Background: an optimization exercise with open tools, aiming at small area and a short achievable clock period. Do not read the settings as production practice.
Where RTL was checked, it was by simulation tests only, not by an equivalence proof against the original.
The series may have gaps, and a smaller design here may also do less where the tests do not look.
For runs 3 and 4, only the layout was checked, not whether the RTL still works.
In run 14 the design's own scripts or RTL, not TritonCTS, make the clock network.
The clock input has no modelled driver; a real chip could not lean on it and would need a root buffer or a full tree.

<file path="flow/config.mk">
export PLATFORM = sky130hd
export DESIGN_NAME = lab9
export DESIGN_NICKNAME = lab9
export VERILOG_FILES = /design/flow/design.v
export SDC_FILE = /design/flow/constraint.sdc
export NUM_CORES = 4
export LEC_CHECK = 0
export CAP_MARGIN = 20
export CORE_MARGIN = 2
export CORE_UTILIZATION = 40
export PLACE_DENSITY = 0.6
export SLEW_MARGIN = 20
</file>
<file path="flow/constraint.sdc">
create_clock -name core_clock -period 120.0 [get_ports {clk}]
set_input_delay 24.0000 -clock core_clock [delete_from_list [all_inputs] [get_ports {clk}]]
set_output_delay 24.0000 -clock core_clock [all_outputs]
set_load 0.01 [all_outputs]
</file>
<file path="flow/design.v">
module lab9(input clk,
            input reset,
            input give_valid,
            input [13:0]Intake,
            output reg [13:0]UpPrime,
            output reg [13:0]LowPrime,
            output out_valid);
wire [7:0] uproot;
wire [7:0] lowroot;
reg updone;
reg lowdone;
reg flag;
reg upflag;
reg lowflag;
reg [13:0]uptmp;
reg [13:0]lowtmp;
reg [13:0]upnumber;
reg [13:0]lownumber;
reg [7:0]cnt_i;
reg [7:0]cnt_j;
reg [3:0]upstate;
reg [3:0]lowstate;
assign out_valid = lowdone & updone;
sqrt sqrt0(.in(upnumber),.out(uproot));
sqrt sqrt1(.in(lownumber),.out(lowroot));
always@(posedge clk or posedge reset)
begin
    if(reset)
    begin
		upflag<=0;
		upnumber<=0;
		cnt_i<=2;
		upstate<=3;
    end
	 else if(give_valid)
	 begin
		upnumber<=Intake;
		upflag<=0;
		upstate<=0;
	 end
    else
    begin
		case(upstate)
			4'd0:begin
				upnumber<=upnumber+1;
				cnt_i<=2;
				upstate<=1;
			end
			4'd1:begin
				if(out_valid) upstate<=2;
				else
				begin
					if(cnt_i>uproot)
					begin
						upflag<=1;
					end
					else
					begin
						if(upnumber%cnt_i==0) upstate<=0;
						else cnt_i<=cnt_i+1;
					end
				end
			end
			4'd2:begin
				upstate<=3;
				upflag<=0;
				upnumber<=0;
				cnt_i<=2;
			end
		endcase
    end
end
always@(posedge clk or posedge reset)
begin
    if(reset)
    begin
		lowflag<=0;
		lownumber<=0;
		cnt_j<=2;
		lowstate<=3;
    end
	 else if(give_valid)
	 begin
		lownumber<=Intake;
		lowflag<=0;
		lowstate<=0;
	 end
    else
    begin
		case(lowstate)
			4'd0:begin
				lownumber<=lownumber-1;
				cnt_j<=2;
				lowstate<=1;
			end
			4'd1:begin
				if(out_valid) lowstate<=2;
				else
				begin
					if(cnt_j>lowroot)
					begin
						lowflag<=1;
					end
					else
					begin
						if(lownumber%cnt_j==0) lowstate<=0;
						else cnt_j<=cnt_j+1;
					end
				end
			end
			4'd2:begin
				lowflag<=0;
				lowstate<=3;
				lownumber<=0;
				cnt_j<=2;
			end
		endcase
    end
end
always@(posedge clk or posedge reset)
begin
    if(reset)
    begin
        updone<=0;
		  lowdone<=0;
		  UpPrime<=0;
		  LowPrime<=0;
    end
	 else if(give_valid)
	 begin
		updone<=0;
		UpPrime<=0;
		lowdone<=0;
		LowPrime<=0;
	 end
	 else if(upflag && lowflag)
	 begin
		updone<=1;
		UpPrime<=upnumber;
		lowdone<=1;
		LowPrime<=lownumber;
	 end
	 else
	 begin
		updone<=0;
		UpPrime<=0;
		lowdone<=0;
		LowPrime<=0;
	 end
end
endmodule
module sqrt(
input [13:0]in,
output reg [7:0]out);
always@(*)
begin
	if ( in >= 9409 ) out <=  97 ;
	 else if ( in >= 7921 ) out <=  89 ;
	 else if ( in >= 6889 ) out <=  83 ;
	 else if ( in >= 6241 ) out <=  79 ;
	 else if ( in >= 5329 ) out <=  73 ;
	 else if ( in >= 5041 ) out <=  71 ;
	 else if ( in >= 4489 ) out <=  67 ;
	 else if ( in >= 3721 ) out <=  61 ;
	 else if ( in >= 3481 ) out <=  59 ;
	 else if ( in >= 2809 ) out <=  53 ;
	 else if ( in >= 2209 ) out <=  47 ;
	 else if ( in >= 1849 ) out <=  43 ;
	 else if ( in >= 1681 ) out <=  41 ;
	 else if ( in >= 1369 ) out <=  37 ;
	 else if ( in >= 961 ) out <=  31 ;
	 else if ( in >= 841 ) out <=  29 ;
	 else if ( in >= 529 ) out <=  23 ;
	 else if ( in >= 361 ) out <=  19 ;
	 else if ( in >= 289 ) out <=  17 ;
	 else if ( in >= 169 ) out <=  13 ;
	 else if ( in >= 121 ) out <=  11 ;
	 else if ( in >= 49 ) out <=  7 ;
	 else if ( in >= 25 ) out <=  5 ;
	 else if ( in >= 9 ) out <=  3 ;
	 else if ( in >= 4 ) out <=  2 ;
	 else out <= 1 ;
end
endmodule 
</file>
<file path="flow/run.sh">
#!/bin/bash
# synth_recipe.tcl (not shown) runs the flow's synth.tcl, then flattens the netlist and writes it again
# the make line also repeats each setting of config.mk as NAME=value (left out here)
make -C /OpenROAD-flow-scripts/flow DESIGN_CONFIG=/design/flow/config.mk WORK_HOME=/design/flow/orfs CLKGATE_MAP_FILE= SYNTH_SCRIPT=/design/flow/synth_recipe.tcl finish
</file>
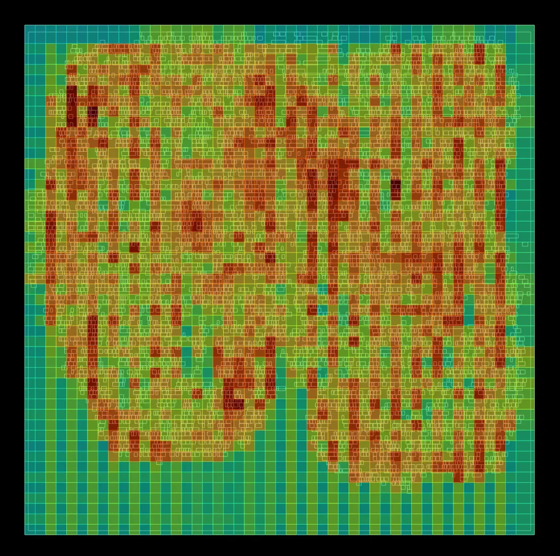
*Track usage over the die, run 1*
drt wl/cell: 18.29 um
routing usage on met3: 2.134%
met1 usage: 34.22%

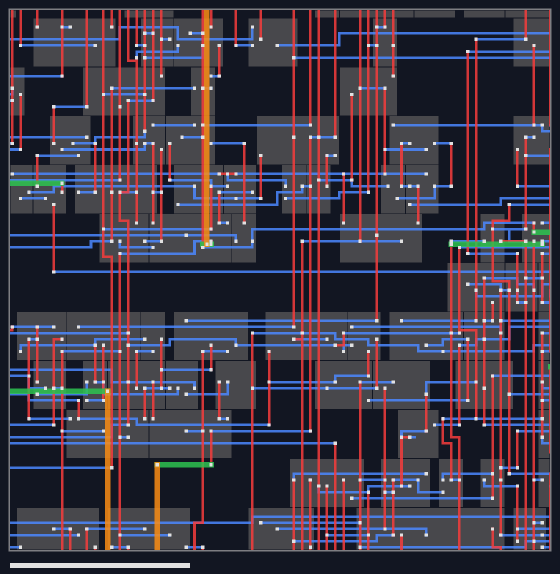
*Layout detail, run 1*
The bar under the picture is 10 um long. Region (237, 237) to (267, 267) um. Cells in gray, sequential cells in the stronger gray; small squares are vias.
color	layer
red	metal 2
orange	metal 4
green	metal 3
blue	metal 1
sequential cells in the window	0
most frequent	ha_1 (11)
cells with their middle in the window	60

==> impl_metrics.tcl, run 1 <==
set metrics [dict create \
    cts.path.max_buffers 2 \
    die_w_um 336.4 \
    viasPerCell 6.331 \
    num_vias 49830 \
    cts_tree "built" \
    gr-usage-all-layers_pct 24.37 \
    drv_cap 0 \
    rows 121 \
    max_slew_margin_pct 26.09 \
    clk_latency_ps 380 \
    ctsRootBufferMaster "clkbuf_16" \
    yosys.cell_count.top_type "nor2_1" \
    hpwl_mm 115.5 \
    crit_required_ps 120280 \
    yosys_register_bits 79 \
    ys_seq_area_share_pct 4.490 \
    drt-initial-drc-count 4185 \
    grt_pass1_vias 45425 \
    dieArea_mm2 0.1132 \
    synthTopCellsByArea "ha_1 14%, nor2_1 5.6%, o21a_1 5.6%" \
    synthFlopType "dfrtp_1" \
    gp_congestion 0.9439 \
    path_delay_family "compound AO/OA/AOI/OAI gates" \
    status "complete, no violations" \
    async_flop_share_pct 100.0 \
    tightest_slew_ps 1105 \
    timing.final.max_slew_violations 0 \
    synth-edff-count 0 \
    synth_common_cells "665 x nor2_1, 604 x nand2_1, 489 x ha_1, 453 x nor3_1, 400 x a21oi_1" \
    path_clk_slew_ps 70 \
    slowest_delay_ps 790 \
]
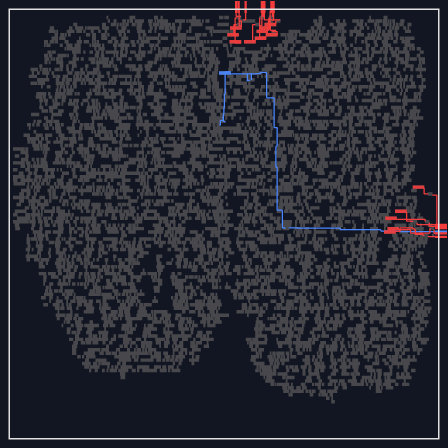
*I/O nets highlighted, run 1*
color	port	bits	direction	edge	end cells	buffers	wire
blue	`out_valid`	1	output	east	1	1	355 um
red	`UpPrime`	14	output	9 north, 5 east	14	14	393 um
IO Pins: 46
Port Buffer Count: 45

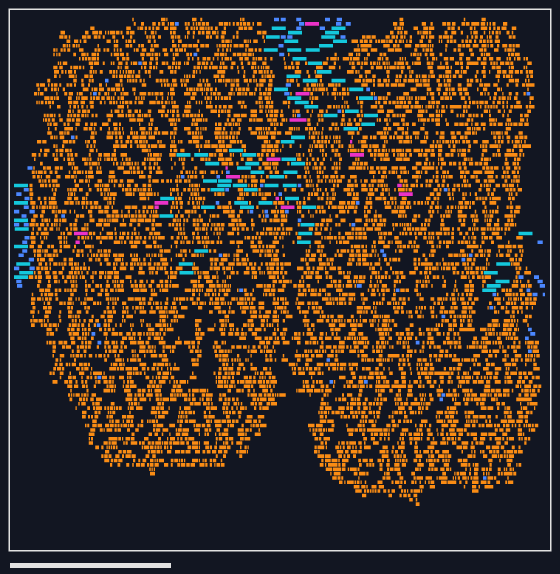
*Placement by cell class, run 1*
The bar under the picture is 100 um long.
color	class	cells	share of their area
cyan	flops	79	4.5%
blue	other buffers and delay cells	98	1.9%
magenta	clock drivers and dummy loads	16	0.67%
orange	combinational and other logic	6200	93%
Core Box Area: 0.1092 mm2
Finished Cell Area: 0.04642 mm2

[run 1: metal layers]
layer | wire (um) | vias to the layer above | share of wire [%] | track usage, %
li1 | - | 24723 | - | -
met1 | 68770 | 23473 | 48 | 34.22
met2 | 64950 | 1456 | 45 | 40.59
met3 | 7976 | 178 | 5.5 | 2.134
met4 | 2297 | 0 | 1.6 | 4.522
met5 | 0 | - | 0 | 0
[run 1: area by class of cell]
type                    count  area, um2
diodes                      2      5.005
flip-flops and latches     79       1984
repair buffers             98      843.3
clock inverters             6      68.82
fillers                 11366      62740
multi-input cells        6025      40780
clock buffers              10      229.0
inverters                 175      659.4
well taps                1476       1847
[run 1: worst min-delay path, cell delays in order, from the launching register on]
cell and delay, ps:
dfstp_2 390, nand2b_1 60, o22ai_1 70
[run 1: cells by family (layout without fill, tap and decap cells)]
group / Yosys count / in the layout / synth area share (%)
compound gates: 2185 / 2185 / 34.98
simple gates: 2817 / 2817 / 32.29
xor+xnor: 306 / 306 / 6.081
other cells: 1 / 36 / 0.008485
flops: 79 / 79 / 4.490
fa+ha+maj: 495 / 495 / 14.02
buf+inv: 388 / 289 / 3.530
mux: 188 / 188 / 4.595
[run 1: sequential cells by signal, summed over array words and instances (netlist names)]
register	cells
upstate	2
UpPrime	14
lownumber	14
LowPrime	14
lowdone	1
lowstate	2
upflag	1
upnumber	14
lowflag	1
cnt_j	8
cnt_i	8
[run 1: through the flow]
step	cells	worst slack [ps]	hold slack [ps]	utilization, %
after floorplan	6492	36040	470.5	-
after global placement	7853	27770	490.1	42.25
after detailed placement	7853	25020	500.4	42.25
after CTS	7869	24660	514.6	42.52
after global routing	7869	14760	535.7	42.52
final	7871	23560	519.1	42.53
[run 1: layout by cell type, fill, tap and decap left out, drive strengths merged, types with 34 or more instances in the layout]
cell / n
a211o: 38
a21o: 117
a211oi: 70
and2: 114
conb: 34
nor4: 75
or3: 102
nor2: 669
and4: 40
and3: 79
nand2: 605
xnor2: 182
clkdlybuf4s50: 44
dfrtp: 73
inv: 172
ha: 489
a21boi: 38
mux2: 97
xor2: 124
o31ai: 166
nand2b: 84
nor2b: 50
o22ai: 47
buf: 54
or2: 95
o21a: 329
a21oi: 405
mux2i: 91
or4: 35
o211ai: 99
o21ai: 342
nand4: 118
a31oi: 88
nor3: 463
nand3: 192
[run 1: worst paths after layout]
check                                  from           to  slack (ps)  depth (start not counted)
min in group asynchronous             reset  UpPrime[10]       23980                          2
worst min register to register  lowstate[0]  lowstate[0]         520                          2
worst min-delay path            lowstate[0]  lowstate[0]         520                          2
max in group asynchronous             reset   UpPrime[0]       94850                          3
worst max register to register     cnt_j[7]     cnt_j[7]       23560                        394
worst max-delay path               cnt_j[7]     cnt_j[7]       23560                        394
==> run 2: changes to the inputs <==
==> flow/design.v (replaced) <==
module lab9(input clk,
            input reset,
            input give_valid,
            input [13:0]Intake,
            output [13:0]UpPrime,
            output [13:0]LowPrime,
            output out_valid);
localparam INIT = 2'd0, STEP = 2'd1, TEST = 2'd2, DIV = 2'd3;
reg        busy;
reg        done;
reg        dir;         
reg [1:0]  phase;
reg [13:0] up;
reg [13:0] dn;
reg [1:0]  m3;          
reg [2:0]  k;           
reg [4:0]  idx;         
reg [6:0]  r;           
reg        qf;          
assign out_valid = done;
assign UpPrime   = up;
assign LowPrime  = dn;
reg [6:0] p;
always @(*) begin
    case (idx)
        5'd0:  p = 7'd5;
        5'd1:  p = 7'd7;
        5'd2:  p = 7'd11;
        5'd3:  p = 7'd13;
        5'd4:  p = 7'd17;
        5'd5:  p = 7'd19;
        5'd6:  p = 7'd23;
        5'd7:  p = 7'd29;
        5'd8:  p = 7'd31;
        5'd9:  p = 7'd37;
        5'd10: p = 7'd41;
        5'd11: p = 7'd43;
        5'd12: p = 7'd47;
        5'd13: p = 7'd53;
        5'd14: p = 7'd59;
        5'd15: p = 7'd61;
        5'd16: p = 7'd67;
        5'd17: p = 7'd71;
        5'd18: p = 7'd73;
        5'd19: p = 7'd79;
        5'd20: p = 7'd83;
        5'd21: p = 7'd89;
        default: p = 7'd97;
    endcase
end
wire [13:0] c = dir ? dn : up;
reg [1:0] pair;
always @(*) begin
    case (k)
        3'd0: pair = c[1:0];
        3'd1: pair = c[3:2];
        3'd2: pair = c[5:4];
        3'd3: pair = c[7:6];
        3'd4: pair = c[9:8];
        3'd5: pair = c[11:10];
        default: pair = c[13:12];
    endcase
end
wire [8:0] t   = {r, pair};
wire [9:0] s1  = {1'b0, t} - {2'b0, p, 1'b0};
wire       ge2 = ~s1[9];
wire [7:0] t1  = ge2 ? s1[7:0] : t[7:0];
wire [8:0] s2  = {1'b0, t1} - {2'b0, p};
wire       ge1 = ~s2[8];
wire [6:0] rn  = ge1 ? s2[6:0] : t1[6:0];
wire last_div  = (idx == 5'd22);
wire composite = (rn == 7'd0) & (qf | ge2);
wire c_is3  = (c == 14'd3);
wire reject = ~c[0] | ((m3 == 2'd0) & ~c_is3);
wire [1:0] m3_step = dir ? ((m3 == 2'd0) ? 2'd2 : m3 - 2'd1)
                         : ((m3 == 2'd2) ? 2'd0 : m3 + 2'd1);
wire [2:0] m3_sum  = {1'b0, m3} + {1'b0, pair};
wire [1:0] m3_pass = (m3_sum >= 3'd3) ? m3_sum[1:0] - 2'd3 : m3_sum[1:0];
reg advance;
always @(*) begin
    advance = 1'b0;
    case (phase)
        STEP:    advance = 1'b1;
        TEST:    advance = reject;
        DIV:     advance = (k == 3'd0) & composite;
        default: advance = 1'b0;
    endcase
end
wire prime_found = (phase == DIV) & (k == 3'd0) & ~composite & last_div;
always @(posedge clk or posedge reset) begin
    if (reset) begin
        busy <= 1'b0;
        done <= 1'b0;
    end else if (give_valid) begin
        busy <= 1'b1;
        done <= 1'b0;
    end else if (busy & prime_found & dir) begin
        busy <= 1'b0;
        done <= 1'b1;
    end
end
always @(posedge clk) begin
    if (give_valid) begin
        up <= Intake;
        dn <= Intake;
    end else if (busy & advance) begin
        if (dir) dn <= dn - 14'd1;
        else     up <= up + 14'd1;
    end
end
always @(posedge clk) begin
    if (give_valid) begin
        dir   <= 1'b0;
        phase <= INIT;
        k     <= 3'd6;
        m3    <= 2'd0;
    end else if (busy) begin
        case (phase)
            INIT: begin
                m3 <= m3_pass;
                k  <= k - 3'd1;
                if (k == 3'd0) phase <= STEP;
            end
            STEP: begin
                m3    <= m3_step;
                phase <= TEST;
            end
            TEST: begin
                if (reject) begin
                    m3 <= m3_step;
                end else begin
                    phase <= DIV;
                    idx   <= 5'd0;
                    qf    <= 1'b0;
                    r     <= {5'd0, c[13:12]};
                    k     <= 3'd5;
                end
            end
            DIV: begin
                if (k != 3'd0) begin
                    r  <= rn;
                    qf <= qf | ge1 | ge2;
                    k  <= k - 3'd1;
                end else if (composite) begin
                    m3    <= m3_step;
                    phase <= TEST;
                end else if (last_div) begin
                    dir   <= 1'b1;
                    phase <= INIT;
                    k     <= 3'd6;
                    m3    <= 2'd0;
                end else begin
                    idx <= idx + 5'd1;
                    qf  <= 1'b0;
                    if (idx < 5'd3) begin
                        r <= {5'd0, c[13:12]};
                        k <= 3'd5;
                    end else begin
                        r <= {3'd0, c[13:10]};
                        k <= 3'd4;
                    end
                end
            end
        endcase
    end
end
endmodule
==> run 2 against run 1 <==
  * Still clean
  * Sequential share of layout area grew 22 points
  * Wire length shrank 91%
  * Register-to-register slack gained 89000 ps
  * Synthesized cell count shrank 92%
  * Clock skew shrank 4.2 ps
  * Worst hold slack lost 14 ps
  * Clock-buffer cell count is the same
  * Utilization grew 6.3 points
  * Area after synthesis shrank 89%
  * Fmax grew to 3.6 times the previous value
  * Die area shrank 88%
  * First-iteration DRC count shrank 95%
==> impl_metrics.tcl, run 2 <==
set metrics [dict create \
    status "complete, no violations" \
    synthFlopType "edfxtp_1" \
    async_flop_share_pct 3.509 \
    fin_hold_ws_ps 505.3 \
    diodes 0 \
    wl_per_cell_um 16.87 \
    largestRegisters "dn: 14 flops, up: 14 flops, r: 7 flops" \
    cts.path.max_buffers 2 \
    layout.cells.most_common_list "52 x nor2_1, 45 x clkdlybuf4s50_1, 44 x nand2_1" \
    tightest_slew_ps 967.6 \
    r2r_end "p[2]" \
    hpwl_mm 9.593 \
    drv_cap 0 \
    ctsRootBufferMaster "clkbuf_16" \
    timing.final.max_slew_violations 0 \
    num_vias 4278 \
    hold_start "done" \
    ys_seq_area_share_pct 31.28 \
    reg2reg_slack_ps 112600 \
    drt-initial-drc-count 203 \
    crit_start "give_valid" \
    crit_required_ps 120290 \
    yosys_register_bits 57 \
    path_clk_slew_ps 50 \
    synth_common_cells "52 x nor2_1, 44 x nand2_1, 41 x a21oi_1, 41 x edfxtp_1, 37 x ha_1" \
    clk_latency_ps 340 \
    viasPerCell 5.681 \
    met3_usage_pct 2.563 \
    synthTopCellsByArea "edfxtp_1 25%, ha_1 9.3%, dfxtp_1 5.6%" \
    hold_depth 2 \
    final_common_cell "nor2_1" \
    reg2regPathDepth 23 \
    grt_pass1_vias 4246 \
    regToRegStartpoint "dir" \
    gr-usage-met1_pct 27.41 \
]
-- run 2: cell types whose count changed after synthesis, sizes merged, moves of 325 or more --
| cell | delta |
|---|---|
| a21oi | -364 |
| ha | -452 |
| nand2 | -559 |
| nor2 | -616 |
| nor3 | -447 |
| o21a | -325 |
-- run 2: final cells by class --
class                      instances  area (um2)
tap                              168       210.2
fill                            1177        6201
inverter                          35       131.4
sequential                        57        1562
clock inverter                     6       106.4
timing repair buffer              48       473.0
multi-input combinational        429        3199
clock buffer                      10       229.0
-- run 2: how the worst max path moves through the flow --
stage            to  slack [ps]
2_1_floorplan  p[2]       93880
3_3_place_gp   p[2]       92810
3_5_place_dp   p[2]       92710
4_1_cts        p[2]       93040
5_1_grt        p[2]       92610
6_report       p[2]       92990
-- run 2: cell families after synthesis --
family | synth area share [%]
and+or+nand+nor | 17.19
adders and majority gates | 10.48
buffers and inverters | 4.637
DFF | 31.28
muxes | 6.090
AOI/OAI and AO/OA | 24.36
xor gates and xnor gates | 5.965
-- run 2: per-layer routing --
| layer | wire length (um) | share of wire (%) |
|---|---|---|
| met5 | 0 | 0 |
| met4 | 363 | 2.9 |
| met3 | 483 | 3.8 |
| met2 | 5888 | 46 |
| met1 | 5964 | 47 |
-- run 2: worst max-delay path: stages --
cell and delay [ps]:
clkdlybuf4s50_1 680, inv_1 180, o211ai_1 120, a21oi_1 210
nand2_2 170, and2_1 200, a311oi_1 640, inv_1 190
ha_1 260, a2111oi_0 330, a211o_1 160, a32o_1 150
-- run 2: per-stage QoR --
step                      instance area, um2  std cells  worst slack [ps]
final                                   5911        753             92990
after global routing                    5911        753             92610
after CTS                               5911        753             93040
after detailed placement                5575        737             92710
after global placement                  5575        737             92810
after floorplan                         4992        539             93880
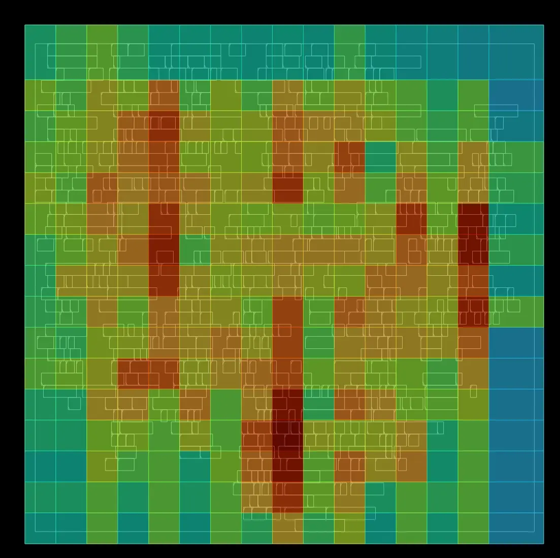
*Track usage over the die, run 2*
Core Util, Final: 48.80%
global-route usage over all layers: 20.30%
M2 GR Usage: 32.51%

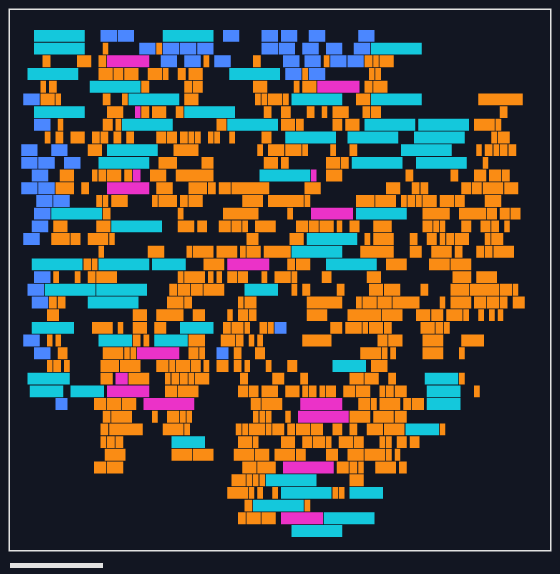
*Placement by cell class, run 2*
The bar under the picture is 20 um long.
color	class	cells	share of their area
blue	other buffers and delay cells	48	8.3%
cyan	flops	57	27%
magenta	clock drivers and dummy loads	16	5.9%
orange	combinational and other logic	464	58%
row cnt: 40
Core Box Area: 0.01211 mm2

==> run 3: changes to the inputs <==
--- a/flow/design.v
+++ b/flow/design.v
@@ -7,5 +7,5 @@
             output out_valid);
 localparam INIT = 2'd0, STEP = 2'd1, TEST = 2'd2, DIV = 2'd3;
-reg        busy;
+reg        busy;        
 reg        done;
 reg        dir;         
@@ -62,30 +62,48 @@
     endcase
 end
+function [8:0] sub8(input [7:0] a, input [7:0] b);  
+    integer i;
+    reg bw;
+    reg [7:0] d;
+    begin
+        bw = 1'b0;
+        for (i = 0; i < 8; i = i + 1) begin
+            d[i] = a[i] ^ b[i] ^ bw;
+            bw   = (~a[i] & b[i]) | (~(a[i] ^ b[i]) & bw);
+        end
+        sub8 = {bw, d};
+    end
+endfunction
 wire [8:0] t   = {r, pair};
-wire [9:0] s1  = {1'b0, t} - {2'b0, p, 1'b0};
-wire       ge2 = ~s1[9];
-wire [7:0] t1  = ge2 ? s1[7:0] : t[7:0];
-wire [8:0] s2  = {1'b0, t1} - {2'b0, p};
+wire [8:0] s1  = sub8(t[8:1], {1'b0, p});
+wire       ge2 = ~s1[8];
+wire [7:0] t1  = ge2 ? {s1[6:0], t[0]} : t[7:0];
+wire [8:0] s2  = sub8(t1, {1'b0, p});
 wire       ge1 = ~s2[8];
 wire [6:0] rn  = ge1 ? s2[6:0] : t1[6:0];
+wire k0        = (k == 3'd0);
 wire last_div  = (idx == 5'd22);
 wire composite = (rn == 7'd0) & (qf | ge2);
-wire c_is3  = (c == 14'd3);
-wire reject = ~c[0] | ((m3 == 2'd0) & ~c_is3);
+wire reject = ~c[0] | ((m3 == 2'd0) & (|c[13:2]));
+wire advance = (phase == STEP) | ((phase == TEST) & reject) |
+               ((phase == DIV) & k0 & composite);
+wire found   = (phase == DIV) & k0 & ~composite & last_div;
 wire [1:0] m3_step = dir ? ((m3 == 2'd0) ? 2'd2 : m3 - 2'd1)
                          : ((m3 == 2'd2) ? 2'd0 : m3 + 2'd1);
 wire [2:0] m3_sum  = {1'b0, m3} + {1'b0, pair};
 wire [1:0] m3_pass = (m3_sum >= 3'd3) ? m3_sum[1:0] - 2'd3 : m3_sum[1:0];
-reg advance;
+reg [13:0] up_inc, dn_dec;
+integer j;
+reg cu, cd;
 always @(*) begin
-    advance = 1'b0;
-    case (phase)
-        STEP:    advance = 1'b1;
-        TEST:    advance = reject;
-        DIV:     advance = (k == 3'd0) & composite;
-        default: advance = 1'b0;
-    endcase
+    cu = 1'b1;
+    cd = 1'b1;
+    for (j = 0; j < 14; j = j + 1) begin
+        up_inc[j] = up[j] ^ cu;
+        cu        = cu & up[j];
+        dn_dec[j] = dn[j] ^ cd;
+        cd        = cd & ~dn[j];
+    end
 end
-wire prime_found = (phase == DIV) & (k == 3'd0) & ~composite & last_div;
 always @(posedge clk or posedge reset) begin
     if (reset) begin
@@ -95,5 +113,5 @@
         busy <= 1'b1;
         done <= 1'b0;
-    end else if (busy & prime_found & dir) begin
+    end else if (busy & found & dir) begin
         busy <= 1'b0;
         done <= 1'b1;
@@ -104,7 +122,7 @@
         up <= Intake;
         dn <= Intake;
-    end else if (busy & advance) begin
-        if (dir) dn <= dn - 14'd1;
-        else     up <= up + 14'd1;
+    end else if (advance) begin
+        if (dir) dn <= dn_dec;
+        else     up <= up_inc;
     end
 end
@@ -115,10 +133,10 @@
         k     <= 3'd6;
         m3    <= 2'd0;
-    end else if (busy) begin
+    end else begin
         case (phase)
             INIT: begin
                 m3 <= m3_pass;
                 k  <= k - 3'd1;
-                if (k == 3'd0) phase <= STEP;
+                if (k0) phase <= STEP;
             end
             STEP: begin
@@ -131,15 +149,10 @@
                 end else begin
                     phase <= DIV;
-                    idx   <= 5'd0;
-                    qf    <= 1'b0;
-                    r     <= {5'd0, c[13:12]};
                     k     <= 3'd5;
                 end
             end
-            DIV: begin
-                if (k != 3'd0) begin
-                    r  <= rn;
-                    qf <= qf | ge1 | ge2;
-                    k  <= k - 3'd1;
+            default: begin  
+                if (!k0) begin
+                    k <= k - 3'd1;
                 end else if (composite) begin
                     m3    <= m3_step;
@@ -151,13 +164,5 @@
                     m3    <= 2'd0;
                 end else begin
-                    idx <= idx + 5'd1;
-                    qf  <= 1'b0;
-                    if (idx < 5'd3) begin
-                        r <= {5'd0, c[13:12]};
-                        k <= 3'd5;
-                    end else begin
-                        r <= {3'd0, c[13:10]};
-                        k <= 3'd4;
-                    end
+                    k <= (idx < 5'd3) ? 3'd5 : 3'd4;
                 end
             end
@@ -165,3 +170,17 @@
     end
 end
+always @(posedge clk) begin
+    if (phase != DIV) begin
+        idx <= 5'd0;
+        qf  <= 1'b0;
+        r   <= {5'd0, c[13:12]};
+    end else if (!k0) begin
+        r  <= rn;
+        qf <= qf | ge1 | ge2;
+    end else begin
+        idx <= idx + 5'd1;
+        qf  <= 1'b0;
+        r   <= (idx < 5'd3) ? {5'd0, c[13:12]} : {3'd0, c[13:10]};
+    end
+end
 endmodule
==> run 3 against run 2 <==
  * Still clean on timing, DRC and antenna
  * Setup slack gained 1300 ps
  * Register-to-register slack worse by 2600 ps
  * Cell count is 16% lower
  * Die area decreased by 14%
  * Wire length down 20%
  * Final area down 14%
  * Largest cell class unchanged
  * Highest routed layer unchanged
==> impl_metrics.tcl, run 3 <==
set metrics [dict create \
    clk_latency_ps 350 \
    tightest_slew_ps 985.4 \
    layout.cells.most_common_list "50 x inv_1, 47 x ha_1, 45 x clkdlybuf4s50_1" \
    timing.critical_path.buf_inv 4 \
    diodes 0 \
    path_clk_slew_ps 70 \
    slowest_delay_ps 480 \
    hold_depth 2 \
    wl_per_cell_um 16.11 \
    synth_common_cells "50 x inv_1, 47 x ha_1, 39 x nor2_1, 30 x a21oi_1, 29 x nand2_1" \
    drt-initial-drc-count 114 \
    timing.final.max_slew_violations 0 \
    drv_cap 0 \
    rows 37 \
    dp_slack_ps 93930 \
    cts.path.max_buffers 2 \
    reg2regPathDepth 28 \
    dieArea_mm2 0.01158 \
    status "complete, no violations" \
    num_vias 3398 \
    async_flop_share_pct 3.509 \
    gr-usage-all-layers_pct 18.87 \
    ys_seq_area_share_pct 33.33 \
    hold_end "busy" \
    grt_pass1_vias 3401 \
    hpwl_mm 7.737 \
    reg2reg_slack_ps 109960 \
    r2r_end "dn[10]" \
    crit_path_frequent_cell "buf_4" \
    yosys_register_bits 57 \
    largestRegisters "dn: 14 flops, up: 14 flops, r: 7 flops" \
    path_delay_family "buffers and inverters" \
    fin_ws_ps 94310 \
    crit_chain "clkdlybuf4s50_1 -> buf_4 -> inv_1 -> o21ai_1 -> buf_4" \
    viasPerCell 5.402 \
    dpl_cell_area_mm2 0.004865 \
    crit_required_ps 120040 \
]
[run 3: cell type report]
type | count | area, um2
fill | 1014 | 5295
multi-input combinational | 319 | 2584
sequential | 57 | 1431
timing repair buffer | 50 | 488.0
inverter | 51 | 191.4
tap | 136 | 170.2
clock buffer | 10 | 127.6
clock inverter | 6 | 82.58
[run 3: worst max path at each step]
stage / depth (start not counted) / end / slack [ps] / startpoint
2_1_floorplan: 4 / dn[0] / 94500 / give_valid
3_3_place_gp: 5 / up[10] / 93960 / give_valid
3_5_place_dp: 5 / up[12] / 93930 / give_valid
4_1_cts: 5 / up[7] / 94310 / give_valid
5_1_grt: 5 / dn[6] / 94180 / give_valid
6_report: 5 / dn[10] / 94310 / give_valid
[run 3: cells by family (layout without fill, tap and decap cells)]
group | Yosys count | after routing | share of synthesized area [%]
and+or+nand+nor | 124 | 124 | 14.48
AOI/OAI and AO/OA | 92 | 92 | 14.60
buffers and inverters | 70 | 117 | 6.527
adders and majority gates | 62 | 62 | 20.22
DFF | 57 | 57 | 33.33
muxes | 33 | 33 | 9.207
xor gates and xnor gates | 8 | 8 | 1.632
[run 3: per-layer routing]
layer,vias to the layer above,wire length [um],track usage (%)
li1,1678,-,-
met1,1643,4966,26.80
met2,66,4637,29.38
met3,11,401,3.390
met4,0,127,5.311
met5,-,0,0
[run 3: through the flow]
| step | instances | hold slack [ps] |
|---|---|---|
| finish | 629 | 518.3 |
| floorplan | 446 | 470.4 |
| CTS | 629 | 524.2 |
| detailed placement | 613 | 507.1 |
| global placement | 613 | 496.2 |
| global route | 629 | 573.3 |
[run 3: tightest hold or removal path, delay by kind of cell, from the launching register on]
kind	cells	cell delay (ps)
AOI/OAI and AO/OA	1	80
DFF	1	340
and+or+nand+nor	1	60
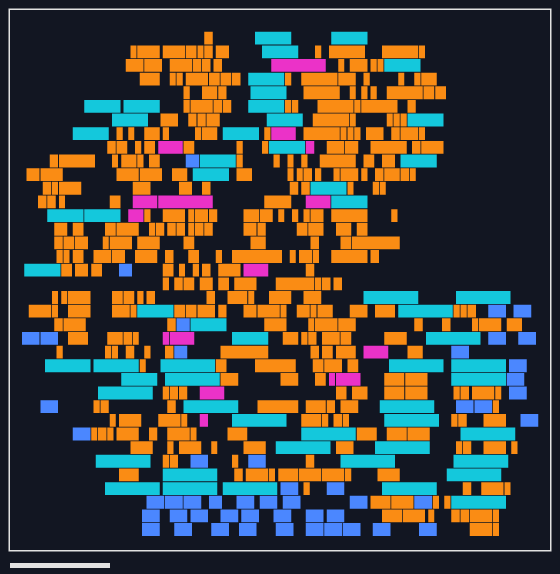
*Placement by cell class, run 3*
The bar under the picture is 20 um long.
color	class	cells	share of their area
magenta	clock drivers and dummy loads	16	4.3%
blue	other buffers and delay cells	50	9.9%
orange	combinational and other logic	370	57%
cyan	flops	57	29%
Core Box Area: 0.01037 mm2
Core Util, Final: 48.94%
Seq area share: 28.21%

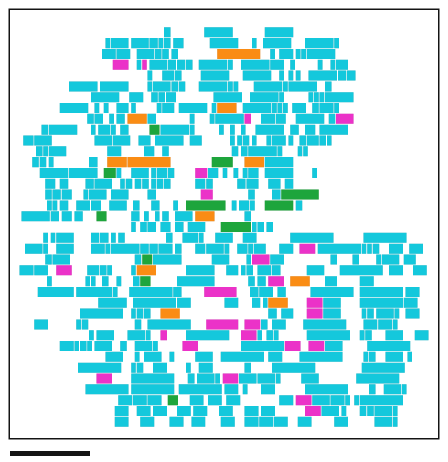
*Sizing map, run 3*
The bar under the picture is 20 um long.
color	size	cells	share
magenta	_2 cells	24	4.9%
green	_3 and _4 cells	11	2.2%
cyan	_0 and _1 cells	447	91%
orange	_6 and larger	11	2.2%
P&R area growth vs syn: 18.18%
Non-clk bufs: 50
Finished Cell Area: 0.005075 mm2

==> run 4: changes to the inputs <==
--- a/flow/config.mk
+++ b/flow/config.mk
@@ -8,5 +8,6 @@
 export CAP_MARGIN = 20
 export CORE_MARGIN = 2
-export CORE_UTILIZATION = 40
-export PLACE_DENSITY = 0.6
+export CORE_UTILIZATION = 70
+export CTS_BUF_LIST = sky130_fd_sc_hd__clkbuf_4
+export PLACE_DENSITY = 0.85
 export SLEW_MARGIN = 20
==> run 4 against run 3 <==
  * First-iteration DRC count grew to 2.8 times the previous value
  * Die area is 41% lower
  * Via count is 4.4% higher
  * Clock-buffer cell count is 2 higher
  * Utilization is 34 points higher
  * Register-to-register slack worse by 480 ps
  * Non-clock buffer count is 2 lower
  * Wire length is 0.54% lower
  * Critical path type unchanged
  * Highest routed layer unchanged
==> impl_metrics.tcl, run 4 <==
set metrics [dict create \
    status "complete, no violations" \
    path_clk_slew_ps 100 \
    drv_cap 0 \
    clk_latency_ps 410 \
    slowest_delay_ps 1130 \
    reg2regPathDepth 27 \
    fin_hold_ws_ps 523.8 \
    synthFlopType "edfxtp_1" \
    ys_seq_area_share_pct 33.33 \
    stdcell_count 566 \
    drt-initial-drc-count 314 \
    fin_area_mm2 0.004911 \
    core_area_mm2 0.005921 \
    num_vias 3548 \
    viasPerCell 6.269 \
    crit_required_ps 120040 \
    dpl_cell_area_mm2 0.004777 \
    hpwl_mm 7.702 \
    crit_chain "clkdlybuf4s50_1 -> inv_1 -> o21ai_2" \
    rows 28 \
    htree_levels 3 \
    grt_pass1_vias 3325 \
    layout.cells.most_common_list "50 x inv_1, 47 x ha_1, 45 x clkdlybuf4s50_1" \
    hold_depth 2 \
    async_flop_share_pct 3.509 \
    wl_per_cell_um 17.81 \
    yosys_register_bits 57 \
    gr-usage-all-layers_pct 31.53 \
    timing.final.max_slew_violations 0 \
    cts.path.max_buffers 2 \
]
run 4: cell counts after synthesis:
Identical to the previous run, type by type.
run 4: metrics by stage:
step | setup slack, ps
floorplan | 94500
global placement | 92920
detailed placement | 93220
finish | 93610
CTS | 93650
global route | 93390
run 4: kinds of logic (layout without fill, tap and decap cells):
kind of cell,after synthesis,in the layout,share of synthesized area [%]
flip-flops,57,57,33.33
multiplexers,33,33,9.207
adder cells (fa/ha/maj),62,62,20.22
XOR/XNOR,8,8,1.632
AO/OA/AOI/OAI,92,92,14.60
buffers and inverters,70,115,6.527
AND/OR/NAND/NOR,124,124,14.48
run 4: final timing paths:
check / start / to / slack, ps
setup / recovery: give_valid / up[10] / 93610
hold / removal: done / done / 520
setup reg to reg: dir / up[10] / 109480
hold reg to reg: done / done / 520
max in group asynchronous: reset / busy / 96170
min in group asynchronous: reset / done / 23720
run 4: final cells by class:
type                       count  area [um2]
multi-input combinational    319        2587
sequential                    57        1431
fill                         381        1010
timing repair buffer          48       473.0
inverter                      51       191.4
tap                           75       93.84
clock buffer                  12       90.09
clock inverter                 4       43.79
run 4: per-layer routing:
layer,vias to the layer above,track usage (%),wire (um)
met5,-,0,0
met4,0,11.83,178
met3,22,5.652,777
met2,177,49.03,4864
met1,1681,44.06,4258
li1,1668,-,-
run 4: worst max-delay path, delay by kind of cell:
kind	cells	cell delay (ps)
buffers and inverters	2	1860
AO/OA/AOI/OAI	1	550
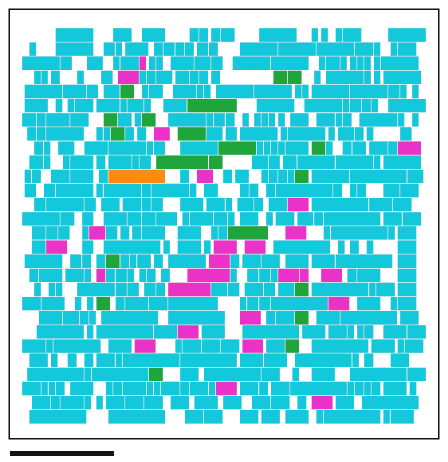
*Sizing map, run 4*
The bar under the picture is 20 um long.
color	size	cells	share
magenta	_2 cells	25	5.1%
cyan	_0 and _1 cells	445	91%
orange	_6 and larger	1	0.20%
green	_3 and _4 cells	20	4.1%

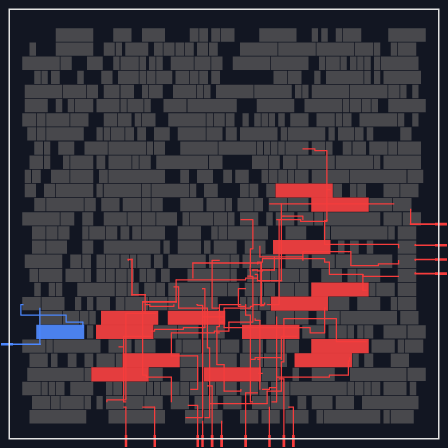
*I/O nets highlighted, run 4*
color	port	bits	direction	edge	end cells	buffers	wire
blue	`out_valid`	1	output	west	1	1	29.1 um
red	`UpPrime`	14	output	10 south, 4 east	14	14	792 um

==> run 5: a larger rewrite; changed files in full <==
removed: flow/run.sh
==> flow/design.v <==
module lab9(input clk,
            input reset,
            input give_valid,
            input [13:0]Intake,
            output [13:0]UpPrime,
            output [13:0]LowPrime,
            output out_valid);
localparam INIT = 2'd0, STEP = 2'd1, TEST = 2'd2, DIV = 2'd3;
reg        busy;        
reg        done;
reg        dir;         
reg [1:0]  phase;
reg [13:0] up;
reg [13:0] dn;
reg [1:0]  m3;          
reg [2:0]  k;           
reg [4:0]  idx;         
reg [6:0]  r;           
reg        qf;          
assign out_valid = done;
assign UpPrime   = up;
assign LowPrime  = dn;
wire [223:0] ptab = {{10{7'd30}},
                     7'd30, 7'd38, 7'd44, 7'd48, 7'd54, 7'd56, 7'd60, 7'd66,
                     7'd68, 7'd74, 7'd80, 7'd84, 7'd86, 7'd90, 7'd96, 7'd98,
                     7'd104, 7'd108, 7'd110, 7'd114, 7'd116, 7'd120, 7'd122};
wire [6:0] pn = ptab[idx * 7 +: 7];    
wire [13:0] c = dir ? dn : up;
reg [1:0] pair;
always @(*) begin
    case (k)
        3'd0: pair = c[1:0];
        3'd1: pair = c[3:2];
        3'd2: pair = c[5:4];
        3'd3: pair = c[7:6];
        3'd4: pair = c[9:8];
        3'd5: pair = c[11:10];
        default: pair = c[13:12];
    endcase
end
function [8:0] subp(input [7:0] a, input [6:0] bn);  
    integer i;
    reg cy;
    reg [7:0] b;
    reg [7:0] d;
    begin
        b  = {1'b1, bn};
        cy = 1'b1;
        for (i = 0; i < 8; i = i + 1) begin
            d[i] = a[i] ^ b[i] ^ cy;
            cy   = (a[i] & b[i]) | ((a[i] ^ b[i]) & cy);
        end
        subp = {cy, d};
    end
endfunction
wire [8:0] t   = {r, pair};
wire [8:0] s1  = subp(t[8:1], pn);
wire       ge2 = s1[8];
wire [7:0] t1  = ge2 ? {s1[6:0], t[0]} : t[7:0];
wire [8:0] s2  = subp(t1, pn);
wire       ge1 = s2[8];
wire [6:0] rn  = ge1 ? s2[6:0] : t1[6:0];
wire k0        = (k == 3'd0);
wire last_div  = (idx == 5'd22);
wire composite = (rn == 7'd0) & (qf | ge2);
wire reject = ~c[0] | ((m3 == 2'd0) & (|c[13:2]));
wire advance = (phase == STEP) | ((phase == TEST) & reject) |
               ((phase == DIV) & k0 & composite);
wire found   = (phase == DIV) & k0 & ~composite & last_div;
wire [1:0] m3_step = dir ? ((m3 == 2'd0) ? 2'd2 : m3 - 2'd1)
                         : ((m3 == 2'd2) ? 2'd0 : m3 + 2'd1);
wire [2:0] m3_sum  = {1'b0, m3} + {1'b0, pair};
wire [1:0] m3_pass = (m3_sum >= 3'd3) ? m3_sum[1:0] - 2'd3 : m3_sum[1:0];
wire adv_up = advance & ~dir;
wire adv_dn = advance & dir;
reg [13:0] up_inc, dn_dec;
integer j;
reg cu, cd;
always @(*) begin
    cu = adv_up;
    cd = adv_dn;
    for (j = 0; j < 14; j = j + 1) begin
        up_inc[j] = up[j] ^ cu;
        cu        = cu & up[j];
        dn_dec[j] = dn[j] ^ cd;
        cd        = cd & ~dn[j];
    end
end
always @(posedge clk or posedge reset) begin
    if (reset) begin
        busy <= 1'b0;
        done <= 1'b0;
    end else if (give_valid) begin
        busy <= 1'b1;
        done <= 1'b0;
    end else if (busy & found & dir) begin
        busy <= 1'b0;
        done <= 1'b1;
    end
end
always @(posedge clk) begin
    up <= give_valid ? Intake : up_inc;
    dn <= give_valid ? Intake : dn_dec;
end
always @(posedge clk) begin
    if (give_valid) begin
        dir   <= 1'b0;
        phase <= INIT;
        k     <= 3'd6;
        m3    <= 2'd0;
    end else begin
        case (phase)
            INIT: begin
                m3 <= m3_pass;
                k  <= k - 3'd1;
                if (k0) phase <= STEP;
            end
            STEP: begin
                m3    <= m3_step;
                phase <= TEST;
            end
            TEST: begin
                if (reject) begin
                    m3 <= m3_step;
                end else begin
                    phase <= DIV;
                    k     <= 3'd5;
                end
            end
            default: begin  
                if (!k0) begin
                    k <= k - 3'd1;
                end else if (composite) begin
                    m3    <= m3_step;
                    phase <= TEST;
                end else if (last_div) begin
                    dir   <= 1'b1;
                    phase <= INIT;
                    k     <= 3'd6;
                    m3    <= 2'd0;
                end else begin
                    k <= (idx < 5'd3) ? 3'd5 : 3'd4;
                end
            end
        endcase
    end
end
always @(posedge clk) begin
    if (phase != DIV) begin
        idx <= 5'd0;
        qf  <= 1'b0;
        r   <= {5'd0, c[13:12]};
    end else if (!k0) begin
        r  <= rn;
        qf <= qf | ge1 | ge2;
    end else begin
        idx <= idx + 5'd1;
        qf  <= 1'b0;
        r   <= (idx < 5'd3) ? {5'd0, c[13:12]} : {3'd0, c[13:10]};
    end
end
endmodule
==> flow/flow/run.sh <==
#!/bin/bash
# Layout flow: the standard ORFS flow (standard synthesis unchanged), with
#  - port buffers of a small plain buffer cell instead of the default delay cell,
#  - clock tree synthesis without dummy load cells, using small clock buffers.
# The ORFS output goes to flow.log; each ORFS step keeps its own log under orfs/logs.
set -uo pipefail
export BUFFER_PORTS_ARGS="-buffer_cell sky130_fd_sc_hd__buf_1"
export CTS_ARGS="-sink_clustering_enable -repair_clock_nets -dont_use_dummy_load -buf_list sky130_fd_sc_hd__clkbuf_8"
bash standard.sh > flow.log 2>&1
==> flow/standard.sh <==
#!/bin/bash
# synth_recipe.tcl (not shown) runs the flow's synth.tcl, then flattens the netlist and writes it again
# the make line also repeats each setting of config.mk as NAME=value (left out here)
make -C /OpenROAD-flow-scripts/flow DESIGN_CONFIG=/design/flow/config.mk WORK_HOME=/design/flow/orfs CLKGATE_MAP_FILE= SYNTH_SCRIPT=/design/flow/synth_recipe.tcl "${@:-finish}"
==> flow/config.mk <==
export PLATFORM = sky130hd
export DESIGN_NAME = lab9
export DESIGN_NICKNAME = lab9
export VERILOG_FILES = /design/flow/design.v
export SDC_FILE = /design/flow/constraint.sdc
export NUM_CORES = 4
export LEC_CHECK = 0
export ABC_AREA = 1
export CAP_MARGIN = 20
export CORE_MARGIN = 2
export CORE_UTILIZATION = 85
export PLACE_DENSITY = 0.92
export SLEW_MARGIN = 20
==> run 5 against run 4 <==
  * Register-to-register slack got worse by 910 ps
  * Utilization increased by 10 points
  * Clock skew about the same
  * Area after synthesis decreased by 11%
  * Fmax increased by 5.8%
  * Cell count increased by 8.7%
  * Synthesized cell count increased by 17%
  * First-iteration DRC count increased by 67%
  * Setup slack improved by 1400 ps
  * Worst hold slack improved by 14 ps
  * Via count increased by 10%
==> impl_metrics.tcl, run 5 <==
set metrics [dict create \
    status "complete, no violations" \
    crit_chain "buf_1" \
    diodes 0 \
    gr-usage-all-layers_pct 43.64 \
    clk_latency_ps 320 \
    cts.path.max_buffers 2 \
    path_clk_slew_ps 100 \
    wirelength_met1_mm 3.686 \
    synth_compound_area_share_pct 10.60 \
    timing.final.max_slew_violations 0 \
    drt-initial-drc-count 523 \
    fin_crit_ps 24950 \
    syn_avg_cell_area_um2 7.270 \
    tightest_slew_ps 945.3 \
    layout.area.seq_mm2 0.001031 \
    wl_met2_mm 5.134 \
    top_layer "met4" \
    synthFlopType "dfxtp_1" \
    rows 24 \
    drc_errors 0 \
    crit_required_ps 96000 \
    max_slew_margin_pct 36.90 \
    synth_top_family_by_area "simple AND/OR/NAND/NOR gates" \
    yosys_register_bits 51 \
    synth_warnings 1 \
    viasPerCell 6.346 \
    htree_levels 2 \
    grt_pass1_wl_mm 17.16 \
    wirelength_mm 10.55 \
    synth-adder-area-share_pct 21.65 \
    drv_cap 0 \
    fill_cells 159 \
    slowest_delay_ps 440 \
    synth_cell_type_count 43 \
    gp_congestion 0.9263 \
    fin_nets 640 \
    wl_per_cell_um 17.16 \
    hpwl_mm 7.277 \
    num_vias 3903 \
    crit_path_end_kind "primary output" \
    ys_seq_area_share_pct 27.11 \
    synthSimpleGateAreaFrac_pct 31.56 \
    fin_hold_ws_ps 537.8 \
    grt_pass1_vias 3795 \
    gr-total-overflow 0 \
    synthXorXnorAreaFrac_pct 0.2303 \
    timing.critical_path.buf_inv 1 \
    async_flop_share_pct 3.922 \
    synth_mux_area_share_pct 0 \
    layout.cells.most_common_list "162 x nand2_1, 62 x inv_1, 49 x dfxtp_1" \
    met3WireLength_mm 1.077 \
    core_area_mm2 0.004324 \
    syn2layout_area_growth_pct 6.219 \
]
## run 5: cell count changes after synthesis, sizes merged, moves of 15 or more
cell | previous run | this run
edfxtp | 28 | 0
mux2 | 16 | 0
nand3 | 6 | 21
nand2 | 29 | 183
o21ai | 23 | 41
dfxtp | 27 | 49
inv | 51 | 70
a21oi | 31 | 13
## run 5: cell type report
class | count | area share, %
timing repair buffer | 46 | 4.368
multi-input combinational | 391 | 60.29
sequential | 51 | 25.53
tap | 52 | 1.611
clock buffer | 5 | 1.704
inverter | 70 | 6.506
## run 5: path summary, 6_finish.rpt
kind,from,cells past startpoint,to,slack [ps]
min in group asynchronous,reset,2,busy,23490
hold / removal,qf,2,qf,540
setup / recovery,dn[8],1,LowPrime[8],95050
setup reg to reg,dir,51,up[13],108570
max in group asynchronous,reset,2,done,96390
hold reg to reg,qf,2,qf,540
## run 5: per-layer routing
layer	vias up	track usage [%]
met5	-	0
met4	0	25.37
met3	102	8.832
met2	320	76.74
met1	1729	48.76
li1	1752	-
## run 5: cells by family (layout without fill, tap and decap cells)
kind of cell,count (synthesis),count (layout)
flops,51,51
compound gates,69,69
buf+inv,81,121
xor+xnor,1,1
fa+ha+maj,58,58
simple gates,263,263
## run 5: through the flow
step	cells	utilization (%)	worst slack, ps	instance area (um2)
after global placement	610	91.81	94920	3970
after CTS	615	93.40	95050	4039
after global routing	615	93.40	95000	4039
final	615	93.40	95050	4039
after detailed placement	610	91.81	94830	3970
after floorplan	523	-	95460	3802
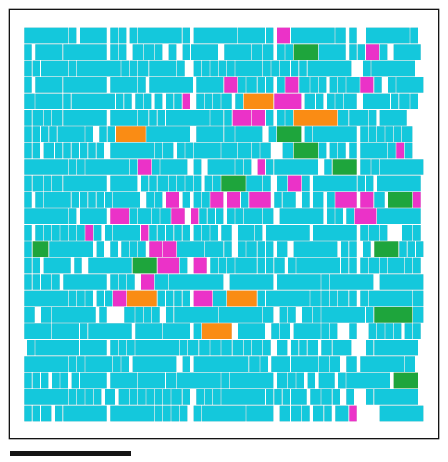
*Sizing map, run 5*
The bar under the picture is 20 um long.
color	size	cells	share
cyan	_0 and _1 cells	512	91%
orange	_6 and larger	6	1.1%
green	_3 and _4 cells	11	2.0%
magenta	_2 cells	34	6.0%

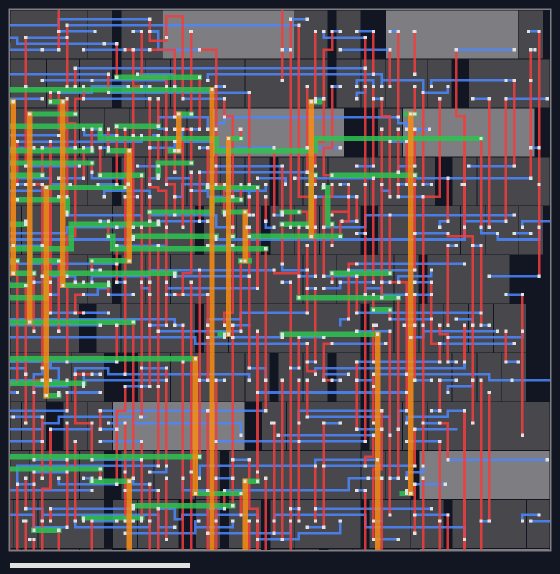
*Layout detail, run 5*
The bar under the picture is 10 um long. Region (38, 38) to (68, 68) um. Cells in gray, sequential cells in the stronger gray; small squares are vias.
color	layer
blue	metal 1
orange	metal 4
red	metal 2
green	metal 3
sequential cells in the window	6
cells with their middle in the window	119
most frequent	nand2_1 (28), inv_1 (15), nor2_1 (14)
netlist names of flops here include	`m3` (2), `phase` (2)

==> run 6: changes to the inputs <==
--- a/flow/config.mk
+++ b/flow/config.mk
@@ -9,5 +9,5 @@
 export CAP_MARGIN = 20
 export CORE_MARGIN = 2
-export CORE_UTILIZATION = 85
-export PLACE_DENSITY = 0.92
+export CORE_UTILIZATION = 70
+export PLACE_DENSITY = 0.8
 export SLEW_MARGIN = 20
==> run 6 against run 5 <==
  * Still clean on timing, DRC and antenna
  * Die area up 20%
  * Fmax up 0.13%
  * Critical path depth unchanged
  * Flip-flop and latch count unchanged
  * Global-route usage down 14 points
  * Worst hold slack worse by 59 ps
  * Clock-buffer cell count unchanged
  * Register-to-register slack better by 300 ps
  * Clock skew up 7.0 ps
  * Critical endpoint unchanged
  * Highest routed layer unchanged
==> impl_metrics.tcl, run 6 <==
set metrics [dict create \
    wl_per_cell_um 13.29 \
    grt_pass1_vias 3303 \
    hpwl_mm 6.709 \
    max_slew_margin_pct 43.46 \
    slowest_delay_ps 440 \
    tightest_slew_ps 846.9 \
    fill_cells 407 \
    crit_required_ps 96000 \
    drt-initial-drc-count 261 \
    met3_usage_pct 4.651 \
    status "complete, no violations" \
    drv_cap 0 \
    fin_area_mm2 0.004061 \
    gr-total-overflow 0 \
    gr-usage-met1_pct 37.53 \
    dpl_cell_area_mm2 0.003993 \
    async_flop_share_pct 3.922 \
    fin_util_pct 78.52 \
    path_clk_slew_ps 100 \
    clk_latency_ps 300 \
    htree_levels 2 \
    synthFlopType "dfxtp_1" \
    wirelength_mm 8.414 \
    yosys_register_bits 51 \
    synth_warnings 1 \
    layout.area.seq_mm2 0.001031 \
    top_usage_layer "met2" \
    grt_pass1_wl_mm 14.55 \
    synth_cell_type_count 43 \
    ys_seq_area_share_pct 27.11 \
]
## run 6: cell counts in the layout (fill, tap and decap cells not counted)
No cell type changed its count.
## run 6: final timing paths
path	endpoint	from	cells past startpoint
max	LowPrime[8]	dn[8]	1
min	busy	busy	2
max reg2reg	up[13]	dir	51
min reg2reg	busy	busy	2
max in group asynchronous	busy	reset	2
min in group asynchronous	done	reset	2
## run 6: kinds of logic (layout without fill, tap and decap cells)
logic type      after synthesis  in the layout  synth area share [%]
buf+inv                      81            121                 8.852
fa+ha+maj                    58             58                 21.65
simple gates                263            263                 31.56
flops                        51             51                 27.11
compound gates               69             69                 10.60
xor+xnor                      1              1                0.2304
## run 6: metrics by stage
stage,hold slack [ps],std cells,setup slack [ps]
after floorplan,441.7,523,95460
after global placement,453.7,628,94920
after CTS,483.4,633,95080
after global routing,506.8,633,95000
after detailed placement,458.9,628,94850
final,479.2,633,95080
## run 6: area by class of cell
cell class,instances,area share (%)
clock buffer,5,1.694
sequential,51,25.39
timing repair buffer,46,4.344
multi-input combinational,391,59.95
tap,70,2.156
inverter,70,6.469
## run 6: metal layers
layer	part of all wire (%)	vias to the layer above	wire length [um]
met1	44	1576	3724
li1	-	1740	-
met4	1.5	0	129
met2	49	109	4106
met3	5.4	15	454
met5	0	-	0
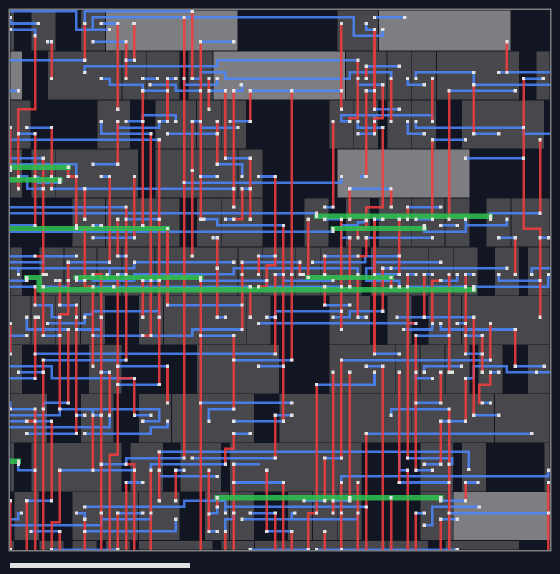
*Layout detail, run 6*
The bar under the picture is 10 um long. Region (43, 43) to (73, 73) um. Cells in gray, sequential cells in the stronger gray; small squares are vias.
color	layer
green	metal 3
blue	metal 1
red	metal 2
most frequent	nand2_1 (23), inv_1 (14), nor2_1 (11)
netlist names of flops here include	`m3` (2), `phase` (2)
sequential cells in the window	5
cells with their middle in the window	97

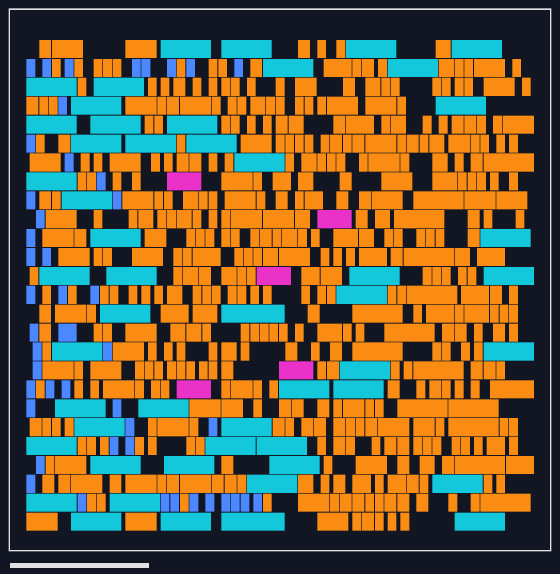
*Placement by cell class, run 6*
The bar under the picture is 20 um long.
color	class	cells	share of their area
cyan	flops	51	26%
orange	combinational and other logic	461	68%
blue	other buffers and delay cells	46	4.4%
magenta	clock drivers	5	1.7%
Seq area share: 25.39%
Core Box Area: 0.005172 mm2
row cnt: 26

==> run 7: changes to the inputs <==
--- a/flow/flow/run.sh
+++ b/flow/flow/run.sh
@@ -6,4 +6,4 @@
 set -uo pipefail
 export BUFFER_PORTS_ARGS="-buffer_cell sky130_fd_sc_hd__buf_1"
-export CTS_ARGS="-sink_clustering_enable -repair_clock_nets -dont_use_dummy_load -buf_list sky130_fd_sc_hd__clkbuf_8"
+export CTS_ARGS="-sink_clustering_enable -repair_clock_nets -dont_use_dummy_load -buf_list {sky130_fd_sc_hd__clkbuf_4 sky130_fd_sc_hd__clkbuf_8}"
 bash standard.sh > flow.log 2>&1
==> run 7 against run 6 <==
  * Still clean on timing, DRC and antenna
  * Setup slack did not move
  * Synthesized cell count unchanged
  * Clock skew did not move
  * Global-route usage unchanged
  * Wire length stayed put
  * Via count is the same
  * Sequential share of layout area did not move
  * Flip-flop and latch count unchanged
  * First-iteration DRC count unchanged
  * Clock-buffer cell count unchanged
  * Highest routed layer unchanged
==> impl_metrics.tcl, run 7 <==
set metrics [dict create \
    rows 26 \
    synth_cell_type_count 43 \
    fin_util_pct 78.52 \
    hpwl_mm 6.709 \
    synth_compound_area_share_pct 10.60 \
    ys_seq_area_share_pct 27.11 \
    drt-initial-drc-count 261 \
    worstPathArrival_ps 920 \
    yosys_register_bits 51 \
    gr-total-overflow 0 \
    tightest_slew_ps 846.9 \
    fin_ws_ps 95080 \
    slowest_delay_ps 440 \
    start_util_pct 73.51 \
    drive_gt1_share_pct 9.059 \
    clk_latency_ps 300 \
    cts_resized 0 \
    wl_per_cell_um 13.29 \
    synth_top_family_by_area "simple AND/OR/NAND/NOR gates" \
    grt_pass1_wl_mm 14.55 \
    crit_path_end_kind "primary output" \
    path_clk_slew_ps 100 \
    dp_slack_ps 94850 \
    dpl_cell_area_mm2 0.003993 \
    post-synth-top-area-fraction_pct 25.80 \
    max_slew_margin_pct 43.46 \
    core_area_mm2 0.005172 \
    synthSimpleGateAreaFrac_pct 31.56 \
    gp_congestion 0.9047 \
    synth-adder-area-share_pct 21.65 \
    num_vias 3440 \
    async_flop_share_pct 3.922 \
    fin_area_mm2 0.004061 \
    drv_cap 0 \
    finalSetupViolCount 0 \
    status "complete, no violations" \
    synthXorXnorAreaFrac_pct 0.2303 \
    synthFlopType "dfxtp_1" \
    wirelength_mm 8.414 \
    synth_warnings 1 \
    htree_levels 2 \
    synth_mux_area_share_pct 0 \
    grt_pass1_vias 3303 \
    fin_crit_ps 24920 \
    finalHoldViolations 0 \
    crit_required_ps 96000 \
]
==> run 7: through the flow <==
step,instances,hold slack (ps)
2_1_floorplan,523,441.7
3_3_place_gp,628,453.7
3_5_place_dp,628,458.9
4_1_cts,633,483.4
5_1_grt,633,506.8
6_report,633,479.2
==> run 7: layout make-up <==
class,instances,area (um2)
fillers,407,1111
repair buffers,46,176.4
inverters,70,262.8
well taps,70,87.58
flip-flops and latches,51,1031
clock buffers,5,68.82
multi-input cells,391,2435
==> run 7: per-layer routing <==
| layer | part of all wire (%) | up-vias | track usage (%) | wire, um |
|---|---|---|---|---|
| met1 | 44 | 1576 | 37.53 | 3724 |
| met3 | 5.4 | 15 | 4.651 | 454 |
| met2 | 49 | 109 | 51.64 | 4106 |
| li1 | - | 1740 | - | - |
| met4 | 1.5 | 0 | 8.571 | 129 |
| met5 | 0 | - | 0 | 0 |
==> run 7: cell families (layout without fill, tap and decap cells) <==
kind of cell | count (synthesis) | count (layout)
flip-flops | 51 | 51
AND/OR/NAND/NOR | 263 | 263
buffers and inverters | 81 | 121
AO/OA/AOI/OAI | 69 | 69
adder cells (fa/ha/maj) | 58 | 58
XOR/XNOR | 1 | 1
==> run 7: final timing paths <==
| kind | end | start | slack, ps | cells after the start |
|---|---|---|---|---|
| setup / recovery | LowPrime[8] | dn[8] | 95080 | 1 |
| hold / removal | busy | busy | 480 | 2 |
| setup reg to reg | up[13] | dir | 108870 | 51 |
| hold reg to reg | busy | busy | 480 | 2 |
| max in group asynchronous | busy | reset | 96350 | 2 |
| min in group asynchronous | done | reset | 23510 | 2 |
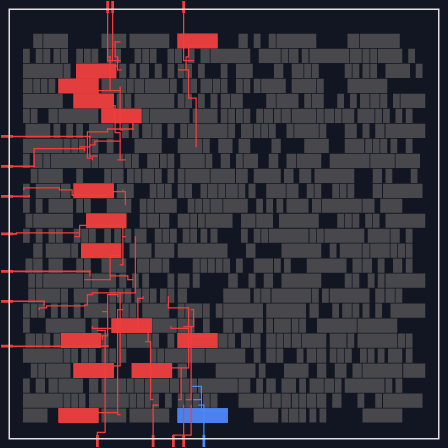
*I/O nets highlighted, run 7*
color	port	bits	direction	edge	end cells	buffers	wire
blue	`out_valid`	1	output	south	1	1	18.5 um
red	`UpPrime`	14	output	7 west, 4 south, 3 north	14	14	481 um

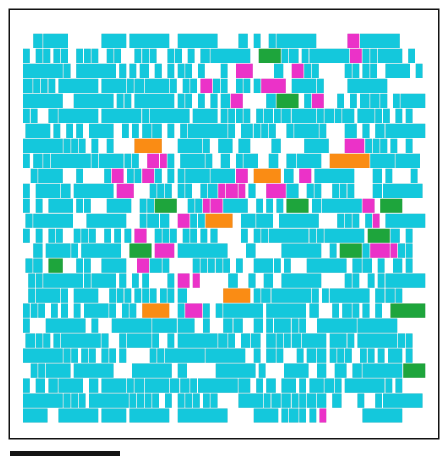
*Sizing map, run 7*
The bar under the picture is 20 um long.
color	size	cells	share
orange	_6 and larger	6	1.1%
magenta	_2 cells	34	6.0%
green	_3 and _4 cells	11	2.0%
cyan	_0 and _1 cells	512	91%

==> run 8: changes to the inputs <==
--- a/flow/flow/run.sh
+++ b/flow/flow/run.sh
@@ -6,4 +6,4 @@
 set -uo pipefail
 export BUFFER_PORTS_ARGS="-buffer_cell sky130_fd_sc_hd__buf_1"
-export CTS_ARGS="-sink_clustering_enable -repair_clock_nets -dont_use_dummy_load -buf_list {sky130_fd_sc_hd__clkbuf_4 sky130_fd_sc_hd__clkbuf_8}"
+export CTS_ARGS="-sink_clustering_enable -repair_clock_nets -dont_use_dummy_load -buf_list sky130_fd_sc_hd__clkbuf_16 -sink_clustering_size 64 -sink_clustering_max_diameter 400"
 bash standard.sh > flow.log 2>&1
==> run 8 against run 7 <==
  * Register-to-register slack got worse by 30 ps
  * Clock skew is 5.3 ps lower
  * Critical path depth rose by 4
  * Global-route usage rose by 0.52 points
  * Die area stayed put
  * Critical path type is now in2reg
  * Synthesized cell count is the same
  * Still clean
==> impl_metrics.tcl, run 8 <==
set metrics [dict create \
    finalSetupViolCount 0 \
    finClkSkew_ps 10.73 \
    grt_pass1_wl_mm 14.79 \
    post-synth-top-area-fraction_pct 25.80 \
    hpwl_mm 6.709 \
    status "complete, no violations" \
    gr-total-overflow 0 \
    synthFlopType "dfxtp_1" \
    dpl_cell_area_mm2 0.003993 \
    path_clk_slew_ps 70 \
    cts_resized 0 \
    synth_cell_type_count 43 \
    gp_congestion 0.9047 \
    drc_errors 0 \
    drive_gt1_share_pct 9.059 \
    dieHeight_um 77.70 \
    fin_area_mm2 0.004118 \
    synth_warnings 1 \
    max_slew_margin_pct 43.53 \
    start_util_pct 73.51 \
    crit_required_ps 120210 \
    fin_crit_sh_pct 20.75 \
    ys_seq_area_share_pct 27.11 \
    async_flop_share_pct 3.922 \
    core_area_mm2 0.005172 \
    layout.area.seq_mm2 0.001031 \
    fmax_mhz 40.16 \
    cts_tree "built" \
    worstPathArrival_ps 25110 \
    tightest_slew_ps 845.9 \
    wirelength_mm 8.524 \
    num_vias 3467 \
    die_w_um 77.70 \
    fill_cells 393 \
    slowest_delay_ps 510 \
    clk_latency_ps 290 \
    drt-initial-drc-count 259 \
    crit_chain "buf_1 -> buf_4 -> inv_1 -> nand2_1 -> nor2_1" \
    drv_cap 0 \
    antenna_found_initial 0 \
    crit_path_end_kind "flop" \
    path_delay_family "buffers and inverters" \
    finalHoldViolations 0 \
    htree_levels 2 \
    rows 26 \
    yosys_register_bits 51 \
    fin_crit_ps 24900 \
]
-- run 8: cell counts after synthesis --
No cell type changed its count.
-- run 8: final timing paths --
kind	end	startpoint	slack [ps]	cells past startpoint
max	k[0]	give_valid	95100	5
min	busy	busy	470	2
max reg2reg	up[13]	dir	108840	51
min reg2reg	busy	busy	470	2
max in group asynchronous	busy	reset	96330	2
min in group asynchronous	done	reset	23540	2
-- run 8: through the flow --
step	worst slack, ps	util, %	hold slack [ps]	instances
global route	94980	79.61	498.8	633
finish	95100	79.61	473.3	633
floorplan	95460	-	441.7	523
detailed placement	94850	77.19	458.9	628
CTS	95110	79.61	476.3	633
global placement	94920	77.19	453.7	628
-- run 8: layout make-up --
type	instances	area share, %
inverter	70	6.381
tap	70	2.127
timing repair buffer	46	4.284
multi-input combinational	391	59.13
sequential	51	25.04
clock buffer	5	3.039
-- run 8: worst min-delay path, stage by stage, from the launching register on --
cell and delay [ps]:
dfrtp_1 350, nand2_1 50, nand2_1 50
-- run 8: cells by family after synthesis --
group                      after synthesis  share of synthesized area [%]
buffers and inverters                   81                          8.852
DFF                                     51                          27.11
and+or+nand+nor                        263                          31.56
AOI/OAI and AO/OA                       69                          10.60
xor gates and xnor gates                 1                         0.2304
adders and majority gates               58                          21.65
-- run 8: routing by layer --
layer / GRT usage, % / vias up / wire, um
met4: 9.464 / 0 / 162
met2: 52.59 / 104 / 4257
li1: - / 1744 / -
met1: 38.26 / 1603 / 3667
met3: 4.070 / 16 / 437
met5: 0 / - / 0
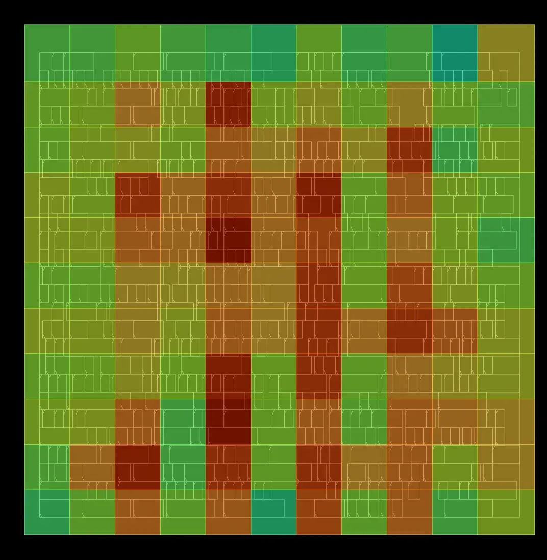
*Track usage over the die, run 8*
routing usage on met3: 4.070%
Most Crowded Layer GR: met2
drt wl/cell: 13.47 um
met1 usage: 38.26%

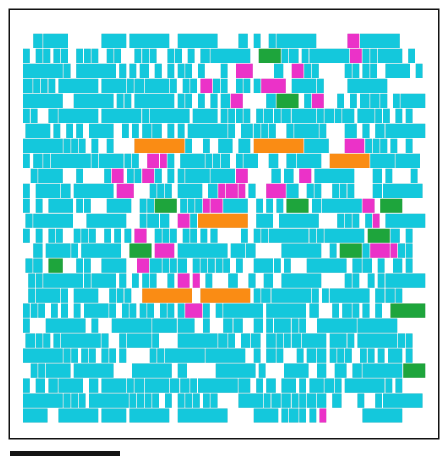
*Sizing map, run 8*
The bar under the picture is 20 um long.
color	size	cells	share
green	_3 and _4 cells	11	2.0%
magenta	_2 cells	34	6.0%
orange	_6 and larger	6	1.1%
cyan	_0 and _1 cells	512	91%

==> run 9: changes to the inputs <==
--- a/flow/design.v
+++ b/flow/design.v
@@ -140,5 +140,5 @@
                     m3    <= 2'd0;
                 end else begin
-                    k <= (idx < 5'd3) ? 3'd5 : 3'd4;
+                    k <= 3'd5;
                 end
             end
@@ -157,5 +157,5 @@
         idx <= idx + 5'd1;
         qf  <= 1'b0;
-        r   <= (idx < 5'd3) ? {5'd0, c[13:12]} : {3'd0, c[13:10]};
+        r   <= {5'd0, c[13:12]};
     end
 end
--- a/flow/flow/run.sh
+++ b/flow/flow/run.sh
@@ -6,4 +6,4 @@
 set -uo pipefail
 export BUFFER_PORTS_ARGS="-buffer_cell sky130_fd_sc_hd__buf_1"
-export CTS_ARGS="-sink_clustering_enable -repair_clock_nets -dont_use_dummy_load -buf_list sky130_fd_sc_hd__clkbuf_16 -sink_clustering_size 64 -sink_clustering_max_diameter 400"
+export CTS_ARGS="-sink_clustering_enable -repair_clock_nets -dont_use_dummy_load -buf_list sky130_fd_sc_hd__clkbuf_8"
 bash standard.sh > flow.log 2>&1
==> run 9 against run 8 <==
  * Flip-flop and latch count unchanged
  * Utilization is 2.0 points lower
  * Synthesized cell count is 1.7% lower
  * Global-route usage decreased by 0.94 points
  * Wire length shrank 5.8%
  * Largest cell class unchanged
  * Worst hold slack improved by 3.9 ps
==> impl_metrics.tcl, run 9 <==
set metrics [dict create \
    fin_crit_sh_pct 20.75 \
    finClkSkew_ps 34.65 \
    dp_slack_ps 94830 \
    reg2reg_slack_ps 109150 \
    drc_errors 0 \
    drt-initial-drc-count 251 \
    antenna_found_initial 0 \
    core_area_mm2 0.005140 \
    post-synth-top-area-fraction_pct 26.31 \
    status "complete, no violations" \
    fmax_mhz 40.17 \
    ys_seq_area_share_pct 27.65 \
    synth_warnings 1 \
    yosys_register_bits 51 \
    gr-total-overflow 0 \
    fin_ws_ps 95100 \
    cts_resized 0 \
    crit_required_ps 96000 \
    slowest_delay_ps 420 \
    hold_start "busy" \
    async_flop_share_pct 3.922 \
    crit_chain "buf_1" \
    synth_cell_type_count 36 \
    gp_congestion 0.9054 \
    wirelength_mm 8.026 \
    finalHoldViolations 0 \
    path_clk_slew_ps 90 \
    crit_path_end_kind "primary output" \
    hold_end "busy" \
    reg2regPathDepth 51 \
    rows 26 \
    r2r_end "dn[13]" \
    htree_levels 2 \
    fill_cells 439 \
    num_vias 3331 \
    drive_gt1_share_pct 6.872 \
    die_w_um 76.99 \
    hpwl_mm 6.408 \
    clk_latency_ps 320 \
    tightest_slew_ps 739.3 \
    path_delay_family "flip-flops" \
    fin_crit_ps 24900 \
    grt_pass1_wl_mm 14.09 \
    finalSetupViolCount 0 \
]
run 9: cell count changes in the layout (fill, tap and decap cells not counted), sizes merged, moves of 2 or more:
cell / previous run / this run
nand2: 183 / 179
o21ai: 41 / 34
nor2: 44 / 38
a22oi: 2 / 0
nand3: 21 / 24
a21oi: 13 / 20
inv: 70 / 67
and2: 2 / 0
o221ai: 2 / 0
o211ai: 2 / 4
run 9: cells by family after synthesis:
kind of cell | synth area share [%]
simple gates | 30.50
compound gates | 9.967
xor+xnor | 0.2349
mux | 0.3020
flops | 27.65
fa+ha+maj | 22.42
buf+inv | 8.926
run 9: metal layers:
metal	track usage, %	up-vias	wire length, um
met2	50.18	89	3830
met3	5.529	16	417
met5	0	-	0
met1	37.87	1515	3675
met4	7.143	0	102
li1	-	1711	-
run 9: worst reg2reg max path: cells and delay by family (launching register included):
| kind | cells | cell delay [ps] |
|---|---|---|
| AO/OA/AOI/OAI | 4 | 620 |
| adder cells (fa/ha/maj) | 26 | 7430 |
| buffers and inverters | 5 | 490 |
| flip-flops | 1 | 440 |
| AND/OR/NAND/NOR | 16 | 1800 |
run 9: final cells by class:
type / instances / area (um2) / share of cell area [%]
sequential: 51 / 1031 / 25.86
tap: 70 / 87.58 / 2.196
clock buffer: 5 / 68.82 / 1.726
timing repair buffer: 46 / 176.4 / 4.424
inverter: 67 / 259.0 / 6.495
multi-input combinational: 384 / 2365 / 59.30
run 9: worst max path at each step:
stage                           from      endpoint  slack [ps]  cells after the start
after floorplan           give_valid          k[2]       95430                      3
after global placement    give_valid          k[2]       94860                      4
after detailed placement  give_valid          k[2]       94830                      4
after CTS                     dn[13]  LowPrime[13]       95110                      1
after global routing      give_valid      phase[0]       94960                      5
final                         dn[13]  LowPrime[13]       95100                      1
run 9: per-stage QoR:
step	instance area (um2)	utilization [%]	hold WS, ps	instances
2_1_floorplan	3729	-	442.2	514
5_1_grt	3988	77.58	504.2	623
4_1_cts	3988	77.58	484.2	623
6_report	3988	77.58	477.2	623
3_5_place_dp	3919	76.24	468.3	618
3_3_place_gp	3919	76.24	455.7	618
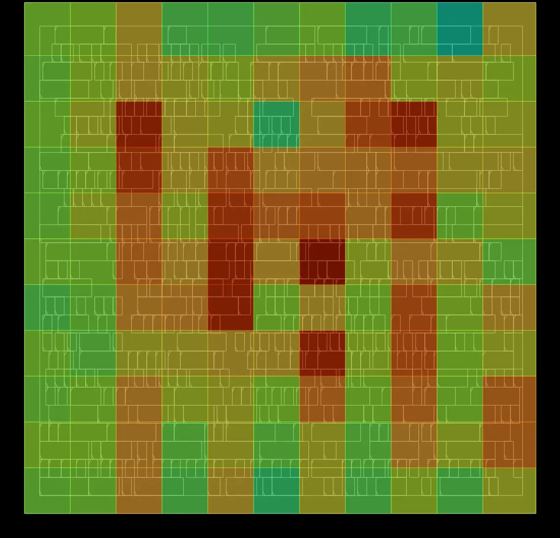
*Track usage over the die, run 9*
met1 usage: 37.87%
global-route usage over all layers: 29.14%
drt wl/cell: 12.88 um

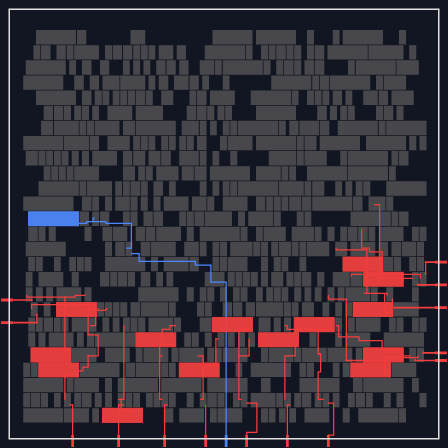
*I/O nets highlighted, run 9*
color	port	bits	direction	edge	end cells	buffers	wire
blue	`out_valid`	1	output	south	1	1	66.4 um
red	`UpPrime`	14	output	7 south, 5 east, 2 west	14	14	381 um

==> run 10: changes to the inputs <==
--- a/flow/config.mk
+++ b/flow/config.mk
@@ -6,5 +6,4 @@
 export NUM_CORES = 4
 export LEC_CHECK = 0
-export ABC_AREA = 1
 export CAP_MARGIN = 20
 export CORE_MARGIN = 2
==> run 10 against run 9 <==
  * Clock skew decreased by 17 ps
  * Wire length increased by 1.6%
  * Synthesized cell count decreased by 19%
  * Highest routed layer unchanged
  * Still clean
  * Setup slack got worse by 54 ps
  * Flip-flop and latch count unchanged
  * Die area decreased by 1.7%
==> impl_metrics.tcl, run 10 <==
set metrics [dict create \
    status "complete, no violations" \
    ys_seq_area_share_pct 28.16 \
    reg2regPathDepth 41 \
    yosys_register_bits 51 \
    fill_cells 396 \
    fin_ws_ps 95050 \
    crit_path_end_kind "flop" \
    postRouteAntennaNets 0 \
    htree_levels 2 \
    worstPathArrival_ps 25200 \
    viasPerCell 6.039 \
    gr-total-overflow 0 \
    cts_resized 0 \
    path_clk_slew_ps 100 \
    async_flop_share_pct 3.922 \
    fmax_mhz 40.08 \
    synth_warnings 1 \
    dpl.cell_count 511 \
    hpwl_mm 6.270 \
    crit_start "give_valid" \
    fin_crit_sh_pct 20.79 \
    finClkSkew_ps 17.37 \
    hold_start "qf" \
    drt-initial-drc-count 194 \
    wirelength_mm 8.156 \
    clk_latency_ps 310 \
    rows 26 \
    fin_crit_ps 24950 \
    largestRegisters "dn: 14 flops, up: 14 flops, r: 7 flops" \
    yosysTopAreaCell "dfxtp_1" \
    gp_congestion 0.9173 \
    dp_slack_ps 94740 \
    antenna_found_initial 0 \
    crit_required_ps 120240 \
    post-synth-top-area-fraction_pct 26.79 \
    die_w_um 76.32 \
    cts_sinks 51 \
    ctsRootBufferMaster "clkbuf_8" \
    gr-usage-all-layers_pct 29.51 \
    grt_pass1_wl_mm 13.88 \
    synth_cell_type_count 56 \
    drc_errors 0 \
    drive_gt1_share_pct 5.605 \
    num_vias 3116 \
    cp-start-kind "input port" \
    tightest_slew_ps 928.8 \
    core_area_mm2 0.005075 \
    finalHoldViolations 0 \
    stdcell_count 516 \
    finalSetupViolCount 0 \
]
[run 10: worst max-delay path: stages]
cell	delay [ps]
buf_1	70
buf_4	230
inv_1	390
o21ai_0	190
a41oi_2	180
o21a_1	140
[run 10: cell type report]
cell class	count	area, um2	share of cell area, %
Inverter	43	161.4	4.133
Tap cell	70	87.58	2.243
Clock buffer	5	68.82	1.762
Timing Repair Buffer	46	176.4	4.518
Multi-Input combinational cell	301	2380	60.94
Sequential cell	51	1031	26.40
[run 10: final timing paths]
check | end | slack [ps]
max in group asynchronous | busy | 96390
min reg2reg | qf | 490
min in group asynchronous | busy | 23510
min | qf | 490
max | k[0] | 95050
max reg2reg | up[13] | 107610
[run 10: logic make-up (layout without fill, tap and decap cells)]
kind of cell | after synthesis | in the layout | synth area share [%]
mux | 23 | 23 | 7.998
simple gates | 116 | 116 | 15.41
xor+xnor | 8 | 8 | 1.914
compound gates | 95 | 95 | 16.85
buf+inv | 62 | 94 | 6.835
flops | 51 | 51 | 28.16
fa+ha+maj | 59 | 59 | 22.83
[run 10: per-stage QoR]
stage / hold WS (ps) / instance area (um2) / util, %
2_1_floorplan: 432.6 / 3661 / -
3_3_place_gp: 447.8 / 3836 / 75.59
3_5_place_dp: 465.0 / 3836 / 75.59
4_1_cts: 488.5 / 3905 / 76.95
5_1_grt: 501.4 / 3905 / 76.95
6_report: 489.0 / 3905 / 76.95
[run 10: metal layers]
| metal | share of wire, % | GRT usage (%) | wire [um] |
|---|---|---|---|
| met2 | 50 | 51.77 | 4052 |
| met3 | 4.9 | 4.976 | 401 |
| met1 | 43 | 36.91 | 3510 |
| met4 | 2.3 | 9.818 | 191 |
| met5 | 0 | 0 | 0 |
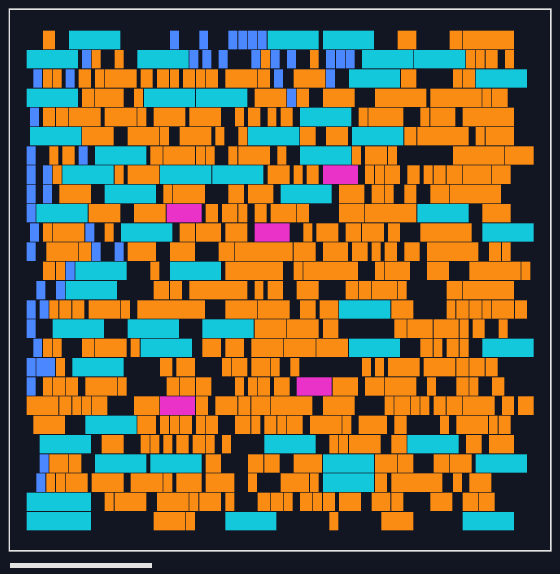
*Placement by cell class, run 10*
The bar under the picture is 20 um long.
color	class	cells	share of their area
blue	other buffers and delay cells	46	4.6%
magenta	clock drivers	5	1.8%
cyan	flops	51	27%
orange	combinational and other logic	344	67%

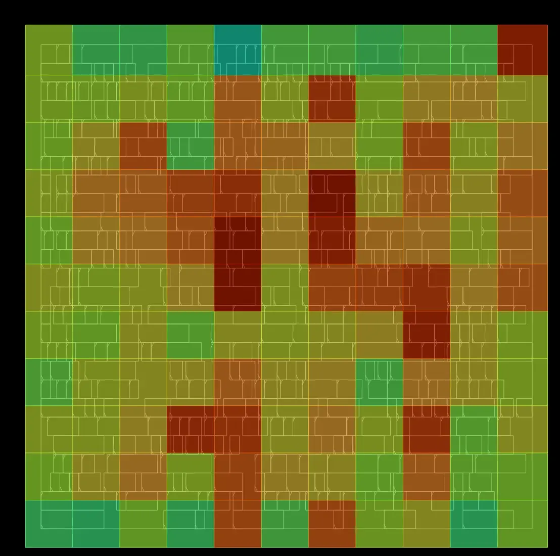
*Track usage over the die, run 10*
M2 GR Usage: 51.77%
drt wl/cell: 15.81 um
met1 usage: 36.91%
routing usage on met3: 4.976%

==> run 11: changes to the inputs <==
--- a/flow/flow/run.sh
+++ b/flow/flow/run.sh
@@ -6,4 +6,4 @@
 set -uo pipefail
 export BUFFER_PORTS_ARGS="-buffer_cell sky130_fd_sc_hd__buf_1"
-export CTS_ARGS="-sink_clustering_enable -repair_clock_nets -dont_use_dummy_load -buf_list sky130_fd_sc_hd__clkbuf_8"
+export CTS_ARGS="-sink_clustering_enable -repair_clock_nets -dont_use_dummy_load -buf_list {sky130_fd_sc_hd__clkbuf_4 sky130_fd_sc_hd__clkbuf_8} -root_buf sky130_fd_sc_hd__clkbuf_8 -tree_buf sky130_fd_sc_hd__clkbuf_4"
 bash standard.sh > flow.log 2>&1
--- a/flow/config.mk
+++ b/flow/config.mk
@@ -6,4 +6,5 @@
 export NUM_CORES = 4
 export LEC_CHECK = 0
+export ABC_AREA = 1
 export CAP_MARGIN = 20
 export CORE_MARGIN = 2
==> run 11 against run 10 <==
  * Still clean on timing, DRC and antenna
  * Utilization is 0.63 points higher
  * Area after synthesis is 1.8% higher
  * Register-to-register slack better by 1500 ps
==> impl_metrics.tcl, run 11 <==
set metrics [dict create \
    status "complete, no violations" \
    synth_warnings 1 \
    die_w_um 76.99 \
    path_delay_family "flip-flops" \
    crit_chain "buf_1" \
    fin_crit_sh_pct 20.75 \
    cts_sinks 51 \
    top_layer "met4" \
    finalHoldViolations 0 \
    cts_resized 0 \
    fmax_mhz 40.17 \
    clk_latency_ps 320 \
    finClkSkew_ps 34.65 \
    drive_gt1_share_pct 6.872 \
    viasPerCell 5.347 \
    met3WireLength_um 417 \
    worstPathArrival_ps 900 \
    crit_start "dn[13]" \
    timing.critical_path.buf_inv 1 \
    gr-usage-all-layers_pct 29.14 \
    crit_path_end_kind "primary output" \
    fin_ws_ps 95100 \
    slowest_delay_ps 420 \
    synth_cell_type_count 36 \
    layout.area.seq_mm2 0.001031 \
]
## run 11: metrics by stage
stage | util, % | cells | hold WS (ps)
5_1_grt | 77.58 | 623 | 504.2
3_3_place_gp | 76.24 | 618 | 455.7
3_5_place_dp | 76.24 | 618 | 468.3
2_1_floorplan | - | 514 | 442.2
4_1_cts | 77.58 | 623 | 484.2
6_report | 77.58 | 623 | 477.2
## run 11: logic make-up after synthesis
logic type               synth area share [%]
AND/OR/NAND/NOR                         30.50
buffers and inverters                   8.926
AO/OA/AOI/OAI                           9.967
adder cells (fa/ha/maj)                 22.42
flip-flops                              27.65
XOR/XNOR                               0.2349
multiplexers                           0.3020
## run 11: final timing paths
check	to	slack, ps	cells past startpoint
max	LowPrime[13]	95100	1
min	busy	480	2
max reg2reg	dn[13]	109150	51
min reg2reg	busy	480	2
max in group asynchronous	busy	96370	2
min in group asynchronous	busy	23520	2
## run 11: layout make-up
type                            count  share of cell area [%]
Tap cell                           70                   2.196
Clock buffer                        5                   1.726
Multi-Input combinational cell    384                   59.30
Inverter                           67                   6.495
Sequential cell                    51                   25.86
Timing Repair Buffer               46                   4.424
## run 11: per-layer routing
layer	track usage, %	vias to the layer above
met5	0	-
met4	7.143	0
met3	5.529	16
met2	50.18	89
met1	37.87	1515
li1	-	1711
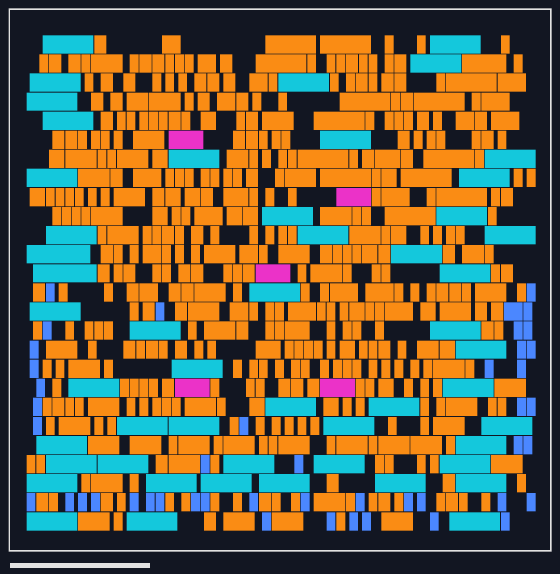
*Placement by cell class, run 11*
The bar under the picture is 20 um long.
color	class	cells	share of their area
orange	combinational and other logic	451	67%
blue	other buffers and delay cells	46	4.5%
magenta	clock drivers	5	1.8%
cyan	flops	51	26%
Finished Cell Area: 0.003988 mm2
Seq area share: 25.86%
Core Util, Final: 77.58%
Core Box Area: 0.005140 mm2

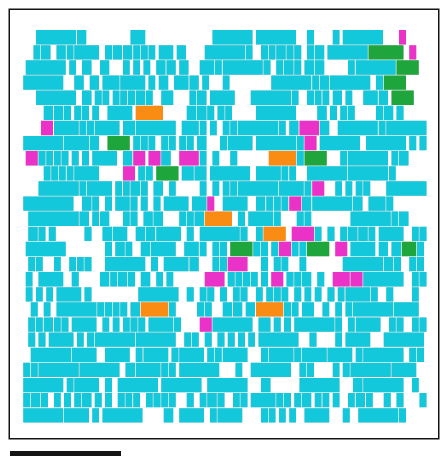
*Sizing map, run 11*
The bar under the picture is 20 um long.
color	size	cells	share
magenta	_2 cells	22	4.0%
orange	_6 and larger	6	1.1%
green	_3 and _4 cells	10	1.8%
cyan	_0 and _1 cells	515	93%
Non-clk bufs: 46
P&R area growth vs syn: 6.946%

==> run 12: changes to the inputs <==
==> flow/flow/run.sh (replaced) <==
#!/bin/bash
# Layout flow: the standard ORFS flow (standard synthesis unchanged), with
#  - port buffers of a small plain buffer cell instead of the default delay cell,
#  - the clock buffered by a single clkbuf_16 (flow/pre_cts.tcl) before CTS.
# The ORFS output goes to flow.log; each ORFS step keeps its own log under orfs/logs.
set -uo pipefail
export BUFFER_PORTS_ARGS="-buffer_cell sky130_fd_sc_hd__buf_1"
export PRE_CTS_TCL="$PWD/flow/pre_cts.tcl"
export CTS_ARGS="-sink_clustering_enable -repair_clock_nets -dont_use_dummy_load -buf_list sky130_fd_sc_hd__clkbuf_8"
bash standard.sh > flow.log 2>&1
==> flow/flow/pre_cts.tcl (new file) <==
# Clock buffering done here instead of by TritonCTS: one clkbuf_16 between
# the clock port and every clock pin, placed at the centre of its sinks.
set block [ord::get_db_block]
set clk_net [$block findNet clk]
set master [[ord::get_db] findMaster sky130_fd_sc_hd__clkbuf_16]
set inst [odb::dbInst_create $block $master clkbuf_root]
set new_net [odb::dbNet_create $block clk_root]
$new_net setSigType CLOCK
set n 0; set sx 0; set sy 0
foreach iterm [$clk_net getITerms] {
  set i [$iterm getInst]
  if {[$i getName] eq "clkbuf_root"} { continue }
  set loc [$i getLocation]
  incr n; set sx [expr {$sx + [lindex $loc 0]}]; set sy [expr {$sy + [lindex $loc 1]}]
  $iterm disconnect
  $iterm connect $new_net
}
[$inst findITerm A] connect $clk_net
[$inst findITerm X] connect $new_net
$inst setLocation [expr {$sx / $n}] [expr {$sy / $n}]
$inst setPlacementStatus PLACED
puts "pre_cts: clkbuf_root drives $n clock pins"
==> run 12 against run 11 <==
  * Flip-flop and latch count stayed put
  * Synthesized cell count did not move
  * Highest routed layer unchanged
==> impl_metrics.tcl, run 12 <==
set metrics [dict create \
    post-synth-top-area-fraction_pct 26.31 \
    hpwl_mm 6.408 \
    die_w_um 76.99 \
    synth-adder-area-share_pct 22.42 \
    crit_required_ps 96000 \
    synthXorXnorAreaFrac_pct 0.2349 \
    slowest_delay_ps 420 \
    drive_gt1_share_pct 7.040 \
    dpl.cell_count 618 \
    synth_compound_area_share_pct 9.966 \
    cts_resized 0 \
    viasPerCell 5.359 \
    syn2layout_area_growth_pct 7.617 \
    synth_top_family_by_area "simple AND/OR/NAND/NOR gates" \
    status "complete, no violations" \
    finalHoldViolations 0 \
    timing.critical_path.buf_inv 1 \
    cp.depth 1 \
    fin_ws_ps 95000 \
    crit_chain "buf_1" \
    path_delay_family "flip-flops" \
    syn_area_mm2 0.003729 \
    fmax_mhz 40.00 \
    fill_cells 435 \
    synthSimpleGateAreaFrac_pct 30.50 \
    reg2regPathDepth 51 \
    synth_warnings 1 \
    synth_cell_type_count 36 \
    finClkSkew_ps 35.83 \
    worstPathArrival_ps 1000 \
    cts_sinks 51 \
    synth_mux_area_share_pct 0.3020 \
    rsz0062_at_grt "false" \
    synthFlopType "dfxtp_1" \
    fin_hold_ws_ps 479.2 \
    final_common_cell "nand2_1" \
    clk_latency_ps 420 \
    crit_path_end_kind "primary output" \
    stdcell_count 624 \
    syn_inst 514 \
    hold_depth 2 \
    core_area_mm2 0.005140 \
]
-- run 12: cell count changes in the layout (fill, tap and decap cells not counted) --
cell and delta:
clkbuf_16 +1
-- run 12: kinds of logic (layout without fill, tap and decap cells) --
kind of cell / Yosys count / count (layout)
AND/OR/NAND/NOR: 256 / 256
buffers and inverters: 79 / 119
AO/OA/AOI/OAI: 67 / 67
adder cells (fa/ha/maj): 59 / 59
flip-flops: 51 / 51
XOR/XNOR: 1 / 1
multiplexers: 1 / 1
-- run 12: worst min-delay path, delay by kind of cell (launching register included) --
family / cells / cell delay, ps
and+or+nand+nor: 2 / 100
DFF: 1 / 340
-- run 12: path summary, 6_finish.rpt --
kind | start | endpoint | slack (ps)
max | dn[13] | LowPrime[13] | 95000
min | busy | busy | 480
max reg2reg | k[0] | dn[13] | 109100
min reg2reg | busy | busy | 480
max in group asynchronous | reset | busy | 96480
min in group asynchronous | reset | busy | 23420
-- run 12: layout make-up, clock buffers not listed --
| type | instances | area (um2) | area share [%] |
|---|---|---|---|
| buffer | 1 | 25.02 | 0.6236 |
| inverter | 67 | 259.0 | 6.455 |
| tap | 70 | 87.58 | 2.183 |
| sequential | 51 | 1031 | 25.69 |
| timing repair buffer | 46 | 176.4 | 4.397 |
| multi-input combinational | 384 | 2365 | 58.93 |
-- run 12: stage by stage --
step | area, um2 | util [%]
after CTS | 4013 | 78.07
final | 4013 | 78.07
after floorplan | 3729 | -
after global placement | 3919 | 76.24
after detailed placement | 3919 | 76.24
after global routing | 4013 | 78.07
-- run 12: per-layer routing --
layer / vias to the layer above / wire length [um] / global-route usage, %
li1: 1717 / - / -
met1: 1521 / 3656 / 38.02
met2: 97 / 3943 / 51.14
met3: 9 / 448 / 4.118
met4: 0 / 82 / 5.714
met5: - / 0 / 0
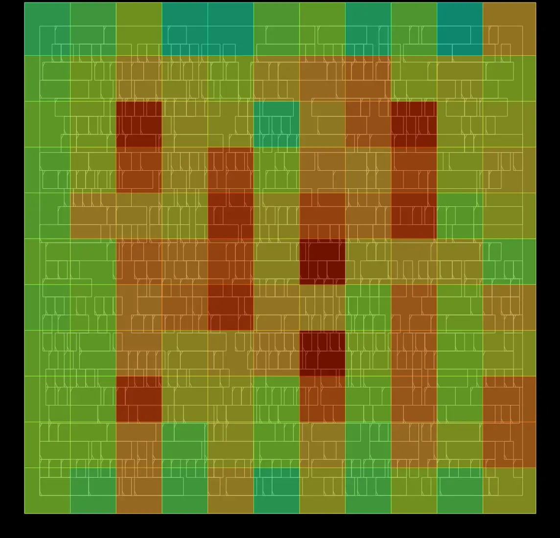
*Track usage over the die, run 12*
global-route usage over all layers: 28.97%
met1 usage: 38.02%
routing usage on met3: 4.118%
drt wl/cell: 13.03 um

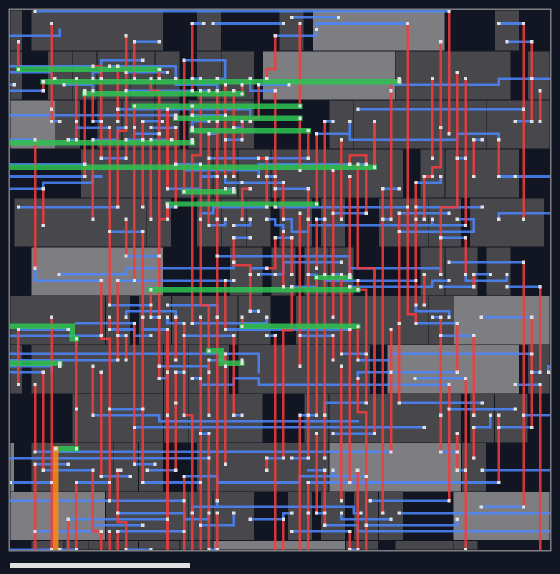
*Layout detail, run 12*
The bar under the picture is 10 um long. Region (43, 43) to (73, 73) um. Cells in gray, sequential cells in the stronger gray; small squares are vias.
color	layer
red	metal 2
blue	metal 1
orange	metal 4
green	metal 3
netlist names of flops here include	`r` (5)
cells with their middle in the window	85
sequential cells in the window	8
most frequent	nand2_1 (27), fa_1 (11), dfxtp_1 (8)

==> run 13: changes to the inputs <==
--- a/flow/flow/run.sh
+++ b/flow/flow/run.sh
@@ -7,4 +7,5 @@
 export BUFFER_PORTS_ARGS="-buffer_cell sky130_fd_sc_hd__buf_1"
 export PRE_CTS_TCL="$PWD/flow/pre_cts.tcl"
-export CTS_ARGS="-sink_clustering_enable -repair_clock_nets -dont_use_dummy_load -buf_list sky130_fd_sc_hd__clkbuf_8"
+export CLK_LEAF_BUF=sky130_fd_sc_hd__clkbuf_8
+export CTS_ARGS="-clk_nets clk -dont_use_dummy_load -buf_list sky130_fd_sc_hd__clkbuf_8"
 bash standard.sh > flow.log 2>&1
==> flow/flow/pre_cts.tcl (replaced) <==
# Clock buffering done here instead of by TritonCTS: the clock pins are split
# into four groups (halves by x, then each half by y, at the medians), and
# each group gets one clock buffer, placed at its centre and driven directly
# by the clock port.
set buf_cell $::env(CLK_LEAF_BUF)
set block [ord::get_db_block]
set clk_net [$block findNet clk]
set master [[ord::get_db] findMaster $buf_cell]
set sinks {}
foreach iterm [$clk_net getITerms] {
  set loc [[$iterm getInst] getLocation]
  lappend sinks [list $iterm [lindex $loc 0] [lindex $loc 1]]
}
proc halves {lst idx} {
  set s [lsort -integer -index $idx $lst]
  set h [expr {[llength $s] / 2}]
  return [list [lrange $s 0 [expr {$h - 1}]] [lrange $s $h end]]
}
set groups {}
foreach half [halves $sinks 1] {
  foreach q [halves $half 2] { lappend groups $q }
}
set g 0
foreach grp $groups {
  set inst [odb::dbInst_create $block $master clkbuf_leaf_$g]
  set net [odb::dbNet_create $block clk_leaf_$g]
  $net setSigType CLOCK
  set sx 0; set sy 0
  foreach s $grp {
    set iterm [lindex $s 0]
    $iterm disconnect
    $iterm connect $net
    set sx [expr {$sx + [lindex $s 1]}]; set sy [expr {$sy + [lindex $s 2]}]
  }
  set n [llength $grp]
  [$inst findITerm A] connect $clk_net
  [$inst findITerm X] connect $net
  $inst setLocation [expr {$sx / $n}] [expr {$sy / $n}]
  $inst setPlacementStatus PLACED
  puts "pre_cts: clkbuf_leaf_$g ($buf_cell) drives $n clock pins"
  incr g
}
==> run 13 against run 12 <==
  * Wire length decreased by 1.3%
  * Worst hold slack improved by 4.6 ps
  * Via count is 0.93% higher
  * First-iteration DRC count shrank 11%
  * Highest routed layer unchanged
  * Fmax is essentially flat
  * Still clean on timing, DRC and antenna
  * Sequential share of layout area is essentially flat
  * Utilization about the same
  * Critical path depth stayed put
  * Synthesized cell count did not move
==> impl_metrics.tcl, run 13 <==
set metrics [dict create \
    gr-usage-all-layers_pct 28.51 \
    crit_start "dn[13]" \
    fin_crit_ps 24990 \
    core_area_mm2 0.005140 \
    met3_usage_pct 3.647 \
    rsz0062_at_grt "false" \
    synthFlopType "dfxtp_1" \
    cts_tree "built" \
    crit_path_end_kind "primary output" \
    synth-edff-count 0 \
    slowest_delay_ps 420 \
    drive_gt1_share_pct 7.207 \
    synth_warnings 1 \
    hpwl_mm 6.408 \
    wl_per_cell_um 12.84 \
    viasPerCell 5.400 \
    path_clk_slew_ps 90 \
    status "complete, no violations" \
    dpl.cell_count 618 \
    timing.critical_path.buf_inv 1 \
    endpoint "LowPrime[13]" \
    setup_tns_ps 0 \
    start_util_pct 72.54 \
    cp.depth 1 \
    fin_hold_ws_ps 483.7 \
    stdcell_count 625 \
    finClkSkew_ps 19.24 \
    syn_area_mm2 0.003729 \
    final_common_cell "nand2_1" \
    syn2layout_area_growth_pct 7.685 \
    clk_latency_ps 400 \
    diodes 0 \
    path_delay_family "flip-flops" \
    crit_required_ps 96000 \
    fin_ws_ps 95010 \
    cts_resized 0 \
    post-synth-top-area-fraction_pct 26.31 \
    gp_congestion 0.9054 \
    finalHoldViolations 0 \
    regToRegStartpoint "k[0]" \
    tightest_slew_ps 743.4 \
    die_w_um 76.99 \
    crit_chain "buf_1" \
    met2_usage_pct 49.91 \
    r2r_end "dn[13]" \
    gr-total-overflow 0 \
    worstPathArrival_ps 990 \
    gr-usage-met1_pct 37.72 \
    reg2regPathDepth 51 \
    top_usage_layer "met2" \
    fmax_mhz 40.02 \
]
## run 13: final cells by class, clock buffers not listed
class,instances,area [um2]
buffer,4,55.05
multi-input combinational,384,2365
fill,448,1125
inverter,67,259.0
tap,70,87.58
sequential,51,1031
timing repair buffer,46,176.4
## run 13: per-layer routing
layer | routed length (um) | up-vias
li1 | - | 1718
met1 | 3612 | 1536
met2 | 3895 | 109
met3 | 413 | 12
met4 | 105 | 0
met5 | 0 | -
## run 13: how the worst min path moves through the flow
stage          endpoint  slack, ps  start  cells past startpoint
3_3_place_gp       busy        460   busy                      2
3_5_place_dp       busy        470   busy                      2
4_1_cts            busy        490   busy                      2
6_report           busy        480   busy                      2
5_1_grt            busy        510   busy                      2
2_1_floorplan      busy        440   busy                      2
## run 13: tightest hold or removal path, delay by kind of cell (launching register included)
family,cells,cell delay [ps]
flip-flops,1,350
AND/OR/NAND/NOR,2,100
## run 13: kinds of logic (layout without fill, tap and decap cells)
family / count (synthesis) / after routing / share of synthesized area, %
flip-flops: 51 / 51 / 27.65
XOR/XNOR: 1 / 1 / 0.2349
AND/OR/NAND/NOR: 256 / 256 / 30.50
multiplexers: 1 / 1 / 0.3020
buffers and inverters: 79 / 120 / 8.926
adder cells (fa/ha/maj): 59 / 59 / 22.42
AO/OA/AOI/OAI: 67 / 67 / 9.967
## run 13: stage by stage
stage          utilization, %  instance area (um2)
5_1_grt                 78.12                 4015
3_3_place_gp            76.24                 3919
4_1_cts                 78.12                 4015
3_5_place_dp            76.24                 3919
6_report                78.12                 4015
2_1_floorplan               -                 3729
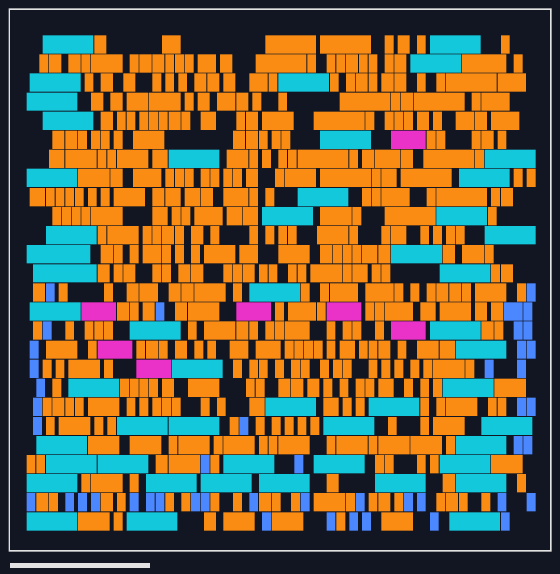
*Placement by cell class, run 13*
The bar under the picture is 20 um long.
color	class	cells	share of their area
cyan	flops	51	26%
orange	combinational and other logic	451	67%
blue	other buffers and delay cells	46	4.5%
magenta	clock drivers	7	2.5%
Core Util, Final: 78.12%
Seq area share: 25.68%
Finished Cell Area: 0.004015 mm2

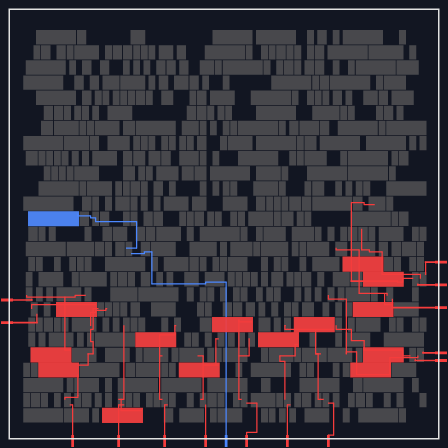
*I/O nets highlighted, run 13*
color	port	bits	direction	edge	end cells	buffers	wire
red	`UpPrime`	14	output	7 south, 5 east, 2 west	14	14	382 um
blue	`out_valid`	1	output	south	1	1	69.7 um

==> run 14: changes to the inputs <==
==> flow/flow/run.sh (replaced) <==
#!/bin/bash
# Layout flow: the standard ORFS flow (standard synthesis unchanged), with
#  - port buffers of a small plain buffer cell instead of the default delay cell,
#  - a clock tree of four leaf buffers built by flow/pre_cts.tcl instead of TritonCTS.
# The ORFS output goes to flow.log; each ORFS step keeps its own log under orfs/logs.
set -uo pipefail
export BUFFER_PORTS_ARGS="-buffer_cell sky130_fd_sc_hd__buf_1"
export PRE_CTS_TCL="$PWD/flow/pre_cts.tcl"
export CLK_LEAF_BUF=sky130_fd_sc_hd__clkbuf_8
export CTS_ARGS="-dont_use_dummy_load"
bash standard.sh > flow.log 2>&1
--- a/flow/flow/pre_cts.tcl
+++ b/flow/flow/pre_cts.tcl
@@ -41,2 +41,8 @@
   incr g
 }
+
+# The clock tree is complete: TritonCTS is not run on top of it.
+rename clock_tree_synthesis orfs_clock_tree_synthesis_unused
+proc clock_tree_synthesis {args} {
+  puts "pre_cts: clock tree built by flow/pre_cts.tcl; clock_tree_synthesis skipped"
+}
==> run 14 against run 13 <==
  * Still clean
  * Setup slack got worse by 22 ps
  * Critical path depth increased by 3
  * Area after synthesis unchanged
  * Largest cell class unchanged
  * Highest routed layer unchanged
==> impl_metrics.tcl, run 14 <==
set metrics [dict create \
    status "complete, no violations" \
    stdcell_count 622 \
    cp.depth 4 \
    path_clk_slew_ps 80 \
    fin_util_pct 77.31 \
    gr-total-overflow 0 \
    synthFlopType "dfxtp_1" \
    io_buffers 45 \
    post-synth-top-area-fraction_pct 26.31 \
    finalHoldViolations 0 \
    regToRegStartpoint "k[0]" \
    fin_ws_ps 94990 \
    core_area_mm2 0.005140 \
    reg2regPathDepth 51 \
    path_delay_family "buffers and inverters" \
    synth-edff-count 0 \
    r2r_end "dn[13]" \
    fmax_mhz 39.99 \
    setup_tns_ps 0 \
    dpl.cell_count 618 \
    crit_start "give_valid" \
    syn_area_mm2 0.003729 \
    clk_latency_ps 150 \
    drive_gt1_share_pct 6.703 \
    slowest_delay_ps 530 \
    worstPathArrival_ps 25010 \
    grt_pass1_vias 3158 \
    synth_warnings 1 \
    fin_hold_ws_ps 483.2 \
    timing.critical_path.buf_inv 3 \
    crit_required_ps 120000 \
    gp_congestion 0.9054 \
    tightest_slew_ps 731.8 \
    die_w_um 76.99 \
    diodes 0 \
    endpoint "k[2]" \
    fin_crit_ps 25010 \
    hold_start "busy" \
    cts_resized 0 \
    crit_chain "buf_1 -> buf_4 -> inv_1 -> o211ai_1" \
    rsz0062_at_grt "false" \
    viasPerCell 5.339 \
    syn2layout_area_growth_pct 6.577 \
]
[run 14: cell count changes in the layout (fill, tap and decap cells not counted)]
| cell | delta |
|---|---|
| clkbuf_8 | -3 |
[run 14: worst min-delay path by stage]
stage | cells past startpoint | slack [ps] | to
2_1_floorplan | 2 | 440 | busy
4_1_cts | 2 | 470 | busy
6_report | 2 | 480 | busy
5_1_grt | 2 | 510 | busy
3_5_place_dp | 2 | 470 | busy
3_3_place_gp | 2 | 460 | busy
[run 14: logic make-up after synthesis]
kind of cell / synth area share [%]
flops: 27.65
buf+inv: 8.926
compound gates: 9.967
xor+xnor: 0.2349
mux: 0.3020
simple gates: 30.50
fa+ha+maj: 22.42
[run 14: layout make-up]
cell class                      count  area [um2]
Tap cell                           70       87.58
Sequential cell                    51        1031
Fill cell                         452        1166
Inverter                           67       259.0
Multi-Input combinational cell    384        2365
Timing Repair Buffer               46       176.4
Buffer                              4       55.05
[run 14: worst min-delay path, cell delays in order (launching register included)]
cell and delay (ps):
dfrtp_1 350, nand2_1 50, nand2_1 50
[run 14: metal layers]
layer	track usage [%]	wire, um
met5	0	0
met4	3.750	101
met3	1.412	383
met2	49.47	3814
met1	37.87	3629
[run 14: through the flow]
stage / cell area (um2)
3_3_place_gp: 3919
5_1_grt: 3974
3_5_place_dp: 3919
2_1_floorplan: 3729
6_report: 3974
4_1_cts: 3974
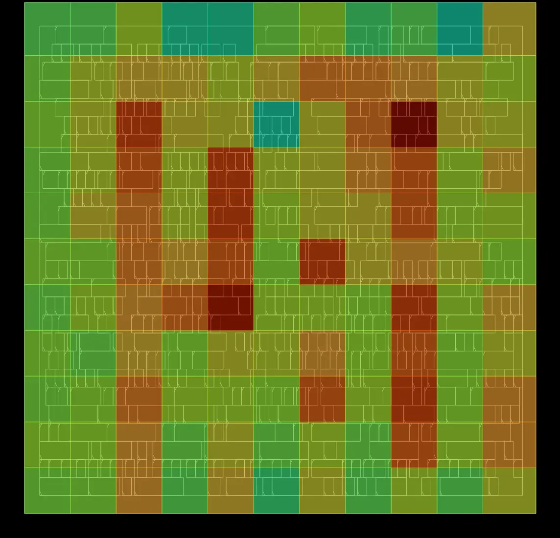
*Track usage over the die, run 14*
routing usage on met3: 1.412%
M2 GR Usage: 49.47%
global-route usage over all layers: 27.59%
met1 usage: 37.87%
drt wl/cell: 12.74 um

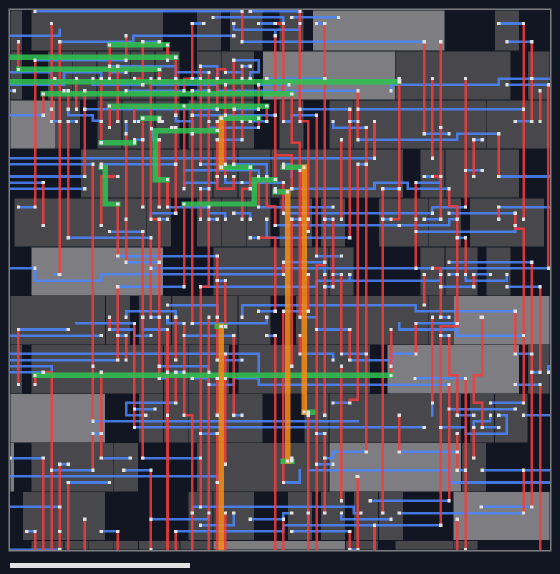
*Layout detail, run 14*
The bar under the picture is 10 um long. Region (43, 43) to (73, 73) um. Cells in gray, sequential cells in the stronger gray; small squares are vias.
color	layer
blue	metal 1
red	metal 2
green	metal 3
orange	metal 4
sequential cells in the window	8
cells with their middle in the window	85
netlist names of flops here include	`r` (5)
most frequent	nand2_1 (27), fa_1 (11), dfxtp_1 (8)

==> run 15: changes to the inputs <==
--- a/flow/design.v
+++ b/flow/design.v
@@ -62,4 +62,17 @@
 wire [6:0] rn  = ge1 ? s2[6:0] : t1[6:0];
 wire k0        = (k == 3'd0);
+reg [2:0] k_dec;      
+always @(*) begin
+    case (k)
+        3'd7: k_dec = 3'd6;
+        3'd6: k_dec = 3'd5;
+        3'd5: k_dec = 3'd4;
+        3'd4: k_dec = 3'd3;
+        3'd3: k_dec = 3'd2;
+        3'd2: k_dec = 3'd1;
+        3'd1: k_dec = 3'd0;
+        default: k_dec = 3'd7;
+    endcase
+end
 wire last_div  = (idx == 5'd22);
 wire composite = (rn == 7'd0) & (qf | ge2);
@@ -68,8 +81,8 @@
                ((phase == DIV) & k0 & composite);
 wire found   = (phase == DIV) & k0 & ~composite & last_div;
-wire [1:0] m3_step = dir ? ((m3 == 2'd0) ? 2'd2 : m3 - 2'd1)
-                         : ((m3 == 2'd2) ? 2'd0 : m3 + 2'd1);
-wire [2:0] m3_sum  = {1'b0, m3} + {1'b0, pair};
-wire [1:0] m3_pass = (m3_sum >= 3'd3) ? m3_sum[1:0] - 2'd3 : m3_sum[1:0];
+wire [1:0] m3_inc  = {m3[0], ~m3[1] & ~m3[0]};
+wire [1:0] m3_dec  = {~m3[1] & ~m3[0], m3[1]};
+wire [1:0] m3_step = dir ? m3_dec : m3_inc;
+wire [1:0] m3_pass = (pair == 2'd1) ? m3_inc : (pair == 2'd2) ? m3_dec : m3;
 wire adv_up = advance & ~dir;
 wire adv_dn = advance & dir;
@@ -113,5 +126,5 @@
             INIT: begin
                 m3 <= m3_pass;
-                k  <= k - 3'd1;
+                k  <= k_dec;
                 if (k0) phase <= STEP;
             end
@@ -130,5 +143,5 @@
             default: begin  
                 if (!k0) begin
-                    k <= k - 3'd1;
+                    k <= k_dec;
                 end else if (composite) begin
                     m3    <= m3_step;
==> flow/flow/run.sh (replaced) <==
#!/bin/bash
# Layout flow: the standard ORFS flow (standard synthesis unchanged), with
#  - port buffers of a small plain buffer cell instead of the default delay cell,
#  - clock tree synthesis without dummy load cells, using small clock buffers.
# The ORFS output goes to flow.log; each ORFS step keeps its own log under orfs/logs.
set -uo pipefail
export BUFFER_PORTS_ARGS="-buffer_cell sky130_fd_sc_hd__buf_1"
export CTS_ARGS="-sink_clustering_enable -repair_clock_nets -dont_use_dummy_load -buf_list sky130_fd_sc_hd__clkbuf_8"
bash standard.sh > flow.log 2>&1
--- a/flow/config.mk
+++ b/flow/config.mk
@@ -6,5 +6,4 @@
 export NUM_CORES = 4
 export LEC_CHECK = 0
-export ABC_AREA = 1
 export CAP_MARGIN = 20
 export CORE_MARGIN = 2
removed: flow/flow/pre_cts.tcl
==> run 15 against run 14 <==
  * Sequential share of layout area grew 0.67 points
  * First-iteration DRC count shrank 6.3%
  * Fmax grew 0.30%
  * Flip-flop and latch count is the same
  * Global-route usage grew 2.7 points
  * Critical path depth shrank 3
  * Register-to-register slack lost 1600 ps
==> impl_metrics.tcl, run 15 <==
set metrics [dict create \
    crit_required_ps 96000 \
    cts.path.max_buffers 2 \
    timing.critical_path.buf_inv 1 \
    gr-usage-all-layers_pct 30.30 \
    tightest_slew_ps 821.6 \
    firstDrtPassIters 4 \
    path_clk_slew_ps 80 \
    fin_crit_ps 24930 \
    finClkSkew_ps 2.512 \
    synth_compound_area_share_pct 19.09 \
    io_buffers 45 \
    core_area_mm2 0.005042 \
    grt_pass1_vias 2805 \
    path_delay_family "flip-flops" \
    gp_congestion 0.9191 \
    synth-edff-count 0 \
    synthSimpleGateAreaFrac_pct 15.93 \
    drc_errors 0 \
    wl_per_cell_um 16.14 \
    gr-total-overflow 0 \
    fin_nets 509 \
    synth_mux_area_share_pct 9.476 \
    crit_path_end_kind "primary output" \
    syn2layout_area_growth_pct 7.463 \
    crit_chain "buf_1" \
    drive_gt1_share_pct 7.692 \
    synth_warnings 1 \
    status "complete, no violations" \
    synthFlopType "dfxtp_1" \
    die_w_um 75.76 \
    post-synth-top-area-fraction_pct 27.21 \
    syn_area_mm2 0.003605 \
    finalHoldViolations 0 \
    wirelength_mm 8.265 \
    synthXorXnorAreaFrac_pct 1.701 \
    rsz0062_at_grt "false" \
    synth-adder-area-share_pct 19.16 \
    cts_setup_buffers 0 \
    hold_class "reg2reg" \
    yosysTopAreaCell "dfxtp_1" \
    viasPerCell 6.059 \
    syn_avg_cell_area_um2 8.879 \
    clk_latency_ps 300 \
    synth_top_family_by_area "adder cells" \
    critPathSlowestCell "dfxtp_1" \
    fin_hold_ws_ps 507.9 \
    worstPathArrival_ps 930 \
    postRouteAntennaNets 0 \
    diodes 0 \
    cts_resized 0 \
    fmax_mhz 40.11 \
    slowest_delay_ps 420 \
]
-- run 15: cell families (layout without fill, tap and decap cells) --
kind of cell    count (synthesis)  in the layout
compound gates                 97             97
xor+xnor                        7              7
fa+ha+maj                      48             48
buf+inv                        55             91
flops                          51             51
mux                            26             26
simple gates                  122            122
-- run 15: cell type report --
| cell class | instances | area [um2] |
|---|---|---|
| Fill cell | 395 | 1169 |
| Clock buffer | 5 | 68.82 |
| Timing Repair Buffer | 47 | 183.9 |
| Multi-Input combinational cell | 300 | 2356 |
| Tap cell | 70 | 87.58 |
| Sequential cell | 51 | 1031 |
| Inverter | 39 | 146.4 |
-- run 15: worst paths after layout --
check,start,endpoint,slack (ps),depth (start not counted)
max in group asynchronous,reset,done,96390,2
min reg2reg,busy,busy,510,1
max,dn[13],LowPrime[13],95070,1
min,busy,busy,510,1
max reg2reg,dir,up[13],107580,43
min in group asynchronous,reset,busy,23500,2
-- run 15: per-stage QoR --
stage / cells / util (%) / area, um2 / setup slack, ps
after detailed placement: 507 / 75.46 / 3805 / 94850
after global routing: 512 / 76.82 / 3874 / 95030
after floorplan: 406 / - / 3605 / 95210
after global placement: 507 / 75.46 / 3805 / 94890
final: 512 / 76.82 / 3874 / 95070
after CTS: 512 / 76.82 / 3874 / 95070
-- run 15: routing by layer --
metal  global-route usage, %  part of all wire, %
met4                   8.967                  1.5
met2                   50.86                   49
met5                       0                    0
met3                   4.630                  6.0
met1                   40.36                   43
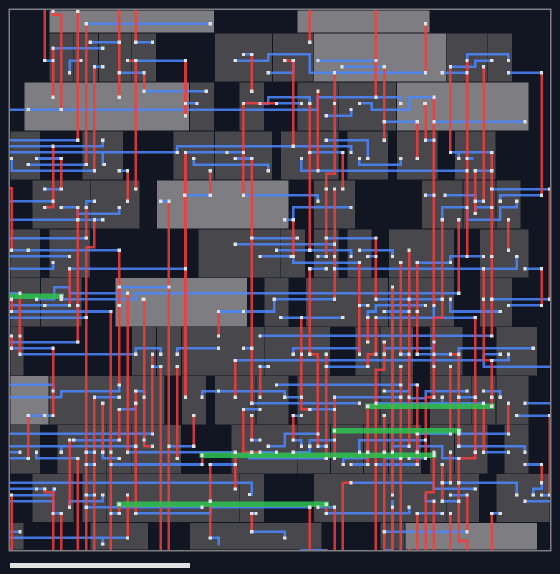
*Layout detail, run 15*
The bar under the picture is 10 um long. Region (42, 42) to (72, 72) um. Cells in gray, sequential cells in the stronger gray; small squares are vias.
color	layer
red	metal 2
green	metal 3
blue	metal 1
most frequent	nand2_1 (11), a21oi_1 (7)
cells with their middle in the window	82
sequential cells in the window	6
netlist names of flops here include	`idx` (4)

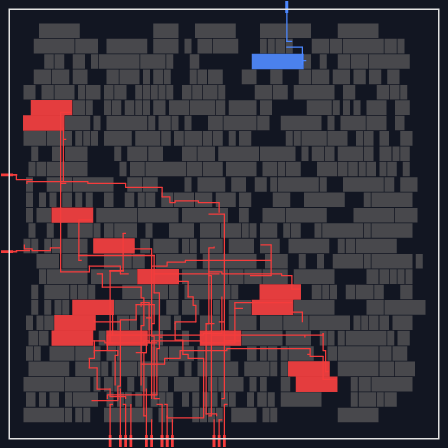
*I/O nets highlighted, run 15*
color	port	bits	direction	edge	end cells	buffers	wire
blue	`out_valid`	1	output	north	1	1	12.7 um
red	`UpPrime`	14	output	12 south, 2 west	14	14	781 um

==> run 16: changes to the inputs <==
--- a/flow/config.mk
+++ b/flow/config.mk
@@ -6,4 +6,5 @@
 export NUM_CORES = 4
 export LEC_CHECK = 0
+export ABC_AREA = 1
 export CAP_MARGIN = 20
 export CORE_MARGIN = 2
==> run 16 against run 15 <==
  * Final area decreased by 4.4%
  * Setup slack got worse by 73 ps
  * Largest cell class unchanged
  * Area after synthesis decreased by 4.9%
  * Highest routed layer unchanged
  * Clock-buffer cell count unchanged
  * Die area decreased by 4.6%
  * Critical path type is now in2reg
  * Wire length decreased by 13%
  * Worst hold slack got worse by 17 ps
  * Utilization increased by 1.6 points
  * Cell count increased by 17%
==> impl_metrics.tcl, run 16 <==
set metrics [dict create \
    die_w_um 73.98 \
    firstDrtPassIters 5 \
    fin_crit_ps 25010 \
    worstPathArrival_ps 25200 \
    post-synth-top-area-fraction_pct 28.61 \
    drive_gt1_share_pct 4.135 \
    postRouteAntennaNets 0 \
    crit_required_ps 120190 \
    synth_warnings 1 \
    gr-total-overflow 0 \
    syn_area_mm2 0.003428 \
    rsz0062_at_grt "false" \
    fmax_mhz 39.99 \
    status "complete, no violations" \
    clk_latency_ps 300 \
    io_buffers 45 \
    grt_pass1_vias 2985 \
    core_area_mm2 0.004723 \
    tightest_slew_ps 703.9 \
    syn2layout_area_growth_pct 8.066 \
    dp_slack_ps 94680 \
    cts_resized 0 \
    drc_errors 0 \
    crit_path_end_kind "flop" \
    finalHoldViolations 0 \
    diodes 0 \
    viasPerCell 5.322 \
    gp_congestion 0.8884 \
    fin_nets 599 \
    gr-usage-all-layers_pct 28.64 \
    cts.path.max_buffers 2 \
    wirelength_mm 7.202 \
    synth-edff-count 0 \
    syn_avg_cell_area_um2 6.982 \
    finClkSkew_ps 7.464 \
]
[run 16: cells by family (layout without fill, tap and decap cells)]
kind of cell / after synthesis / in the layout / share of synthesized area (%)
AOI/OAI and AO/OA: 71 / 71 / 10.88
xor gates and xnor gates: 1 / 1 / 0.2555
adders and majority gates: 48 / 48 / 20.15
buffers and inverters: 74 / 115 / 8.540
DFF: 51 / 51 / 30.07
and+or+nand+nor: 246 / 246 / 30.11
[run 16: layout make-up]
class	count	area, um2
well taps	67	83.83
flip-flops and latches	51	1031
multi-input cells	366	2105
fillers	379	1018
repair buffers	46	176.4
clock buffers	5	68.82
inverters	64	240.2
[run 16: critical path, cell delays in order]
cell and delay [ps]:
buf_1 70, buf_4 290, clkinv_1 540, nand2_1 220, nor2_1 60
[run 16: per-stage QoR]
step	hold slack [ps]	cell area (um2)	utilization (%)	cells
after detailed placement	464.4	3636	76.98	594
after floorplan	442.7	3428	-	491
after global routing	549.9	3705	78.44	599
after global placement	460.6	3636	76.98	594
final	491.0	3705	78.44	599
after CTS	485.7	3705	78.44	599
[run 16: worst paths after layout]
| kind | startpoint | end | slack, ps | depth (start not counted) |
|---|---|---|---|---|
| min in group asynchronous | reset | busy | 23510 | 2 |
| min | busy | busy | 490 | 2 |
| max reg2reg | dir | up[13] | 109230 | 48 |
| max | give_valid | m3[1] | 94990 | 5 |
| min reg2reg | busy | busy | 490 | 2 |
| max in group asynchronous | reset | done | 96390 | 2 |
[run 16: metal layers]
metal / wire, um / GRT usage (%) / up-vias
met5: 0 / 0 / -
li1: - / - / 1648
met3: 315 / 5.556 / 23
met2: 3646 / 52.88 / 85
met4: 206 / 11.31 / 0
met1: 3034 / 32.28 / 1432
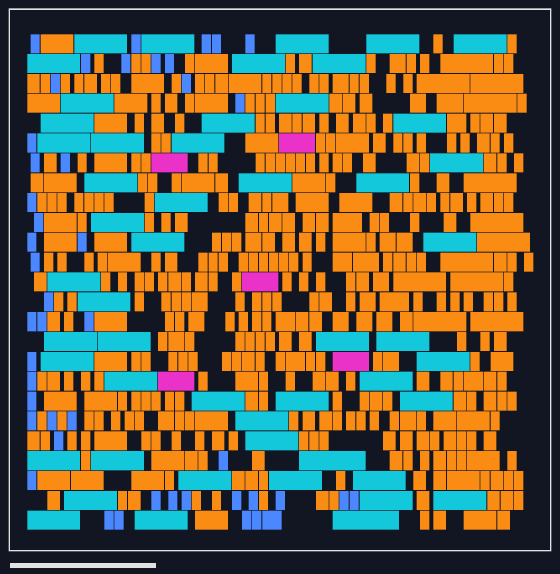
*Placement by cell class, run 16*
The bar under the picture is 20 um long.
color	class	cells	share of their area
blue	other buffers and delay cells	46	4.9%
cyan	flops	51	28%
magenta	clock drivers	5	1.9%
orange	combinational and other logic	430	65%

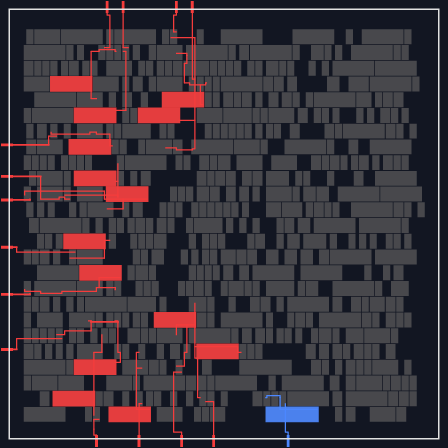
*I/O nets highlighted, run 16*
color	port	bits	direction	edge	end cells	buffers	wire
red	`UpPrime`	14	output	6 west, 4 north, 4 south	14	14	371 um
blue	`out_valid`	1	output	south	1	1	17.7 um

[afterwards: timing with drivers on the ports]
Ports are ideal in the flow. The routed layouts listed here were re-timed in OpenROAD.
Step 1 (the two cells are an assumption about what drives the block):
set clk [get_ports {clk}]
set_driving_cell -lib_cell sky130_fd_sc_hd__clkbuf_16 $clk
set_driving_cell -lib_cell sky130_fd_sc_hd__buf_2 [delete_from_list [all_inputs] $clk]
Step 2, shift: input delay + t, output delay - t, t = (earliest + latest rising clock arrival at the registers) / 2. This alone moves slack from input paths to output paths.
Slacks: ideal / step 1 / step 2; pairs: ideal / step 1.
run | t (ns) | setup WS [ns] | latest minus earliest clock arrival (ns)
run 1 | 0.429 | 23.562 / 23.562 / 23.562 | 0.011 / 0.011
run 2 | 0.378 | 92.992 / 93.005 / 92.628 | 0.007 / 0.007
run 3 | 0.376 | 94.314 / 94.313 / 93.937 | 0.012 / 0.012
run 4 | 0.434 | 93.612 / 93.604 / 93.170 | 0.009 / 0.009
run 5 | 0.344 | 95.048 / 95.015 / 94.773 | 0.009 / 0.009
run 6 | 0.327 | 95.080 / 95.049 / 94.850 | 0.016 / 0.016
run 7 | 0.327 | 95.080 / 95.049 / 94.850 | 0.016 / 0.016
run 8 | 0.316 | 95.101 / 95.077 / 94.800 | 0.011 / 0.010
run 9 | 0.329 | 95.103 / 95.073 / 94.824 | 0.035 / 0.034
run 10 | 0.331 | 95.049 / 95.054 / 94.728 | 0.017 / 0.017
run 11 | 0.329 | 95.103 / 95.073 / 94.824 | 0.035 / 0.034
run 12 | 0.439 | 94.998 / 94.966 / 94.821 | 0.036 / 0.036
run 13 | 0.416 | 95.014 / 94.984 / 94.824 | 0.019 / 0.019
run 14 | 0.200 | 94.992 / 95.029 / 94.829 | 0.009 / 0.008
run 15 | 0.326 | 95.067 / 95.039 / 94.821 | 0.002 / 0.003
run 16 | 0.325 | 94.994 / 94.999 / 94.675 | 0.008 / 0.007
After both steps every run listed still meets setup and hold. For run 4, which loses most, drivers alone change the setup slack by -0.008 ns; drivers and shift together by -0.442 ns.
